This design comes from an exercise in tuning for small area on the open sky130 flow, not from production work.
RTL that was checked went through simulation tests only; none was proved equivalent to the original.
The series may have gaps, and a smaller design here may also do less where the tests do not look.
Function not checked in runs 1 and 2: the RTL went through the layout flow alone.
No driver is modelled on the clock port, so clocking that relies on it looks cheaper here than on a real chip.
Power is estimated from default activity; no workload was simulated.

### The metal 1 layer, run 1

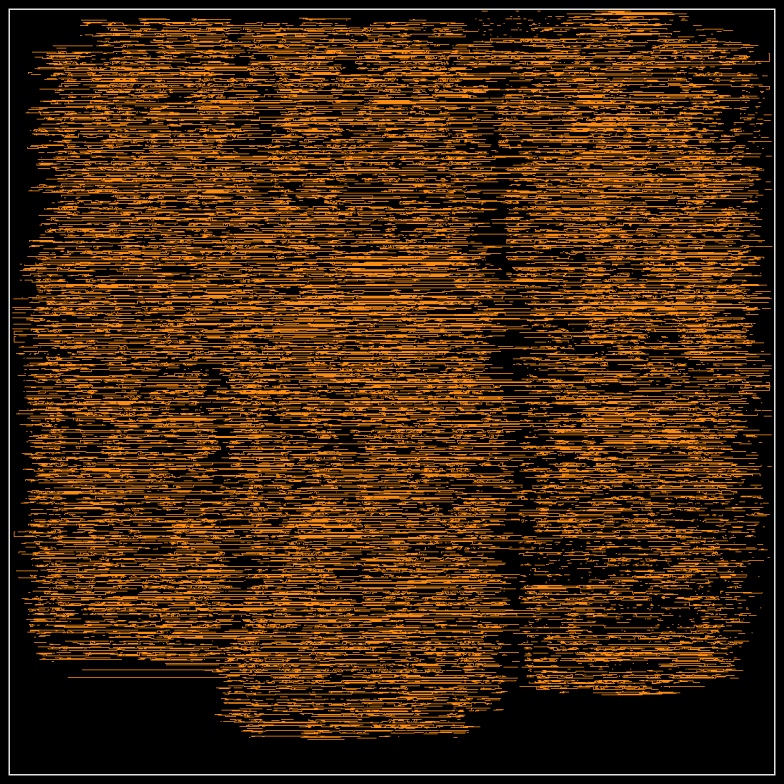
### Met2 routing, run 1

Cells faint in the background.
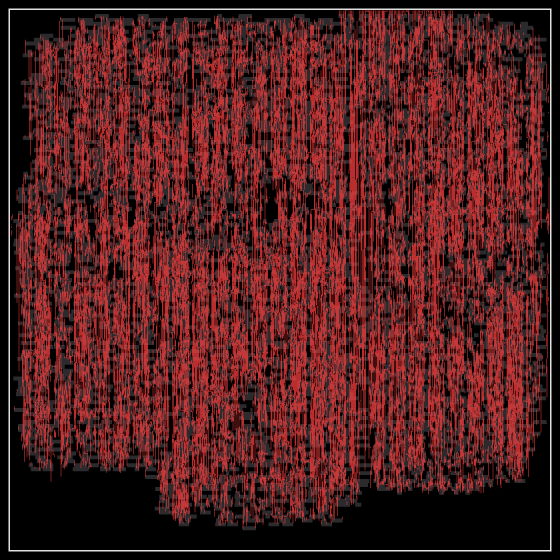
### Metal 3, run 1

Scale bar: 100 um.
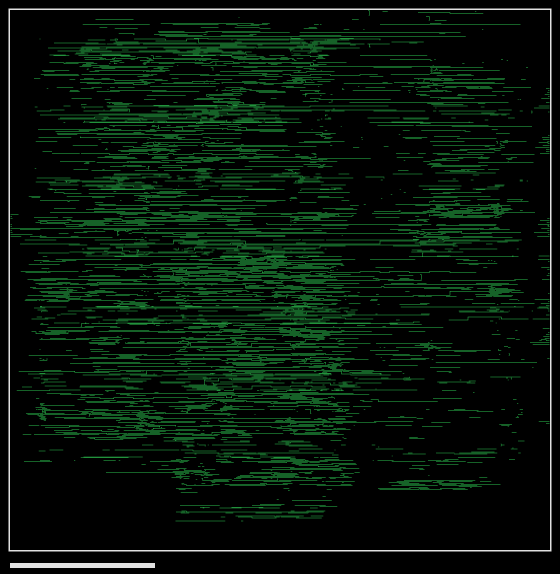
### Metal 4, run 1

Scale bar: 100 um.
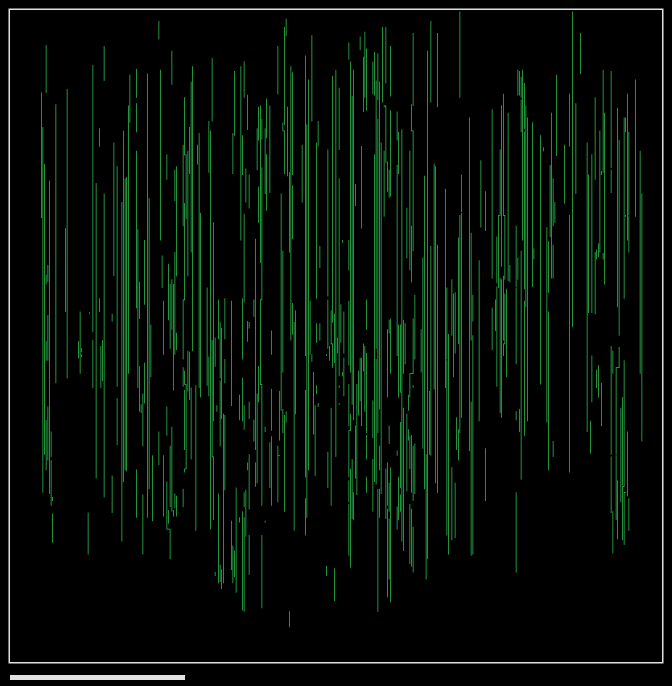
==> flow/design.v, too long to show whole: its modules and the start of the top module <==
// module mul32: 882 lines
// module kgp_risc: 107 lines
// module wmux: 3 lines
// module ao22: 3 lines
// module ao3: 3 lines
// module xr: 3 lines
// module xn: 3 lines
// module nd: 3 lines
// module cge: 3 lines
// module cgo: 3 lines
// module mxi: 3 lines
// module mfa: 4 lines
// module mha: 4 lines
// module rdbit: 10 lines
// module rce: 6 lines
// module rco: 7 lines
// module add32: 10 lines
// module pcnext: 13 lines
// module shifter: 15 lines
module kgp_risc( input wire clk, input wire rst,
	output wire [31:0] imem_addr, input wire [31:0] imem_data,
	output wire [9:0] dmem_addr, output wire [31:0] dmem_wdata, output wire dmem_we, output wire dmem_re, input wire [31:0] dmem_rdata );
  // ...
==> flow/run.sh <==
#!/bin/bash
# synth_recipe.tcl (not shown) runs the flow's synth.tcl, then flattens the netlist and writes it again
# the make line also repeats each setting of config.mk as NAME=value (left out here)
make -C /OpenROAD-flow-scripts/flow DESIGN_CONFIG=/design/flow/config.mk WORK_HOME=/design/flow/orfs CLKGATE_MAP_FILE= SYNTH_SCRIPT=/design/flow/synth_recipe.tcl finish
==> flow/config.mk <==
export PLATFORM = sky130hd
export DESIGN_NAME = kgp_risc
export DESIGN_NICKNAME = kgp_risc
export VERILOG_FILES = /design/flow/design.v
export SDC_FILE = /design/flow/constraint.sdc
export NUM_CORES = 4
export LEC_CHECK = 0
export CAP_MARGIN = 20
export CORE_MARGIN = 2
export CORE_UTILIZATION = 45
export SLEW_MARGIN = 20
export SYNTH_HIERARCHICAL = 1
export SYNTH_MINIMUM_KEEP_SIZE = 0
==> flow/constraint.sdc <==
create_clock -name core_clock -period 25.0 [get_ports {clk}]
set_input_delay 5.0000 -clock core_clock [delete_from_list [all_inputs] [get_ports {clk}]]
set_output_delay 5.0000 -clock core_clock [all_outputs]
set_load 0.01 [all_outputs]
==> results.cfg, run 1 <==
[sta]
setup_violations = 0
maxSlewViolCount = 0
finalHoldViolations = 0
tightest_slew_ps = 1140
hold_slack_ps = 480
period_share_pct = 73.3
rsz0062_at_grt = no
fin_tns_setup_ps = 0
slew_headroom_pct = 24.3
worst_slack_ps = 6680
min_period_ps = 18320

[cells_and_area]
non_clock_buffer_count = 381
nFlopsAndLatches = 1092
bufAreaShareNonClock_pct = 4.57
num-nets-final = 6204
area_dominant_class = multi-input combinational cells
area_growth_pct = 15.2
fill_cells = 12108
post-route-util_pct = 52.1
final_cells = 7726
largest_reg_flops = 1024
most-common-layout-cells = a22o_1, dfxtp_1, a222oi_1, xor2_1, mux2i_1
final_layout_size_suffix_gt1_share_pct = 9.94
clock_area_share_pct = 5.83
multi_input_area_mm2 = 0.0386
seq_area_mm2 = 0.0222
multi_input_area_share_pct = 54.7
nMultiInputCombCells = 4224
postLayoutCellArea_mm2 = 0.0705

[drt]
wl_per_cell_um = 37.7
drt-met1-wl_um = 109000
drtPass1Iterations = 14
drc_errors = 0
dr.max_layer_used = met5
drt_iter0_markers = 11016
wl_met3_um = 40500
wl_met2_um = 118000
detail_route.vias_per_cell = 7.64

[floorplanning]
fp-row-count = 135
start_util_pct = 45.3
ios = 142
tap_cells = 1781
die_w_um = 373
dieArea_mm2 = 0.139

[clock_network]
root_buffer = clkbuf_16
tritoncts.num_buffers = 112
cts_htree_levels = 3
hold_buffers = 0
clk-insertion-delay-late_ps = 800
clk_pin_slew_ps = 70
postCtsSetupBuffers = 0

[grt]
antenna_found_initial = 34
grt_util_met1_pct = 51.7
grt_pass1_vias = 56553
grt_pass1_wl_um = 414000
busiest_layer = met2
grt_max_degree = 65
grt_overflow = 0

[critical_path]
critical_path_cell_count = 53
reg2regPathDepth = 51
slowest_delay_ps = 880
cp_slowest_cell = clkdlybuf4s50_1
cp.arrival_ps = 18950
crit_type = input port to register
crit_family = compound AO/OA/AOI/OAI gates
worstPathMaxFanout = 32
cp-start-kind = input port
cpMostUsedCell = o21ai_1
crit_buf_inv = 3
rrSetupSlack_ps = 12280
end_kind = register
required_ps = 25630

[status]
run_status = finished clean

[pwr]
p_leak_nw = 30.3
pg_comb_mw = 0.517
power.switching_mw = 1.19
p_int_mw = 3.15
p_seq_mw = 1.95
power-top-group = registers
p_comb_share_pct = 11.9
p_clk_mw = 1.87
power_frac_seq_pct = 45.0
p_per_area_mw_per_mm2 = 61.6
power_frac_clock_pct = 43.1
total_power_mw = 4.34
peakVddDrop_v = 0.0000969

[place]
placedInstanceArea_mm2 = 0.0663
hpwl_um = 185000
port_buffers = 141
dp_slack_ps = 6320
place_inst = 7502

[worst_hold_path]
hold_path_class = register to register
min_path_cells = 1

[synth]
syn_area_mm2 = 0.0612
yosys_warnings = 7
syn_inst = 5439

[run]
max-cap-violations = 0
## Picture notes: 'The metal 1 layer'
5926 nets have wire on it. The longest straight run is 87.4 um.

## Picture notes: 'Met2 routing'
The layer carries 118 mm of wire. The wires run mostly vertical. The layer holds 41% of the routed length. 5366 nets have wire on it.
Global Route met2 Usage: 57.4%
final WL: 292000 um
vias: 59032

## Picture notes: 'Metal 3'
The longest straight run is 232 um. 911 nets have wire on it. The wires run mostly horizontal. The layer carries 40.5 mm of wire.

## Picture notes: 'Metal 4'
268 nets have wire on it. The longest straight run is 290 um. The wires run mostly vertical. The layer carries 23.9 mm of wire.

--- run 2 (diff from run 1) ---
--- a/flow/config.mk
+++ b/flow/config.mk
@@ -9,3 +9,4 @@
 export CORE_MARGIN = 2
-export CORE_UTILIZATION = 45
+export CORE_UTILIZATION = 60
+export PLACE_DENSITY = 0.7
 export SLEW_MARGIN = 20
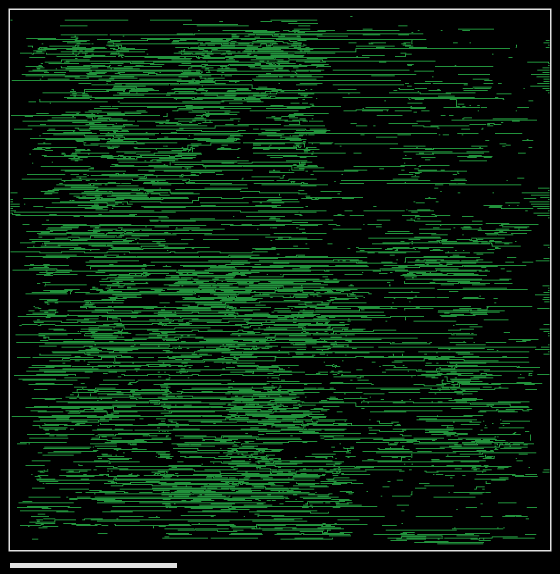
*Metal 3, run 2*
Scale bar: 100 um.
The layer holds 16% of the routed length. The layer carries 44.2 mm of wire. The longest straight run is 224 um. 1038 nets have wire on it. The wires run mostly horizontal.
final WL: 279000 um
vias: 60065
met3 GRT Util: 21.2%

==> run 2 against run 1 <==
  * Sequential cell count is the same
  * Total power shrank 2.5%
  * Design area fell by 1.1%
==> results.cfg, run 2 <==
[clock_network]
cts_htree_levels = 3
postCtsSetupBuffers = 0
cts_resized = 0
hold_buffers = 0
clk_pin_slew_ps = 70
root_buffer = clkbuf_16
clk-insertion-delay-late_ps = 720
tritoncts.num_buffers = 109

[drt]
drt-met1-wl_um = 94600
wl_per_cell_um = 38.1
ant_nets = 0
drc_errors = 0
dr.max_layer_used = met5
wl_met2_um = 113000
detail_route.vias_per_cell = 8.20
wl_met3_um = 44200
drt_iter0_markers = 13479

[sta]
tightest_slew_ps = 1180
worst_slack_ps = 6880
period_share_pct = 72.5
fin_tns_setup_ps = 0
maxSlewViolCount = 0
min_period_ps = 18120
hold_slack_ps = 474
slew_headroom_pct = 21.3
rsz0062_at_grt = no
finalHoldViolations = 0
setup_violations = 0

[cells_and_area]
non_clock_buffer_count = 386
area_dominant_class = multi-input combinational cells
area_growth_pct = 13.9
final_layout_size_suffix_gt1_share_pct = 8.99
post-route-util_pct = 68.7
bufAreaShareNonClock_pct = 4.69
largest_reg_flops = 1024
num-nets-final = 6206
seq_share_pct = 31.9
postLayoutCellArea_mm2 = 0.0697
most-common-layout-cells = a22o_1, dfxtp_1, a222oi_1, xor2_1, mux2i_1
clock_area_share_pct = 5.53
seq_area_mm2 = 0.0222
final_cells = 7324
nFlopsAndLatches = 1092
multi_input_area_share_pct = 55.2
multi_input_area_mm2 = 0.0385

[pwr]
power.switching_mw = 1.14
total_power_mw = 4.23
p_comb_share_pct = 12.2
pg_comb_mw = 0.518
p_int_mw = 3.09
p_per_area_mw_per_mm2 = 60.7
power-top-group = registers
power_frac_seq_pct = 46.0
p_clk_mw = 1.77
p_leak_nw = 30.2
p_seq_mw = 1.95
peakVddDrop_v = 0.0000669
power_frac_clock_pct = 41.7

[grt]
busiest_layer = met2
grt_pass1_wl_um = 398000
grt_overflow = 0
met2_usage_pct = 73.2
antenna_found_initial = 33
grt_pass1_vias = 56433
grt_max_degree = 56
grt_util_met1_pct = 62.2

[place]
dp_slack_ps = 6610
hpwl_um = 175000
place_inst = 7095
port_buffers = 141
placedInstanceArea_mm2 = 0.0657

[synth]
syn_inst = 5439
yosys_warnings = 7

[critical_path]
crit_buf_inv = 4
required_ps = 25590
cp.arrival_ps = 18710
end_kind = register
reg2regPathDepth = 49
slowest_delay_ps = 730
crit_family = compound AO/OA/AOI/OAI gates
rrSetupSlack_ps = 12270
cp-start-kind = input port
crit_type = input port to register
critical_path_cell_count = 53
worstPathMaxFanout = 32
cp_slowest_cell = clkdlybuf4s50_1

[floorplanning]
start_util_pct = 60.3
dieArea_mm2 = 0.105
die_w_um = 323
tap_cells = 1368
ios = 142

[run]
max-cap-violations = 0

[worst_hold_path]
hold_path_class = register to register
min_path_cells = 1

[status]
run_status = finished clean
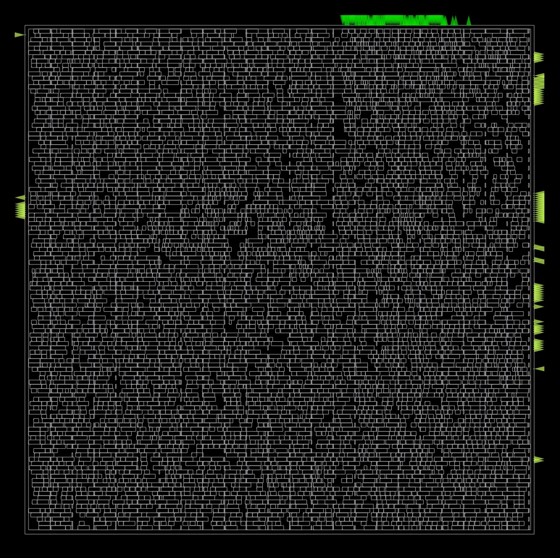
*Cell outlines without signal wires, run 2*
Core Box Area: 0.101 mm2
site row count: 117
FILL cells: 7893

--- run 3 (diff from run 2) ---
--- a/flow/design.v
+++ b/flow/design.v
@@ -954,4 +954,6 @@
 	wire fill = (r_sra | i_sra) & a[31];
-	wire [31:0] shres;
-	shifter SH (.a(a), .n(samt[4:0]), .big(big), .left(left), .fill(fill), .y(shres));
+	wire [31:0] shn;
+	shifter SH (.a(a), .n(samt[4:0]), .left(left), .fill(fill), .yn(shn));
+	wire sh_in = s_shift & ~big;           
+	wire sh_all = s_shift & big & fill;    
 	wire [31:0] prod;
@@ -959,3 +961,3 @@
 	wire [31:0] res = ({32{r_and}} & (a & b)) | ({32{r_xor}} & (a ^ b)) | ({32{r_mul}} & prod)
-	                | ({32{s_shift}} & shres) | ({32{b_ret}} & a) | ({32{b_reg}} & b)
+	                | ({32{sh_in}} & ~shn) | {32{sh_all}} | ({32{b_ret}} & a) | ({32{b_reg}} & b)
 	                | ({32{s_add}} & sum);
@@ -1072,4 +1074,4 @@
 endmodule
-module shifter(input wire [31:0] a, input wire [4:0] n, input wire big, input wire left, input wire fill, output wire [31:0] y);
-	wire [31:0] s0, s1, s2, s3, s4, s5, s6;
+module shifter(input wire [31:0] a, input wire [4:0] n, input wire left, input wire fill, output wire [31:0] yn);
+	wire [31:0] s0, s1, s2, s3, s4, s5;
 	wire fn = ~fill;
@@ -1083,4 +1085,3 @@
 		mxi r5 (.s(n[4]), .a(s4[k]), .b(k + 16 < 32 ? s4[k+16] : fn), .y(s5[k]));         
-		mxi r6 (.s(big), .a(s5[k]), .b(fill), .y(s6[k]));                                  
-		mxi r7 (.s(left), .a(s6[k]), .b(s6[31-k]), .y(y[k]));                              
+		mxi r6 (.s(left), .a(s5[k]), .b(s5[31-k]), .y(yn[k]));                             
 	end endgenerate
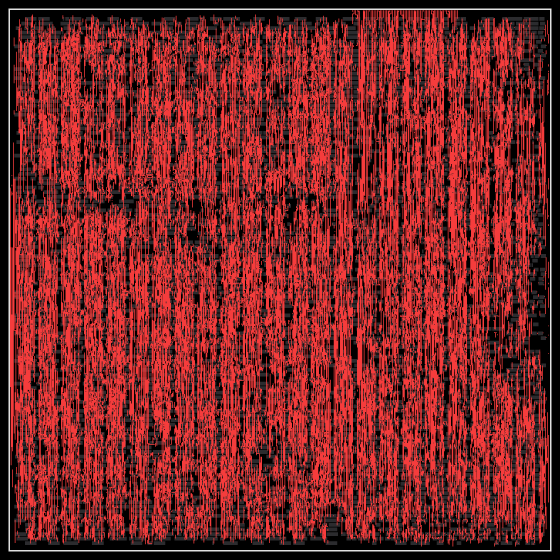
*Met2 routing, run 3*
Cells faint in the background.
The layer carries 111 mm of wire. The longest straight run is 163 um.
vias: 60287
Global Route met2 Usage: 73.1%

==> run 3 against run 2 <==
  * Clock skew increased by 0.89 ps
  * Via count up 0.37%
  * Routed wire length is essentially flat
  * Setup slack worse by 760 ps
  * Worst hold slack improved by 9.7 ps
  * Clock-buffer cell count rose by 10
  * Design area shrank 0.34%
  * Core utilization increased by 0.56 points
  * Final cell count is 0.15% higher
  * Largest cell class unchanged
  * Critical path depth is 4 higher
  * Synthesized area fell by 0.65%
==> results.cfg, run 3 <==
[run]
max-cap-violations = 0

[clock_network]
hold_buffers = 0
tritoncts.num_buffers = 108
root_buffer = clkbuf_16
cts_resized = 0
clk-insertion-delay-late_ps = 740
cts_htree_levels = 3
clk_pin_slew_ps = 60
postCtsSetupBuffers = 0

[drt]
drc_errors = 0
wl_per_cell_um = 38.1
dr.max_layer_used = met5
drt-met1-wl_um = 93500
wl_met3_um = 45500
ant_nets = 0
wl_met2_um = 111000
drt_iter0_markers = 13831

[sta]
slew_headroom_pct = 17.7
setup_violations = 0
hold_slack_ps = 484
worst_slack_ps = 6130
fin_tns_setup_ps = 0
finalHoldViolations = 0
min_period_ps = 18870
tightest_slew_ps = 1230
period_share_pct = 75.5

[cells_and_area]
area_dominant_class = multi-input combinational cells
nFlopsAndLatches = 1092
bufAreaShareNonClock_pct = 4.88
multi_input_area_mm2 = 0.0383
seq_area_mm2 = 0.0222
fill_cells = 7683
seq_share_pct = 32.0
largest_reg_flops = 1024
final_cells = 7335
num-nets-final = 6245
clock_area_share_pct = 5.33
most-common-layout-cells = a22o_1, dfxtp_1, a222oi_1, xor2_1, mux2i_1
post-route-util_pct = 69.2
multi_input_area_share_pct = 55.1

[pwr]
p_comb_share_pct = 12.5
p_int_mw = 3.05
power_frac_clock_pct = 41.0
p_clk_mw = 1.72
power.switching_mw = 1.15
p_seq_mw = 1.95
power_frac_seq_pct = 46.5
p_per_area_mw_per_mm2 = 60.5
p_leak_nw = 29.7
peakVddDrop_v = 0.0000665

[critical_path]
worstPathMaxFanout = 32
reg2regPathDepth = 51
required_ps = 25630
crit_buf_inv = 5
cp.arrival_ps = 19510
crit_family = compound AO/OA/AOI/OAI gates
rrSetupSlack_ps = 11940
end_kind = register
crit_type = input port to register
critical_path_cell_count = 57

[grt]
busiest_layer = met2
grt_pass1_wl_um = 396000
grt_overflow = 0
grt_max_degree = 70
grt_use_met3_pct = 21.1
grt_util_met1_pct = 61.4
antenna_found_initial = 33

[floorplanning]
tap_cells = 1357
coreArea_mm2 = 0.100
fp-row-count = 116
die_w_um = 322
start_util_pct = 60.6
ios = 142
dieArea_mm2 = 0.104

[status]
run_status = finished clean

[worst_hold_path]
hold_path_class = register to register
min_path_cells = 1

[place]
dp_slack_ps = 6250
hpwl_um = 175000
place_inst = 7121
port_buffers = 141
placedInstanceArea_mm2 = 0.0656
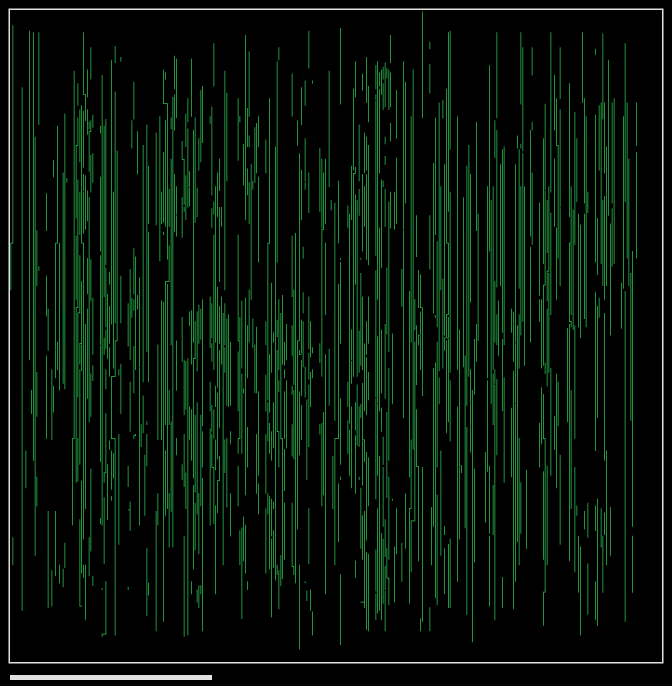
*Metal 4, run 3*
Scale bar: 100 um.
The longest straight run is 258 um. The layer holds 10% of the routed length. 394 nets have wire on it. The wires run mostly vertical.
final WL: 279000 um

--- run 4 (diff from run 3) ---
--- a/flow/config.mk
+++ b/flow/config.mk
@@ -9,4 +9,6 @@
 export CORE_MARGIN = 2
-export CORE_UTILIZATION = 60
-export PLACE_DENSITY = 0.7
+export CORE_UTILIZATION = 50
+export CTS_CLUSTER_DIAMETER = 100
+export CTS_CLUSTER_SIZE = 30
+export PLACE_DENSITY = 0.65
 export SLEW_MARGIN = 20
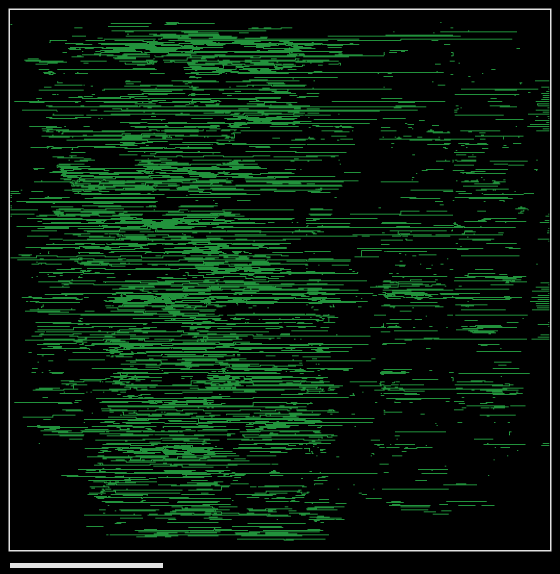
*Metal 3, run 4*
Scale bar: 100 um.
908 nets have wire on it. The longest straight run is 204 um. The layer holds 14% of the routed length.

==> run 4 against run 3 <==
  * Core utilization is 13 points lower
  * Setup slack better by 17 ps
  * Sequential cell count stayed put
  * Critical path depth stayed put
  * Register-to-register slack better by 410 ps
  * Fmax hardly changed
  * Largest cell class unchanged
  * Final cell count is 1.5% higher
  * Global-route usage is 8.1 points lower
  * First-iteration DRC count is 19% lower
  * Synthesized cell count stayed put
  * Die area is 20% higher
==> results.cfg, run 4 <==
[status]
run_status = finished clean

[pwr]
p_clk_mw = 0.946
p_comb_share_pct = 15.1
power.switching_mw = 1.00
p_leak_nw = 28.5
p_int_mw = 2.42
p_seq_mw = 1.96
power_frac_seq_pct = 57.2
p_per_area_mw_per_mm2 = 50.8
power-top-group = registers
power_frac_clock_pct = 27.7

[critical_path]
crit_family = compound AO/OA/AOI/OAI gates
crit_buf_inv = 5
worstPathMaxFanout = 35
cp.arrival_ps = 19520
cp_slowest_cell = clkdlybuf4s50_1
crit_type = input port to register
reg2regPathDepth = 49
critical_path_cell_count = 57
rrSetupSlack_ps = 12350
end_kind = register
required_ps = 25660
slowest_delay_ps = 850

[drt]
dr.max_layer_used = met5
totalWireLength_um = 284000
drt_iter0_markers = 11185
vias = 58575
wl_met3_um = 39000
wl_met2_um = 118000
wl_per_cell_um = 38.1
drc_errors = 0
ant_nets = 0

[run]
max-cap-violations = 0

[cells_and_area]
final_common_cell = a22o_1
post-route-util_pct = 55.9
bufAreaShareNonClock_pct = 4.95
most-common-layout-cells = a22o_1, dfxtp_1, a222oi_1, xor2_1, mux2i_1
fill_cells = 10502
seq_area_mm2 = 0.0222
num-nets-final = 6183
area_dominant_class = multi-input combinational cells
nFlopsAndLatches = 1092
clock_area_share_pct = 1.93
largest_reg_flops = 1024
multi_input_area_share_pct = 56.9
multi_input_area_mm2 = 0.0383

[clock_network]
cts.path.max_buffers = 3
cts_tree = done
tritoncts.num_buffers = 44
hold_buffers = 0
root_buffer = clkbuf_16
postCtsSetupBuffers = 0
cts_htree_levels = 2
clk-insertion-delay-late_ps = 710
cts_resized = 0
clk_pin_slew_ps = 120

[grt]
grt_pass1_wl_um = 403000
grt_use_met3_pct = 14.0
met2_usage_pct = 63.8
grt_util_met1_pct = 53.6
busiest_layer = met2
antenna_found_initial = 12
grt_max_degree = 69
grt_overflow = 0

[place]
placedInstanceArea_mm2 = 0.0659
dp_slack_ps = 5920
hpwl_um = 181000
port_buffers = 141
place_inst = 7379

[sta]
min_period_ps = 18860
slew_headroom_pct = 22.7
period_share_pct = 75.4
setup_violations = 0
worst_slack_ps = 6140
hold_slack_ps = 491
finalHoldViolations = 0
fin_tns_setup_ps = 0

[floorplanning]
dieArea_mm2 = 0.124
die_w_um = 353
ios = 142
start_util_pct = 50.5

[synth]
yosys_warnings = 7
syn_area_mm2 = 0.0608
syn_avg_cell_area_um2 = 11.1

[worst_hold_path]
min_path_cells = 1
hold_path_class = register to register
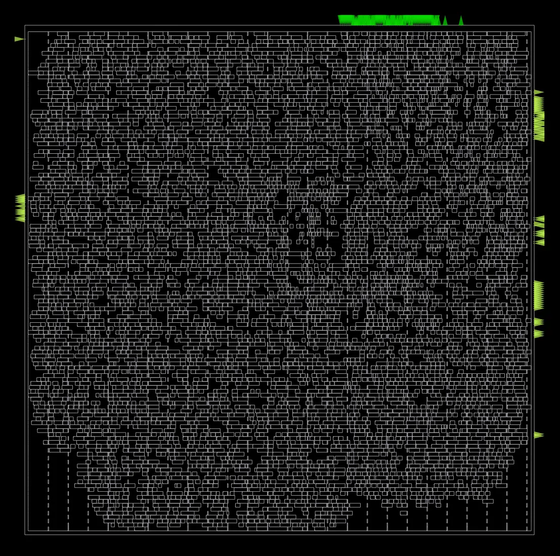
*Cell outlines without signal wires, run 4*
TAP cells: 1612
site row count: 127
register share of the cell area: 33.0%
Core Box Area: 0.120 mm2
Non-Filler Instances: 7447

--- run 5 (diff from run 4) ---
--- a/flow/config.mk
+++ b/flow/config.mk
@@ -7,9 +7,9 @@
 export LEC_CHECK = 0
-export CAP_MARGIN = 20
+export CAP_MARGIN = 5
 export CORE_MARGIN = 2
 export CORE_UTILIZATION = 50
-export CTS_CLUSTER_DIAMETER = 100
-export CTS_CLUSTER_SIZE = 30
+export CTS_CLUSTER_DIAMETER = 90
+export CTS_CLUSTER_SIZE = 24
 export PLACE_DENSITY = 0.65
-export SLEW_MARGIN = 20
+export SLEW_MARGIN = 5
 export SYNTH_HIERARCHICAL = 1
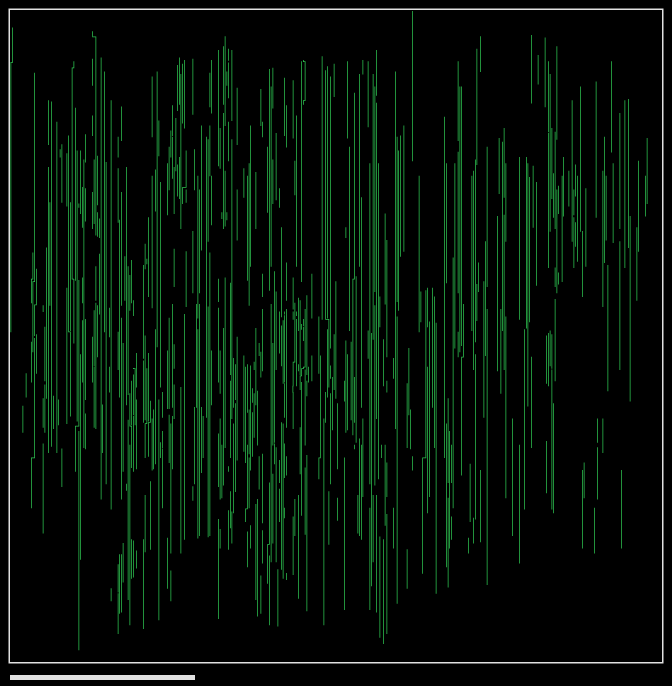
*Metal 4, run 5*
Scale bar: 100 um.
vias: 58581
final WL: 283000 um

==> run 5 against run 4 <==
  * Fmax about the same
  * Total power increased by 1.7%
  * Global-route usage about the same
  * Clock power increased by 7%
  * Largest cell class unchanged
  * Core utilization increased by 0.094 points
  * Clock-buffer cell count increased by 9
==> results.cfg, run 5 <==
[cells_and_area]
most-common-layout-cells = a22o_1, dfxtp_1, a222oi_1, xor2_1, mux2i_1
clock_area_share_pct = 2.20
nFlopsAndLatches = 1092
num-nets-final = 6190
fill_cells = 10516
area_dominant_class = multi-input combinational cells
multi_input_area_share_pct = 56.8

[place]
port_buffers = 141
place_inst = 7379
dp_slack_ps = 5950
placedInstanceArea_mm2 = 0.0659

[grt]
antenna_found_initial = 7
grt_max_degree = 69
grt_util_met1_pct = 53.7
grt_use_met3_pct = 13.5
met2_usage_pct = 63.9

[critical_path]
reg2regPathDepth = 49
worstPathMaxFanout = 35
critical_path_cell_count = 57
slowest_delay_ps = 880
cp_slowest_cell = clkdlybuf4s50_1
required_ps = 25660
crit_type = input port to register
crit_buf_inv = 5

[floorplanning]
ios = 142
fp-row-count = 127
die_w_um = 353
tap_cells = 1612
start_util_pct = 50.5
dieArea_mm2 = 0.124

[pwr]
power-top-group = registers
power_frac_seq_pct = 56.2
p_int_mw = 2.46
p_leak_nw = 28.6
power_frac_clock_pct = 28.9

[clock_network]
clk-insertion-delay-late_ps = 730
tritoncts.num_buffers = 53
cts_tree = done
clk_pin_slew_ps = 100
postCtsSetupBuffers = 0

[run]
max-cap-violations = 0

[synth]
syn_avg_cell_area_um2 = 11.1
syn_area_mm2 = 0.0608

[drt]
wl_met3_um = 39200
drt_iter0_markers = 11253
dr.max_layer_used = met5
wl_met2_um = 118000
drc_errors = 0

[sta]
finalHoldViolations = 0
setup_violations = 0

[status]
run_status = finished clean

[worst_hold_path]
hold_path_class = register to register
min_path_cells = 1
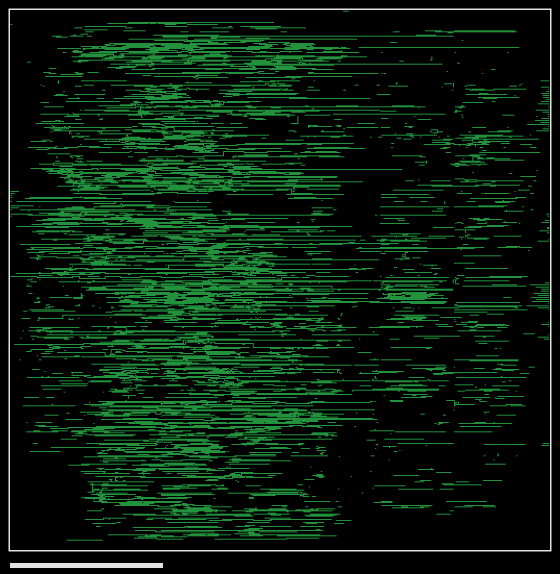
*Metal 3, run 5*
Scale bar: 100 um.
The layer carries 39.2 mm of wire. The longest straight run is 190 um.

--- run 6 (diff from run 5) ---
==> flow/flow/run.sh (new file) <==
#!/bin/bash
# Own layout flow: the standard ORFS flow (standard.sh, unchanged synthesis), with
#  - port buffers of the smallest buffer cell (every port still gets its own buffer),
#  - an area-recovery pass after CTS (repair_timing -recover_power: downsizes cells that
#    have setup slack to spare), followed by the standard legalisation and checks.
# Each tool's output goes to a log file in this folder and ORFS's own logs under orfs/logs.
set -euo pipefail
W=$PWD
bash standard.sh \
  "BUFFER_PORTS_ARGS=-buffer_cell sky130_fd_sc_hd__buf_1" \
  "POST_CTS_TCL=$W/flow/recover.tcl" \
  finish > "$W/standard_finish.log" 2>&1
==> flow/flow/recover.tcl (new file) <==
# Area recovery after CTS: downsize cells on paths with setup slack to spare,
# keeping a margin for routing; then legalise the placement again.
log_cmd estimate_parasitics -placement
log_cmd repair_timing -recover_power 100 -setup_margin 2.0
log_cmd repair_timing -setup -hold
set result [catch { detailed_placement } msg]
if { $result != 0 } {
  error "Detailed placement failed after area recovery: $msg"
}
check_placement -verbose
report_design_area
==> flow/standard.sh (new file) <==
#!/bin/bash
# synth_recipe.tcl (not shown) runs the flow's synth.tcl, then flattens the netlist and writes it again
# the make line also repeats each setting of config.mk as NAME=value (left out here)
make -C /OpenROAD-flow-scripts/flow DESIGN_CONFIG=/design/flow/config.mk WORK_HOME=/design/flow/orfs CLKGATE_MAP_FILE= SYNTH_SCRIPT=/design/flow/synth_recipe.tcl "${@:-finish}"
--- a/flow/config.mk
+++ b/flow/config.mk
@@ -7,9 +7,9 @@
 export LEC_CHECK = 0
-export CAP_MARGIN = 5
+export CAP_MARGIN = 20
 export CORE_MARGIN = 2
 export CORE_UTILIZATION = 50
-export CTS_CLUSTER_DIAMETER = 90
-export CTS_CLUSTER_SIZE = 24
+export CTS_CLUSTER_DIAMETER = 100
+export CTS_CLUSTER_SIZE = 30
 export PLACE_DENSITY = 0.65
-export SLEW_MARGIN = 5
+export SLEW_MARGIN = 20
 export SYNTH_HIERARCHICAL = 1
removed: flow/run.sh
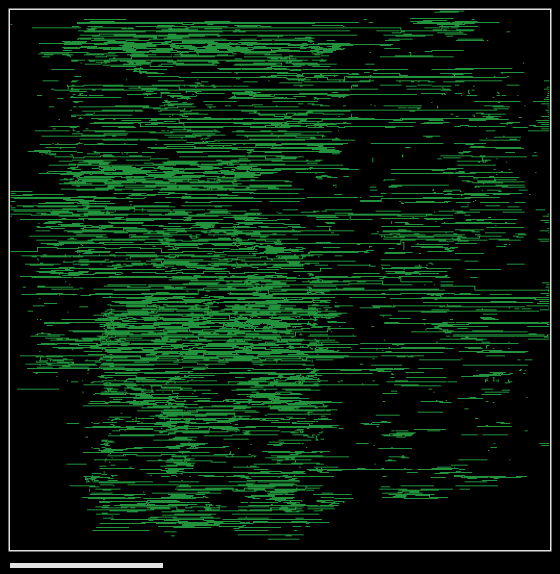
*Metal 3, run 6*
Scale bar: 100 um.
The layer holds 16% of the routed length. 1000 nets have wire on it. The longest straight run is 200 um. The wires run mostly horizontal.
met3 GRT Util: 16.9%
vias: 59898

==> run 6 against run 5 <==
  * Still clean
  * Global-route usage grew 0.88 points
  * Sequential share of layout area shrank 0.076 points
  * Combinational power shrank 4.3%
  * First-iteration DRC count grew 4.6%
  * Die area is the same
  * Synthesized area is the same
  * Critical endpoint unchanged
  * Highest routed layer unchanged
==> results.cfg, run 6 <==
[pwr]
total_power_mw = 3.41
p_int_mw = 2.39
power_frac_seq_pct = 57.4
power-top-group = registers
peakVddDrop_v = 0.0000605
p_leak_nw = 28.7
power_frac_clock_pct = 28.2

[critical_path]
worstPathMaxFanout = 32
cp-start-kind = input port
rrSetupSlack_ps = 11950
critical_path_cell_count = 57
cp_slowest_cell = buf_1
cp.arrival_ps = 18970
slowest_delay_ps = 720
end_kind = register
reg2regPathDepth = 51
crit_type = input port to register
crit_buf_inv = 5
required_ps = 25610

[cells_and_area]
postLayoutCellArea_mm2 = 0.0676
num-nets-final = 6236
most-common-layout-cells = a22o_1, dfxtp_1, a222oi_1, xor2_1, mux2i_1
nMultiInputCombCells = 4244
multi_input_area_mm2 = 0.0382
bufAreaShareNonClock_pct = 5.27
seq_area_mm2 = 0.0222
nonClockInverterCount = 41
non_clock_buffer_count = 444
largest_reg_flops = 1024
final_layout_size_suffix_gt1_share_pct = 8.57
clock_area_share_pct = 2.00
num_antenna_cells = 9
multi_input_area_share_pct = 56.6
area_dominant_class = multi-input combinational cells

[drt]
drc_errors = 0
wl_per_cell_um = 38.6
ant_nets = 0
totalWireLength_um = 290000
dr.max_layer_used = met5
wl_met3_um = 45000
wl_met2_um = 116000
drt_iter0_markers = 11771

[clock_network]
cts_tree = done
clk_pin_slew_ps = 120
clk-insertion-delay-late_ps = 740

[status]
run_status = finished clean

[floorplanning]
fp.dieH_um = 353
tap_cells = 1612
fp-row-count = 127
ios = 142
die_w_um = 353
dieArea_mm2 = 0.124
start_util_pct = 50.5

[sta]
hold_slack_ps = 499
min_period_ps = 18350
setup_violations = 0
finalHoldViolations = 0
worst_slack_ps = 6650
skew_ps = 89.9
rsz0062_at_grt = no

[grt]
antenna_found_initial = 16
grt_util_met1_pct = 54.8
grt_max_degree = 69
grt_overflow = 0
busiest_layer = met2
met2_usage_pct = 62.4

[place]
place_inst = 7371
dp_slack_ps = 6570
placedInstanceArea_mm2 = 0.0650
port_buffers = 141

[worst_hold_path]
hold_path_class = register to register
min_path_cells = 1

[run]
max-cap-violations = 0

[synth]
syn_area_mm2 = 0.0608
syn_avg_cell_area_um2 = 11.1
yosys_warnings = 7
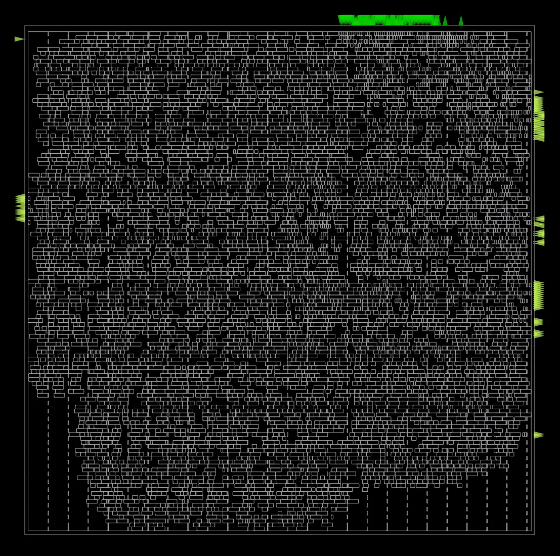
*Cell outlines without signal wires, run 6*
fin util: 56.2%
FILL cells: 10551
register share of the cell area: 32.9%
Non-Filler Instances: 7505
sequential cells: 1092

--- run 7 (diff from run 6) ---
--- a/flow/design.v
+++ b/flow/design.v
@@ -946,6 +946,7 @@
 	wire neg = r_neg | i_neg;
-	wire [31:0] opnd = (r_add | r_neg) ? b : {16'd0, imm};
-	wire [31:0] sum;
+	wire [31:0] opnd = r_ok ? b : {16'd0, imm};
+	wire [31:0] sum, pp;
 	wire cout;
-	add32 ADD (.a(a & {32{~neg}}), .b(opnd ^ {32{neg}}), .ci(neg), .s(sum), .co(cout));
+	add32 ADD (.a(a & {32{~neg}}), .b(opnd ^ {32{neg}}), .ci(neg), .s(sum), .co(cout), .pp(pp));
+	wire [31:0] axb = pp ^ 32'haaaaaaaa;
 	wire [31:0] samt = op1 ? b : {16'd0, imm};
@@ -953,10 +954,12 @@
 	wire left = r_sll | i_sll;
+	wire right = r_srl | r_sra | i_srl | i_sra;
 	wire fill = (r_sra | i_sra) & a[31];
 	wire [31:0] shn;
-	shifter SH (.a(a), .n(samt[4:0]), .left(left), .fill(fill), .yn(shn));
-	wire sh_in = s_shift & ~big;           
-	wire sh_all = s_shift & big & fill;    
+	shifter SH (.a(a), .n(samt[4:0]), .fill(fill), .yn(shn));
+	wire sh_in = right & ~big;             
+	wire sh_all = right & big & fill;      
+	wire [31:0] mb = ({32{r_mul}} & b) | ((32'd1 << samt[4:0]) & {32{left & ~big}});
 	wire [31:0] prod;
-	mul32 MUL (.a(a), .b(b), .p(prod));
-	wire [31:0] res = ({32{r_and}} & (a & b)) | ({32{r_xor}} & (a ^ b)) | ({32{r_mul}} & prod)
+	mul32 MUL (.a(a), .b(mb), .p(prod));
+	wire [31:0] res = ({32{r_and}} & a & ~axb) | ({32{r_xor}} & axb) | ({32{r_mul | left}} & prod)
 	                | ({32{sh_in}} & ~shn) | {32{sh_all}} | ({32{b_ret}} & a) | ({32{b_reg}} & b)
@@ -1038,4 +1041,3 @@
 endmodule
-module rce(input wire a, input wire b, input wire c, output wire s, output wire cn);
-	wire p;
+module rce(input wire a, input wire b, input wire c, output wire s, output wire cn, output wire p);
 	xr u0 (.a(a), .b(b), .y(p));
@@ -1044,4 +1046,4 @@
 endmodule
-module rco(input wire a, input wire b, input wire cn, output wire s, output wire c);
-	wire pn, nab;
+module rco(input wire a, input wire b, input wire cn, output wire s, output wire c, output wire pn);
+	wire nab;
 	xn u0 (.a(a), .b(b), .y(pn));
@@ -1051,3 +1053,4 @@
 endmodule
-module add32(input wire [31:0] a, input wire [31:0] b, input wire ci, output wire [31:0] s, output wire co);
+module add32(input wire [31:0] a, input wire [31:0] b, input wire ci, output wire [31:0] s, output wire co,
+	output wire [31:0] pp);        
 	wire [32:0] c;                 
@@ -1056,4 +1059,4 @@
 	generate for (k = 0; k < 32; k = k + 2) begin : F
-		rce u0 (.a(a[k]), .b(b[k]), .c(c[k]), .s(s[k]), .cn(c[k+1]));
-		rco u1 (.a(a[k+1]), .b(b[k+1]), .cn(c[k+1]), .s(s[k+1]), .c(c[k+2]));
+		rce u0 (.a(a[k]), .b(b[k]), .c(c[k]), .s(s[k]), .cn(c[k+1]), .p(pp[k]));
+		rco u1 (.a(a[k+1]), .b(b[k+1]), .cn(c[k+1]), .s(s[k+1]), .c(c[k+2]), .pn(pp[k+1]));
 	end endgenerate
@@ -1061,2 +1064,15 @@
 endmodule
+module addpc(input wire [31:0] a, input wire [31:0] b, output wire [31:0] s);
+	wire [32:1] c;                 
+	wire [31:16] pp;
+	genvar k;
+	mha u0 (.x(a[0]), .y(b[0]), .s(s[0]), .c(c[1]));
+	generate for (k = 1; k < 16; k = k + 1) begin : L
+		mfa u (.x(a[k]), .y(b[k]), .z(c[k]), .s(s[k]), .c(c[k+1]));
+	end endgenerate
+	generate for (k = 16; k < 32; k = k + 2) begin : F
+		rce u0 (.a(a[k]), .b(b[k]), .c(c[k]), .s(s[k]), .cn(c[k+1]), .p(pp[k]));
+		rco u1 (.a(a[k+1]), .b(b[k+1]), .cn(c[k+1]), .s(s[k+1]), .c(c[k+2]), .pn(pp[k+1]));
+	end endgenerate
+endmodule
 module pcnext(input wire [31:0] pc, input wire [31:0] y, output wire [31:0] n);
@@ -1071,7 +1087,6 @@
 	end endgenerate
-	wire co;
-	add32 A (.a(p4), .b(y), .ci(1'b0), .s(n), .co(co));
+	addpc A (.a(p4), .b(y), .s(n));
 endmodule
-module shifter(input wire [31:0] a, input wire [4:0] n, input wire left, input wire fill, output wire [31:0] yn);
-	wire [31:0] s0, s1, s2, s3, s4, s5;
+module shifter(input wire [31:0] a, input wire [4:0] n, input wire fill, output wire [31:0] yn);
+	wire [31:0] s1, s2, s3, s4;
 	wire fn = ~fill;
@@ -1079,9 +1094,7 @@
 	generate for (k = 0; k < 32; k = k + 1) begin : S
-		mxi r0 (.s(left), .a(a[k]), .b(a[31-k]), .y(s0[k]));                                
-		mxi r1 (.s(n[0]), .a(s0[k]), .b(k + 1  < 32 ? s0[k+1]  : fn), .y(s1[k]));         
-		mxi r2 (.s(n[1]), .a(s1[k]), .b(k + 2  < 32 ? s1[k+2]  : fill), .y(s2[k]));       
-		mxi r3 (.s(n[2]), .a(s2[k]), .b(k + 4  < 32 ? s2[k+4]  : fn), .y(s3[k]));         
-		mxi r4 (.s(n[3]), .a(s3[k]), .b(k + 8  < 32 ? s3[k+8]  : fill), .y(s4[k]));       
-		mxi r5 (.s(n[4]), .a(s4[k]), .b(k + 16 < 32 ? s4[k+16] : fn), .y(s5[k]));         
-		mxi r6 (.s(left), .a(s5[k]), .b(s5[31-k]), .y(yn[k]));                             
+		mxi r1 (.s(n[0]), .a(a[k]),  .b(k + 1  < 32 ? a[k+1]   : fill), .y(s1[k]));      
+		mxi r2 (.s(n[1]), .a(s1[k]), .b(k + 2  < 32 ? s1[k+2]  : fn), .y(s2[k]));        
+		mxi r3 (.s(n[2]), .a(s2[k]), .b(k + 4  < 32 ? s2[k+4]  : fill), .y(s3[k]));      
+		mxi r4 (.s(n[3]), .a(s3[k]), .b(k + 8  < 32 ? s3[k+8]  : fn), .y(s4[k]));        
+		mxi r5 (.s(n[4]), .a(s4[k]), .b(k + 16 < 32 ? s4[k+16] : fill), .y(yn[k]));     
 	end endgenerate
==> flow/run.sh (new file) <==
#!/bin/bash
# synth_recipe.tcl (not shown) runs the flow's synth.tcl, then flattens the netlist and writes it again
# the make line also repeats each setting of config.mk as NAME=value (left out here)
make -C /OpenROAD-flow-scripts/flow DESIGN_CONFIG=/design/flow/config.mk WORK_HOME=/design/flow/orfs CLKGATE_MAP_FILE= SYNTH_SCRIPT=/design/flow/synth_recipe.tcl finish
--- a/flow/config.mk
+++ b/flow/config.mk
@@ -7,9 +7,9 @@
 export LEC_CHECK = 0
-export CAP_MARGIN = 20
+export CAP_MARGIN = 5
 export CORE_MARGIN = 2
 export CORE_UTILIZATION = 50
-export CTS_CLUSTER_DIAMETER = 100
-export CTS_CLUSTER_SIZE = 30
+export CTS_CLUSTER_DIAMETER = 90
+export CTS_CLUSTER_SIZE = 24
 export PLACE_DENSITY = 0.65
-export SLEW_MARGIN = 20
+export SLEW_MARGIN = 5
 export SYNTH_HIERARCHICAL = 1
removed: flow/flow/run.sh
removed: flow/flow/recover.tcl
removed: flow/standard.sh
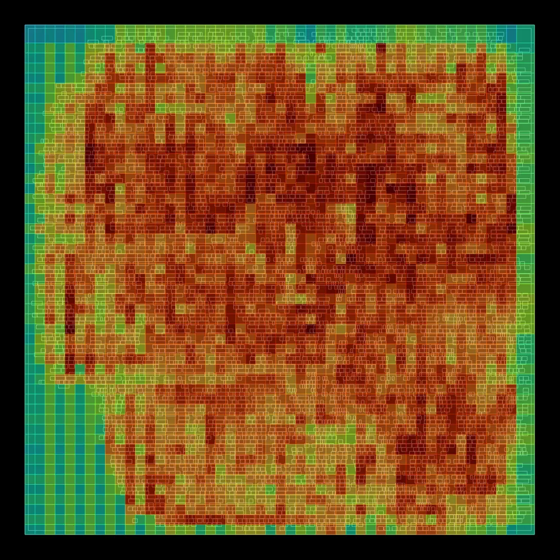
*Track usage over the die, run 7*
Global Route met2 Usage: 60.2%
met3 GRT Util: 20.1%
fin util: 55.7%

==> run 7 against run 6 <==
  * The layout now fails its checks (capacitance limit, slew limit)
  * Clock-buffer cell count grew 13
  * Synthesized cell count fell by 0.38%
  * Via count shrank 1.2%
  * Synthesized area decreased by 1.2%
  * Sequential share of layout area rose by 0.49 points
  * Critical path depth did not move
  * First-iteration DRC count is 19% higher
  * Highest routed layer unchanged
==> results.cfg, run 7 <==
[pwr]
peakVddDrop_v = 0.0000601
total_power_mw = 3.45
power-top-group = registers
p_leak_nw = 28.3
power_frac_clock_pct = 29.5

[cells_and_area]
final_layout_size_suffix_gt1_share_pct = 7.31
num-nets-final = 6135
seq_area_mm2 = 0.0222
multi_input_area_mm2 = 0.0373
postLayoutCellArea_mm2 = 0.0666
nFlopsAndLatches = 1092
clock_area_share_pct = 2.28
non_clock_buffer_count = 386
num_antenna_cells = 20
area_dominant_class = multi-input combinational cells
nonClockInverterCount = 63
nMultiInputCombCells = 4187
largest_reg_flops = 1024
most-common-layout-cells = a22o_1, dfxtp_1, a222oi_1, xor2_1, nand2_1

[drt]
drc_errors = 0
drt_iter0_markers = 14035
dr.max_layer_used = met5
vias = 59169
wl_per_cell_um = 39.0
wl_met2_um = 110000
ant_nets = 0
wl_met3_um = 51000
drtPass1Iterations = 15

[sta]
skew_ps = 43.5
finalHoldViolations = 0
hold_slack_ps = 499
worst_slack_ps = 3980
maxSlewViolCount = 10
setup_violations = 0
max_freq_mhz = 47.6
min_period_ps = 21020

[critical_path]
reg2regPathDepth = 55
cp_slowest_cell = nor2b_4
cp.arrival_ps = 21680
cp-start-kind = input port
slowest_delay_ps = 1010
end_kind = register
worstPathMaxFanout = 33
rrSetupSlack_ps = 9020
crit_buf_inv = 3
critical_path_cell_count = 57

[clock_network]
clk_pin_slew_ps = 100
clk-insertion-delay-late_ps = 720
cts_tree = done

[grt]
busiest_layer = met2
grt_max_degree = 67
grt_util_met1_pct = 59.3
grt_overflow = 0
antenna_found_initial = 36

[worst_hold_path]
min_path_cells = 1
hold_path_class = register to register

[synth]
syn_avg_cell_area_um2 = 11.0
yosys_warnings = 7
syn_area_mm2 = 0.0600

[floorplanning]
die_w_um = 350
tap_cells = 1612
dieArea_mm2 = 0.123
ios = 142
fp-row-count = 127

[place]
placedInstanceArea_mm2 = 0.0650
place_inst = 7339
dp_slack_ps = 4120
port_buffers = 141

[run]
max-cap-violations = 2

[status]
failed_checks = capacitance limit, slew limit
run_status = finished with violations
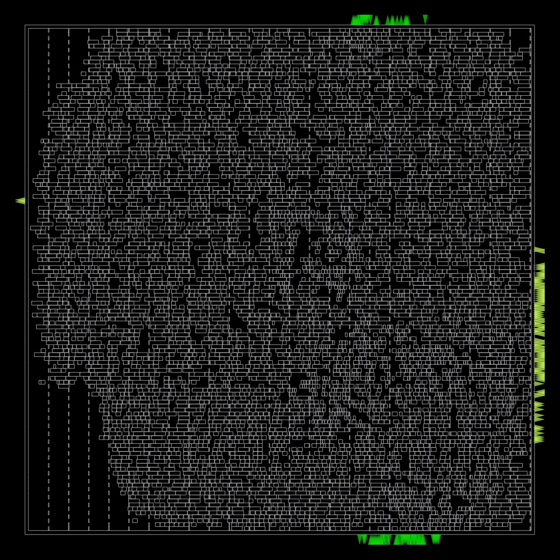
*Cell outlines without signal wires, run 7*
Non-Filler Instances: 7433
register share of the cell area: 33.4%

--- run 8 (diff from run 7) ---
==> flow/flow/run.sh (new file) <==
#!/bin/bash
# Own layout flow: the standard ORFS flow (standard.sh, with the unchanged standard
# synthesis and every step as standard), except that port buffering uses buf_2 cells
# (BUFFER_PORTS_ARGS) instead of ORFS's default choice; every input and output port still
# gets its own buffer.
# make's full output goes to standard_finish.log here; ORFS keeps each step's log in orfs/logs.
set -euo pipefail
W=$PWD
bash standard.sh \
  "BUFFER_PORTS_ARGS=-buffer_cell sky130_fd_sc_hd__buf_2" \
  finish > "$W/standard_finish.log" 2>&1
==> flow/standard.sh (new file) <==
#!/bin/bash
# synth_recipe.tcl (not shown) runs the flow's synth.tcl, then flattens the netlist and writes it again
# the make line also repeats each setting of config.mk as NAME=value (left out here)
make -C /OpenROAD-flow-scripts/flow DESIGN_CONFIG=/design/flow/config.mk WORK_HOME=/design/flow/orfs CLKGATE_MAP_FILE= SYNTH_SCRIPT=/design/flow/synth_recipe.tcl "${@:-finish}"
--- a/flow/config.mk
+++ b/flow/config.mk
@@ -7,3 +7,3 @@
 export LEC_CHECK = 0
-export CAP_MARGIN = 5
+export CAP_MARGIN = 20
 export CORE_MARGIN = 2
@@ -13,3 +13,3 @@
 export PLACE_DENSITY = 0.65
-export SLEW_MARGIN = 5
+export SLEW_MARGIN = 20
 export SYNTH_HIERARCHICAL = 1
removed: flow/run.sh
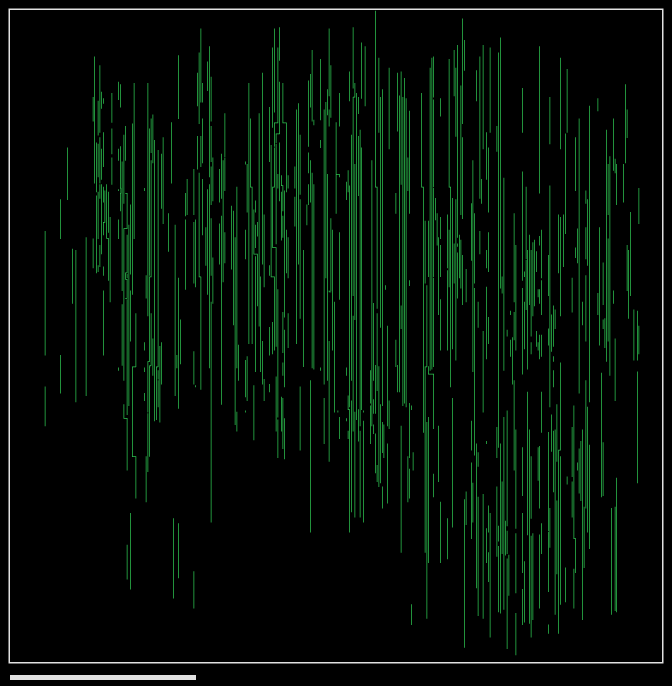
*Metal 4, run 8*
Scale bar: 100 um.
The layer carries 21.5 mm of wire. The wires run mostly vertical. 332 nets have wire on it.
final WL: 289000 um
vias: 59071

==> run 8 against run 7 <==
  * Now clean on timing, DRC and antenna
  * Synthesized area is the same
  * Largest cell class unchanged
  * Synthesized cell count is the same
  * Sequential cell count is the same
  * Via count shrank 0.17%
  * Global-route usage shrank 0.12 points
  * Critical path depth grew 2
  * Critical path type unchanged
==> results.cfg, run 8 <==
[status]
run_status = finished clean

[cells_and_area]
seq_area_mm2 = 0.0222
final_layout_size_suffix_gt1_share_pct = 9.64
clock_area_share_pct = 2.31
nMultiInputCombCells = 4187
post-route-util_pct = 55.1
largest_reg_flops = 1024
num_antenna_cells = 15
most-common-layout-cells = a22o_1, dfxtp_1, a222oi_1, xor2_1, nand2_1
num-nets-final = 6132
area_dominant_class = multi-input combinational cells
seq_share_pct = 33.7
multi_input_area_mm2 = 0.0373
nonClockInverterCount = 63
nFlopsAndLatches = 1092

[grt]
antenna_found_initial = 42
grt_max_degree = 69
grt_overflow = 0
met2_usage_pct = 60.1
busiest_layer = met2
grt_util_met1_pct = 59.8

[worst_hold_path]
min_path_cells = 1

[sta]
skew_ps = 67.4
min_period_ps = 19990
max_freq_mhz = 50.0
finalHoldViolations = 0
maxSlewViolCount = 0
setup_violations = 0
worst_slack_ps = 5010

[synth]
yosys_warnings = 7
syn_avg_cell_area_um2 = 11.0

[clock_network]
clk_pin_slew_ps = 110
cts_tree = done
clk-insertion-delay-late_ps = 760

[drt]
drtPass1Iterations = 13
drt_iter0_markers = 13703
wl_per_cell_um = 39.0
wl_met3_um = 50600
wl_met2_um = 110000
drc_errors = 0
dr.max_layer_used = met5

[place]
port_buffers = 141
dp_slack_ps = 4950
placedInstanceArea_mm2 = 0.0642
place_inst = 7337

[critical_path]
reg2regPathDepth = 57
rrSetupSlack_ps = 9400
cp_slowest_cell = or3_1
cp-start-kind = input port
slowest_delay_ps = 860
end_kind = register

[pwr]
total_power_mw = 3.41
p_leak_nw = 28.4
peakVddDrop_v = 0.0000581

[floorplanning]
tap_cells = 1612
ios = 142
dieArea_mm2 = 0.123
die_w_um = 350
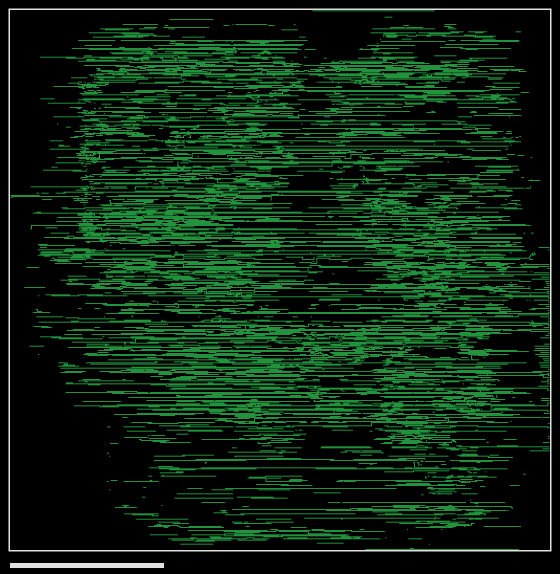
*Metal 3, run 8*
Scale bar: 100 um.
The longest straight run is 206 um. The layer carries 50.6 mm of wire. 1042 nets have wire on it.
met3 GRT Util: 19.5%

--- run 9 (diff from run 8) ---
==> flow/flow/run.sh (replaced) <==
#!/bin/bash
# Own layout flow: the standard ORFS flow (standard.sh, with the unchanged standard
# synthesis and every step as standard), except that
#  - port buffering uses buf_2 cells (BUFFER_PORTS_ARGS) instead of ORFS's default choice;
#    every input and output port still gets its own buffer;
#  - clock tree synthesis runs with the same sink clustering as config.mk asks for, but
#    without dummy load cells (CTS_ARGS).
# make's full output goes to standard_finish.log here; ORFS keeps each step's log in orfs/logs.
set -euo pipefail
W=$PWD
bash standard.sh \
  "BUFFER_PORTS_ARGS=-buffer_cell sky130_fd_sc_hd__buf_2" \
  "CTS_ARGS=-sink_clustering_enable -repair_clock_nets -sink_clustering_size 24 -sink_clustering_max_diameter 90 -dont_use_dummy_load" \
  finish > "$W/standard_finish.log" 2>&1
--- a/flow/config.mk
+++ b/flow/config.mk
@@ -9,6 +9,6 @@
 export CORE_MARGIN = 2
-export CORE_UTILIZATION = 50
+export CORE_UTILIZATION = 55
 export CTS_CLUSTER_DIAMETER = 90
 export CTS_CLUSTER_SIZE = 24
-export PLACE_DENSITY = 0.65
+export PLACE_DENSITY = 0.7
 export SLEW_MARGIN = 20
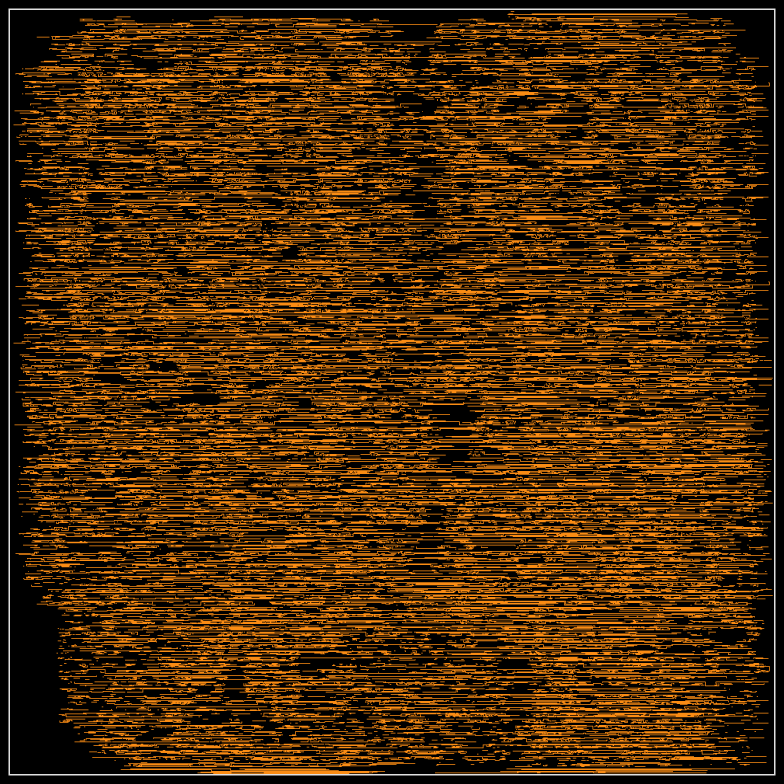
*The metal 1 layer, run 9*
The wires run mostly horizontal. The layer holds 35% of the routed length.
met1 Use GR: 63.1%
final WL: 293000 um
vias: 59635

==> run 9 against run 8 <==
  * Critical path type unchanged
  * Combinational power up 0.9%
  * Sequential cell count unchanged
  * Global-route usage up 5.0 points
  * Clock power down 6%
  * Design area down 0.40%
  * Core utilization up 5.3 points
  * Worst hold slack better by 7.1 ps
  * Final cell count down 2.6%
  * Fmax down 4.5%
  * Total power down 1.3%
  * Critical endpoint is now R[26].r[31]
  * Setup slack worse by 950 ps
  * Via count up 0.95%
==> results.cfg, run 9 <==
[place]
placedInstanceArea_mm2 = 0.0641
dp_slack_ps = 4170
port_buffers = 141
place_inst = 7160

[sta]
finalHoldViolations = 0
maxSlewViolCount = 0
min_period_ps = 20940
setup_violations = 0
max_freq_mhz = 47.8
worst_slack_ps = 4060
skew_ps = 131

[clock_network]
cts_tree = done

[cells_and_area]
nMultiInputCombCells = 4187
final_layout_size_suffix_gt1_share_pct = 9.64
nFlopsAndLatches = 1092
seq_area_mm2 = 0.0222
largest_reg_flops = 1024
area_dominant_class = multi-input combinational cells
multi_input_area_mm2 = 0.0373
nonClockInverterCount = 63
num-nets-final = 6154
post-route-util_pct = 60.4

[status]
run_status = finished clean

[floorplanning]
dieArea_mm2 = 0.112
die_w_um = 334

[critical_path]
reg2regPathDepth = 55
slowest_delay_ps = 1030
cp_slowest_cell = nor2b_4

[drt]
drt_iter0_markers = 13259
drc_errors = 0
dr.max_layer_used = met5
wl_met3_um = 54600
drtPass1Iterations = 15
wl_met2_um = 111000

[grt]
grt_overflow = 0
met2_usage_pct = 66.7
antenna_found_initial = 36
grt_max_degree = 67

[pwr]
peakVddDrop_v = 0.0000611

[synth]
syn_avg_cell_area_um2 = 11.0
yosys_warnings = 7
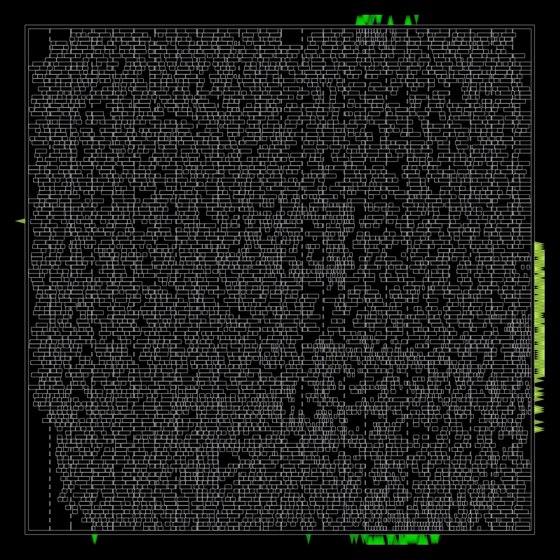
*Cell outlines without signal wires, run 9*
FILL cells: 9224
register share of the cell area: 33.9%
Non-Filler Instances: 7231
TAP cells: 1414
Core Box Area: 0.109 mm2

--- run 10 (diff from run 9) ---
--- a/flow/config.mk
+++ b/flow/config.mk
@@ -9,6 +9,6 @@
 export CORE_MARGIN = 2
-export CORE_UTILIZATION = 55
+export CORE_UTILIZATION = 50
 export CTS_CLUSTER_DIAMETER = 90
 export CTS_CLUSTER_SIZE = 24
-export PLACE_DENSITY = 0.7
+export PLACE_DENSITY = 0.65
 export SLEW_MARGIN = 20
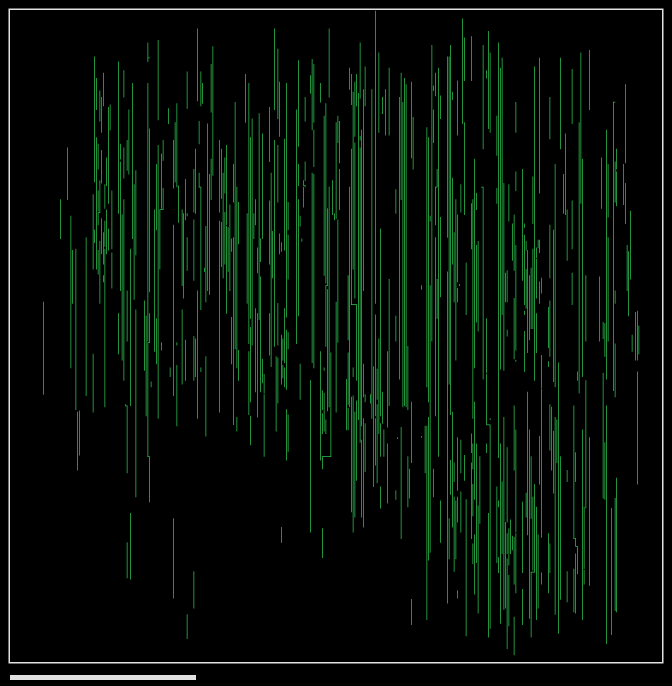
*Metal 4, run 10*
Scale bar: 100 um.
The layer carries 22.3 mm of wire. 340 nets have wire on it. The wires run mostly vertical. The longest straight run is 223 um. The layer holds 7.7% of the routed length.
vias: 59103
final WL: 289000 um

==> run 10 against run 9 <==
  * Clock skew rose by 6.1 ps
  * Total power shrank 0.34%
  * Synthesized area did not move
  * Combinational power fell by 1%
  * Worst hold slack got worse by 5.9 ps
  * Core utilization fell by 5.5 points
==> results.cfg, run 10 <==
[drt]
wl_met3_um = 50300
wl_per_cell_um = 39.0
dr.max_layer_used = met5
drtPass1Iterations = 13
drt-met1-wl_um = 107000
detail_route.vias_per_cell = 7.98
wl_met2_um = 109000
drt_iter0_markers = 13765
drc_errors = 0

[sta]
slew_headroom_pct = 15.4
period_share_pct = 80.3
skew_ps = 137
min_period_ps = 20080
rsz0062_at_grt = no
worst_slack_ps = 4920
finalHoldViolations = 0
hold_slack_ps = 489
maxSlewViolCount = 0
max_freq_mhz = 49.8
setup_violations = 0
fin_tns_setup_ps = 0

[clock_network]
cts_resized = 0
postCtsSetupBuffers = 0
tritoncts.num_buffers = 53
clk-insertion-delay-late_ps = 750
cts_htree_levels = 2
root_buffer = clkbuf_16
cts_tree = done
cts_num_sinks = 1092
clk_pin_slew_ps = 110

[cells_and_area]
fill_cells = 10471
multi_input_area_share_pct = 56.8
final_cells = 7409
bufAreaShareNonClock_pct = 3.85
nFlopsAndLatches = 1092
final_common_cell = a22o_1
num-nets-final = 6132
clock_buffers = 53
seq_area_mm2 = 0.0222
nonClockInverterCount = 63
seq_share_pct = 33.8
post-route-util_pct = 54.9
largest_reg_flops = 1024
area_growth_pct = 9.33
clock_area_share_pct = 2.02
postLayoutCellArea_mm2 = 0.0656
non_clock_buffer_count = 383
area_dominant_class = multi-input combinational cells
num_antenna_cells = 19
nMultiInputCombCells = 4187
multi_input_area_mm2 = 0.0373
final_layout_size_suffix_gt1_share_pct = 9.50

[critical_path]
reg2regPathDepth = 57
crit_buf_inv = 4
critical_path_cell_count = 59
crit_family = compound AO/OA/AOI/OAI gates
end_kind = register
cp_slowest_cell = or3_1
cp-start-kind = input port
cp.arrival_ps = 20630
slowest_delay_ps = 850

[grt]
busiest_layer = met2
grt_util_met1_pct = 59.5
grt_max_degree = 69
grt_pass1_wl_um = 405000
antenna_found_initial = 37
met2_usage_pct = 59.7
grtUsageTotal_pct = 45.1
grt_overflow = 0
grt_pass1_vias = 54684

[synth]
syn_area_mm2 = 0.0600
syn_inst = 5454
yosys_warnings = 7
syn_avg_cell_area_um2 = 11.0

[floorplanning]
fp.dieH_um = 350
dieArea_mm2 = 0.123
die_w_um = 350
tap_cells = 1612
ios = 142
coreArea_mm2 = 0.119
start_util_pct = 50.2

[place]
place_inst = 7337
place.gp.congestion = 1.06
dp_slack_ps = 4950
placedInstanceArea_mm2 = 0.0642
port_buffers = 141
hpwl_um = 188000

[pwr]
peakVddDrop_v = 0.0000586
p_per_area_mw_per_mm2 = 51.2
pg_comb_mw = 0.433
p_seq_mw = 1.96
total_power_mw = 3.36
p_clk_mw = 0.964
p_comb_share_pct = 12.9
p_leak_nw = 28.3
power.switching_mw = 0.966
netSwitchingFraction_pct = 28.8
p_int_mw = 2.39

[run]
max-cap-violations = 0

[worst_hold_path]
hold_path_class = register to register
min_path_cells = 1

[status]
run_status = finished clean
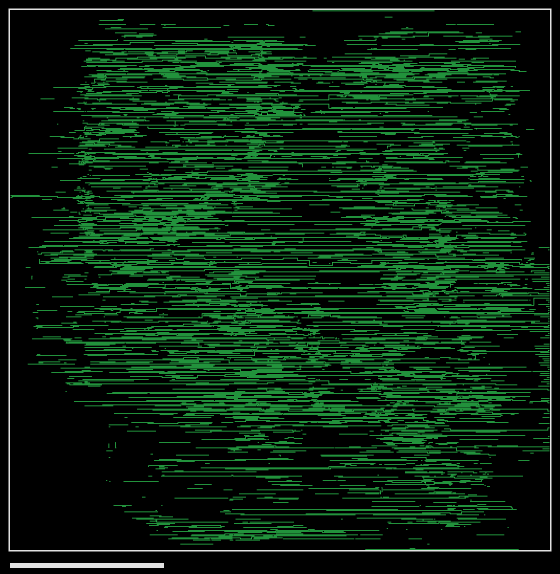
*Metal 3, run 10*
Scale bar: 100 um.
The wires run mostly horizontal. The layer carries 50.3 mm of wire. The layer holds 17% of the routed length. 1060 nets have wire on it.
met3 GRT Util: 19.3%

--- run 11 (diff from run 10) ---
--- a/flow/design.v
+++ b/flow/design.v
@@ -1014,2 +1014,8 @@
 endmodule
+module nd4(input wire a, input wire b, input wire c, input wire d, output wire y);
+	assign y = ~(a & b & c & d);
+endmodule
+module or4(input wire a, input wire b, input wire c, input wire d, output wire y);
+	assign y = a | b | c | d;
+endmodule
 module cge(input wire a, input wire b, input wire p, input wire c, output wire cn);
@@ -1038,4 +1044,8 @@
 	end endgenerate
+	wire [2:0] w;
 	ao22 u10 (.a(s[30]), .b(d[30]), .c(s[31]), .d(d[31]), .y(u));
-	assign y = ~&t | u;
+	nd4 n0 (.a(t[0]), .b(t[1]), .c(t[2]), .d(t[3]), .y(w[0]));
+	nd4 n1 (.a(t[4]), .b(t[5]), .c(t[6]), .d(t[7]), .y(w[1]));
+	nd n2 (.a(t[8]), .b(t[9]), .y(w[2]));
+	or4 o (.a(w[0]), .b(w[1]), .c(w[2]), .d(u), .y(y));
 endmodule
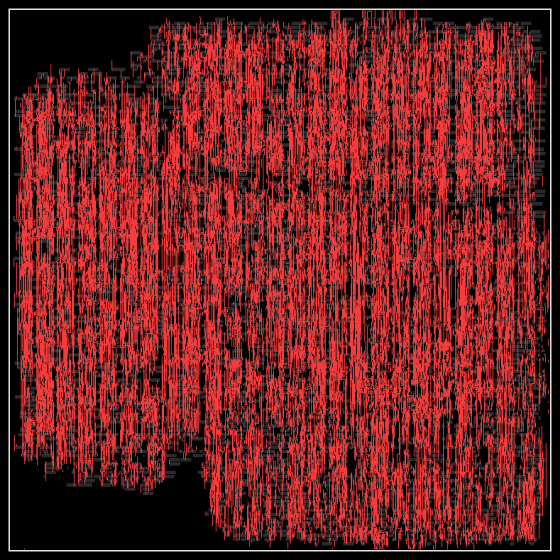
*Met2 routing, run 11*
Cells faint in the background.
The layer holds 38% of the routed length. The wires run mostly vertical. The longest straight run is 129 um. 5317 nets have wire on it. The layer carries 111 mm of wire.
vias: 59268
final WL: 288000 um
Global Route met2 Usage: 61.4%

==> run 11 against run 10 <==
  * Synthesized cell count unchanged
  * Sequential share of layout area about the same
  * Core utilization increased by 0.55 points
  * First-iteration DRC count decreased by 0.81%
  * Sequential cell count unchanged
  * Clock power increased by 0.9%
  * Die area decreased by 0.26%
  * Largest power group unchanged
  * Global-route usage about the same
==> results.cfg, run 11 <==
[cells_and_area]
num-nets-final = 6163
largest_reg_flops = 1024
final_cells = 7427
area_growth_pct = 9.71
non_clock_buffer_count = 413
clock_area_share_pct = 2.06
post-route-util_pct = 55.5
nonClockInverterCount = 63
area_dominant_class = multi-input combinational cells
seq_share_pct = 33.8
final_layout_size_suffix_gt1_share_pct = 9.59
bufAreaShareNonClock_pct = 4.18
seq_area_mm2 = 0.0222
fill_cells = 10485
clock_buffers = 54

[floorplanning]
fp.dieH_um = 350
coreArea_mm2 = 0.118
die_w_um = 350

[drt]
drt_iter0_markers = 13654
wl_met3_um = 48700
drt-met1-wl_um = 104000
dr.max_layer_used = met5
drc_errors = 0
wl_per_cell_um = 38.7
drtPass1Iterations = 15

[critical_path]
cp.arrival_ps = 21170
slowest_delay_ps = 1010
end_kind = register
critical_path_cell_count = 57
reg2regPathDepth = 55
crit_family = compound AO/OA/AOI/OAI gates

[clock_network]
root_buffer = clkbuf_16
cts_num_sinks = 1092
clk_pin_slew_ps = 100
cts_tree = done
tritoncts.num_buffers = 54
postCtsSetupBuffers = 0

[pwr]
power.switching_mw = 0.964
total_power_mw = 3.36
p_comb_share_pct = 12.7

[sta]
worst_slack_ps = 4480
rsz0062_at_grt = no
max_freq_mhz = 48.7
min_period_ps = 20520

[grt]
grtUsageTotal_pct = 45.1
grt_pass1_vias = 55865
grt_pass1_wl_um = 404000
grt_max_degree = 65

[synth]
yosys_warnings = 7
syn_avg_cell_area_um2 = 11.0

[place]
dp_slack_ps = 4470
place.gp.congestion = 1.04
hpwl_um = 189000

[status]
run_status = finished clean
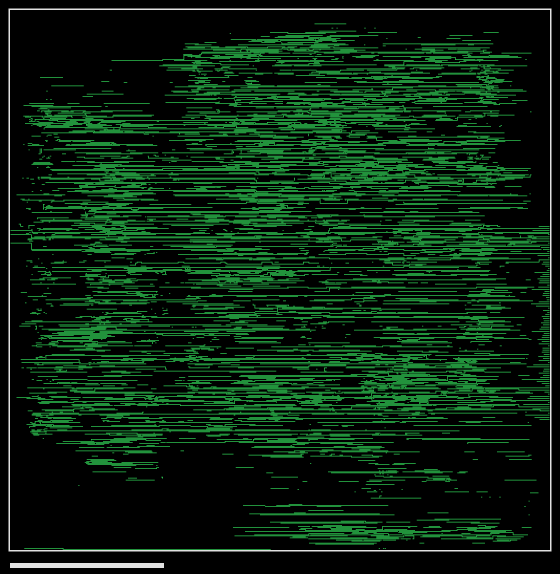
*Metal 3, run 11*
Scale bar: 100 um.
The wires run mostly horizontal. The layer holds 17% of the routed length. The layer carries 48.7 mm of wire.
met3 GRT Util: 18.5%

--- run 12 (diff from run 11) ---
--- a/flow/flow/run.sh
+++ b/flow/flow/run.sh
@@ -12,3 +12,3 @@
   "BUFFER_PORTS_ARGS=-buffer_cell sky130_fd_sc_hd__buf_2" \
-  "CTS_ARGS=-sink_clustering_enable -repair_clock_nets -sink_clustering_size 24 -sink_clustering_max_diameter 90 -dont_use_dummy_load" \
+  "CTS_ARGS=-sink_clustering_enable -repair_clock_nets -sink_clustering_size 27 -sink_clustering_max_diameter 95 -dont_use_dummy_load" \
   finish > "$W/standard_finish.log" 2>&1
--- a/flow/config.mk
+++ b/flow/config.mk
@@ -10,4 +10,4 @@
 export CORE_UTILIZATION = 50
-export CTS_CLUSTER_DIAMETER = 90
-export CTS_CLUSTER_SIZE = 24
+export CTS_CLUSTER_DIAMETER = 95
+export CTS_CLUSTER_SIZE = 27
 export PLACE_DENSITY = 0.65
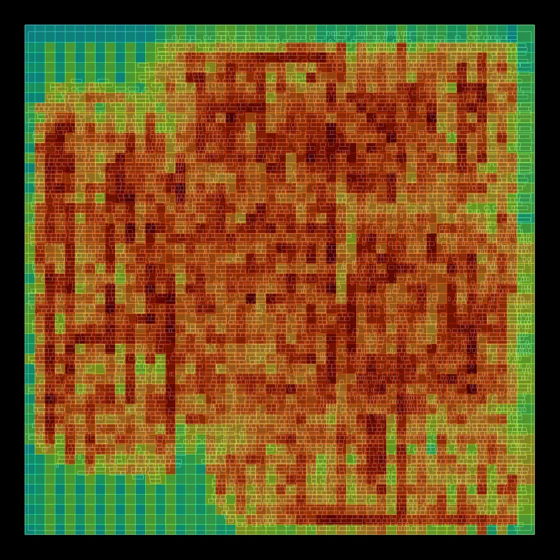
*Track usage over the die, run 12*
Global Route met2 Usage: 60.9%
Global Route Usage Sum: 45.0%

==> run 12 against run 11 <==
  * Non-clock buffer count unchanged
  * Global-route usage shrank 0.060 points
  * Critical endpoint unchanged
  * Worst hold slack worse by 1.5 ps
  * Clock-buffer cell count is 5 lower
  * Largest power group unchanged
  * Setup slack about the same
  * Total power shrank 1.2%
  * Clock skew grew 32 ps
==> results.cfg, run 12 <==
[status]
run_status = finished clean

[place]
port_buffers = 141
placedInstanceArea_mm2 = 0.0643
hpwl_um = 189000
dp_slack_ps = 4470
place.gp.congestion = 1.04
place_inst = 7355

[cells_and_area]
postLayoutCellArea_mm2 = 0.0655
non_clock_buffer_count = 413
post-route-util_pct = 55.4
largest_reg_flops = 1024
multi_input_area_share_pct = 56.6
final_common_cell = a22o_1
seq_area_mm2 = 0.0222
nMultiInputCombCells = 4187
area_dominant_class = multi-input combinational cells
num-nets-final = 6158
bufAreaShareNonClock_pct = 4.19
final_cells = 7421
num_antenna_cells = 17
clock_buffers = 49
area_growth_pct = 9.50
final_layout_size_suffix_gt1_share_pct = 9.51
nonClockInverterCount = 63
clock_area_share_pct = 1.87
fill_cells = 10508
seq_share_pct = 33.9

[critical_path]
cp.arrival_ps = 21150
worstPathMaxFanout = 33
reg2regPathDepth = 55
crit_family = compound AO/OA/AOI/OAI gates
cp-start-kind = input port
crit_buf_inv = 2
cpMostUsedCell = o21ai_1
crit_type = input port to register
rrSetupSlack_ps = 9100
required_ps = 25630
slowest_delay_ps = 1000
critical_path_cell_count = 56
cp_slowest_cell = nor2b_4
end_kind = register

[drt]
totalWireLength_um = 287000
wl_per_cell_um = 38.7
drtPass1Iterations = 15
wl_met3_um = 49200
drt-met1-wl_um = 103000
dr.max_layer_used = met5
drt_iter0_markers = 12902
ant_nets = 0
wl_met2_um = 111000
vias = 59323
detail_route.vias_per_cell = 7.99
drc_errors = 0

[clock_network]
cts_htree_levels = 2
cts_tree = done
cts.path.max_buffers = 3
cts_num_sinks = 1092
postCtsSetupBuffers = 0
root_buffer = clkbuf_16
tritoncts.num_buffers = 49
clk_pin_slew_ps = 100
hold_buffers = 0
cts_resized = 0
clk-insertion-delay-late_ps = 750

[pwr]
total_power_mw = 3.32
peakVddDrop_v = 0.0000554
netSwitchingFraction_pct = 28.8
p_leak_nw = 28.6
pg_comb_mw = 0.426
power.switching_mw = 0.955
p_clk_mw = 0.931
p_comb_share_pct = 12.8
power_frac_clock_pct = 28.1
power_frac_seq_pct = 59.1
p_per_area_mw_per_mm2 = 50.6

[floorplanning]
start_util_pct = 50.6
dieArea_mm2 = 0.123
fp-row-count = 126
fp.dieH_um = 350
die_w_um = 350
tap_cells = 1600
ios = 142
coreArea_mm2 = 0.118

[synth]
yosys_warnings = 7
syn_inst = 5454
syn_avg_cell_area_um2 = 11.0
syn_area_mm2 = 0.0599

[sta]
slew_headroom_pct = 22.2
finalHoldViolations = 0
skew_ps = 148
maxSlewViolCount = 0
rsz0062_at_grt = no
min_period_ps = 20520
period_share_pct = 82.1
tightest_slew_ps = 1150
max_freq_mhz = 48.7
worst_slack_ps = 4480
setup_violations = 0

[worst_hold_path]
hold_path_class = register to register

[grt]
grt_overflow = 0
grt_pass1_vias = 55826
grt_max_degree = 65
grt_pass1_wl_um = 403000
grt_use_met3_pct = 18.4
busiest_layer = met2
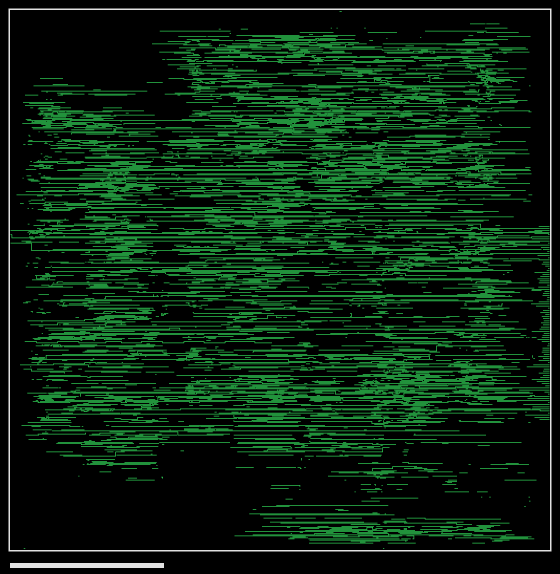
*Metal 3, run 12*
Scale bar: 100 um.
1111 nets have wire on it. The longest straight run is 264 um. The layer holds 17% of the routed length.


## Gallery

Track usage over the die.
panel A
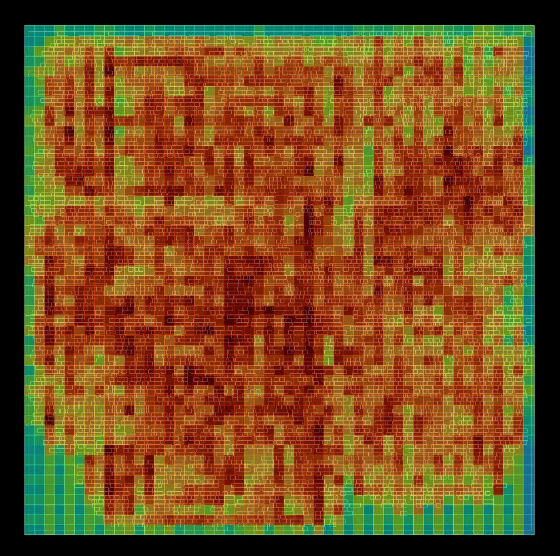
panel B
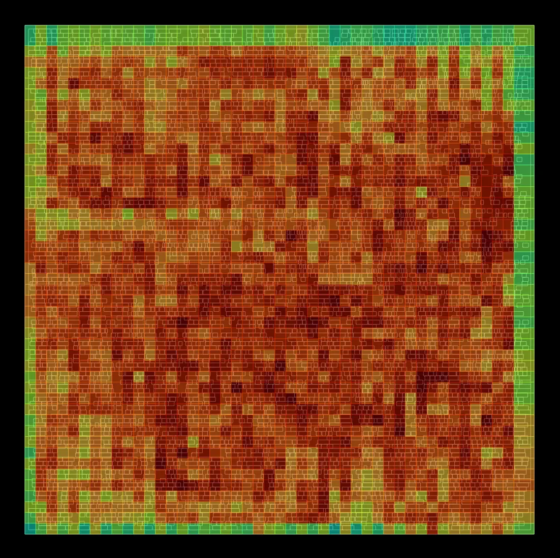
panel C
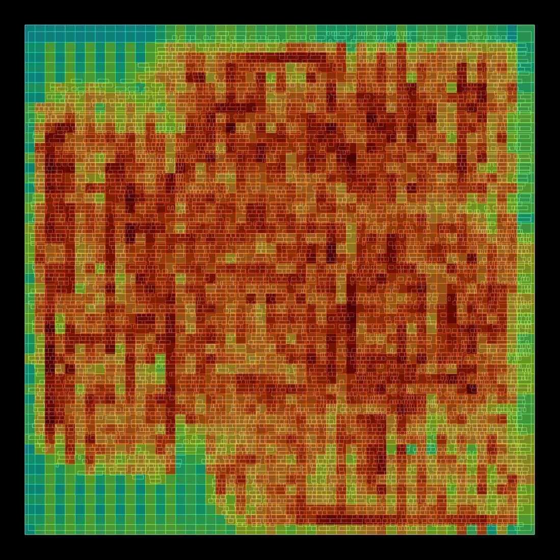
panel D
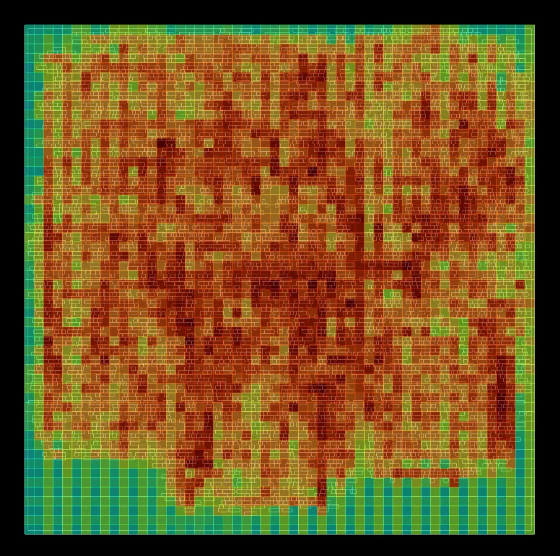
panel E
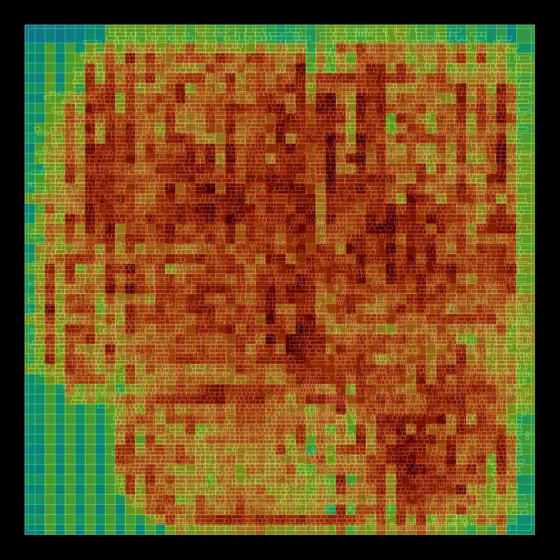
- highest utilization: panel B
Panel D comes from run 1.
Panel A comes from run 4.
Panel C comes from run 11.
Panel E comes from run 10.
Panel B comes from run 2.


==> notes/layouts.md <==
Pictures saved along the way, in no particular order.

Track usage over the die.
(a)
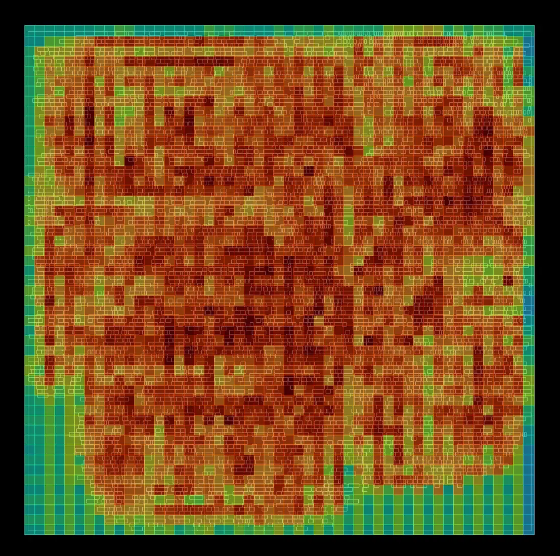
(b)
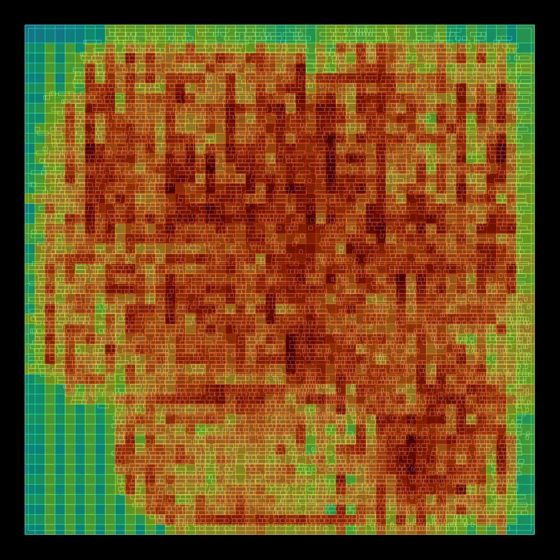
(c)
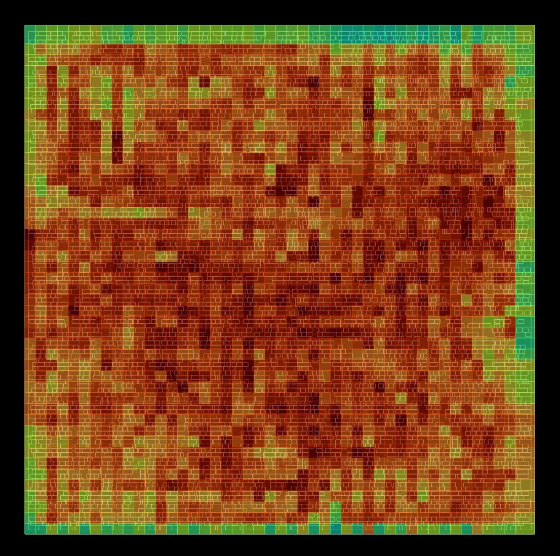
(c): run 3
(b): run 8
(a): run 6
- highest utilization: (c)

-- afterwards: timing with drivers on the ports --
How much do the figures lean on ideal ports? The routed layouts below were timed once more, with nothing changed but the port constraints.
Step 1 (the two cells are an assumption about what drives the block):
set clk [get_ports {clk}]
set_driving_cell -lib_cell sky130_fd_sc_hd__clkbuf_16 $clk
set_driving_cell -lib_cell sky130_fd_sc_hd__buf_2 [delete_from_list [all_inputs] $clk]
Step 2, shift: input delay + t, output delay - t, t = (earliest + latest rising clock arrival at the registers) / 2. This alone moves slack from input paths to output paths.
a / b / c = ideal / step 1 / step 2; a / b = the first two.
run	t (ns)	setup WS [ns]	worst register clock-pin slew, ns	worst slew at a driven data input, ns	pins driven straight from the clock port
run 1	0.851	6.679 / 6.737 / 5.887	0.08 / 0.08	0.07	1
run 2	0.776	6.884 / 6.901 / 6.125	0.07 / 0.07	0.12	1
run 3	0.786	6.127 / 6.173 / 5.388	0.08 / 0.08	0.08	1
run 4	0.765	6.144 / 6.183 / 5.418	0.12 / 0.12	0.09	1
run 5	0.792	6.144 / 6.182 / 5.390	0.10 / 0.10	0.11	1
run 6	0.773	6.645 / 6.693 / 5.920	0.12 / 0.12	0.09	1
run 7	0.770	3.983 / 4.017 / 3.248	0.11 / 0.11	0.13	1
run 8	0.789	5.008 / 5.033 / 4.244	0.11 / 0.11	0.13	1
run 9	0.739	4.060 / 4.104 / 3.365	0.11 / 0.11	0.11	1
run 10	0.744	4.917 / 4.943 / 4.200	0.11 / 0.11	0.13	1
run 11	0.752	4.484 / 4.533 / 3.781	0.11 / 0.11	0.11	1
run 12	0.771	4.484 / 4.554 / 3.782	0.12 / 0.12	0.10	1
The setup slack of run 1, which loses most, moves by +0.058 ns with the drivers and by -0.792 ns with both steps.
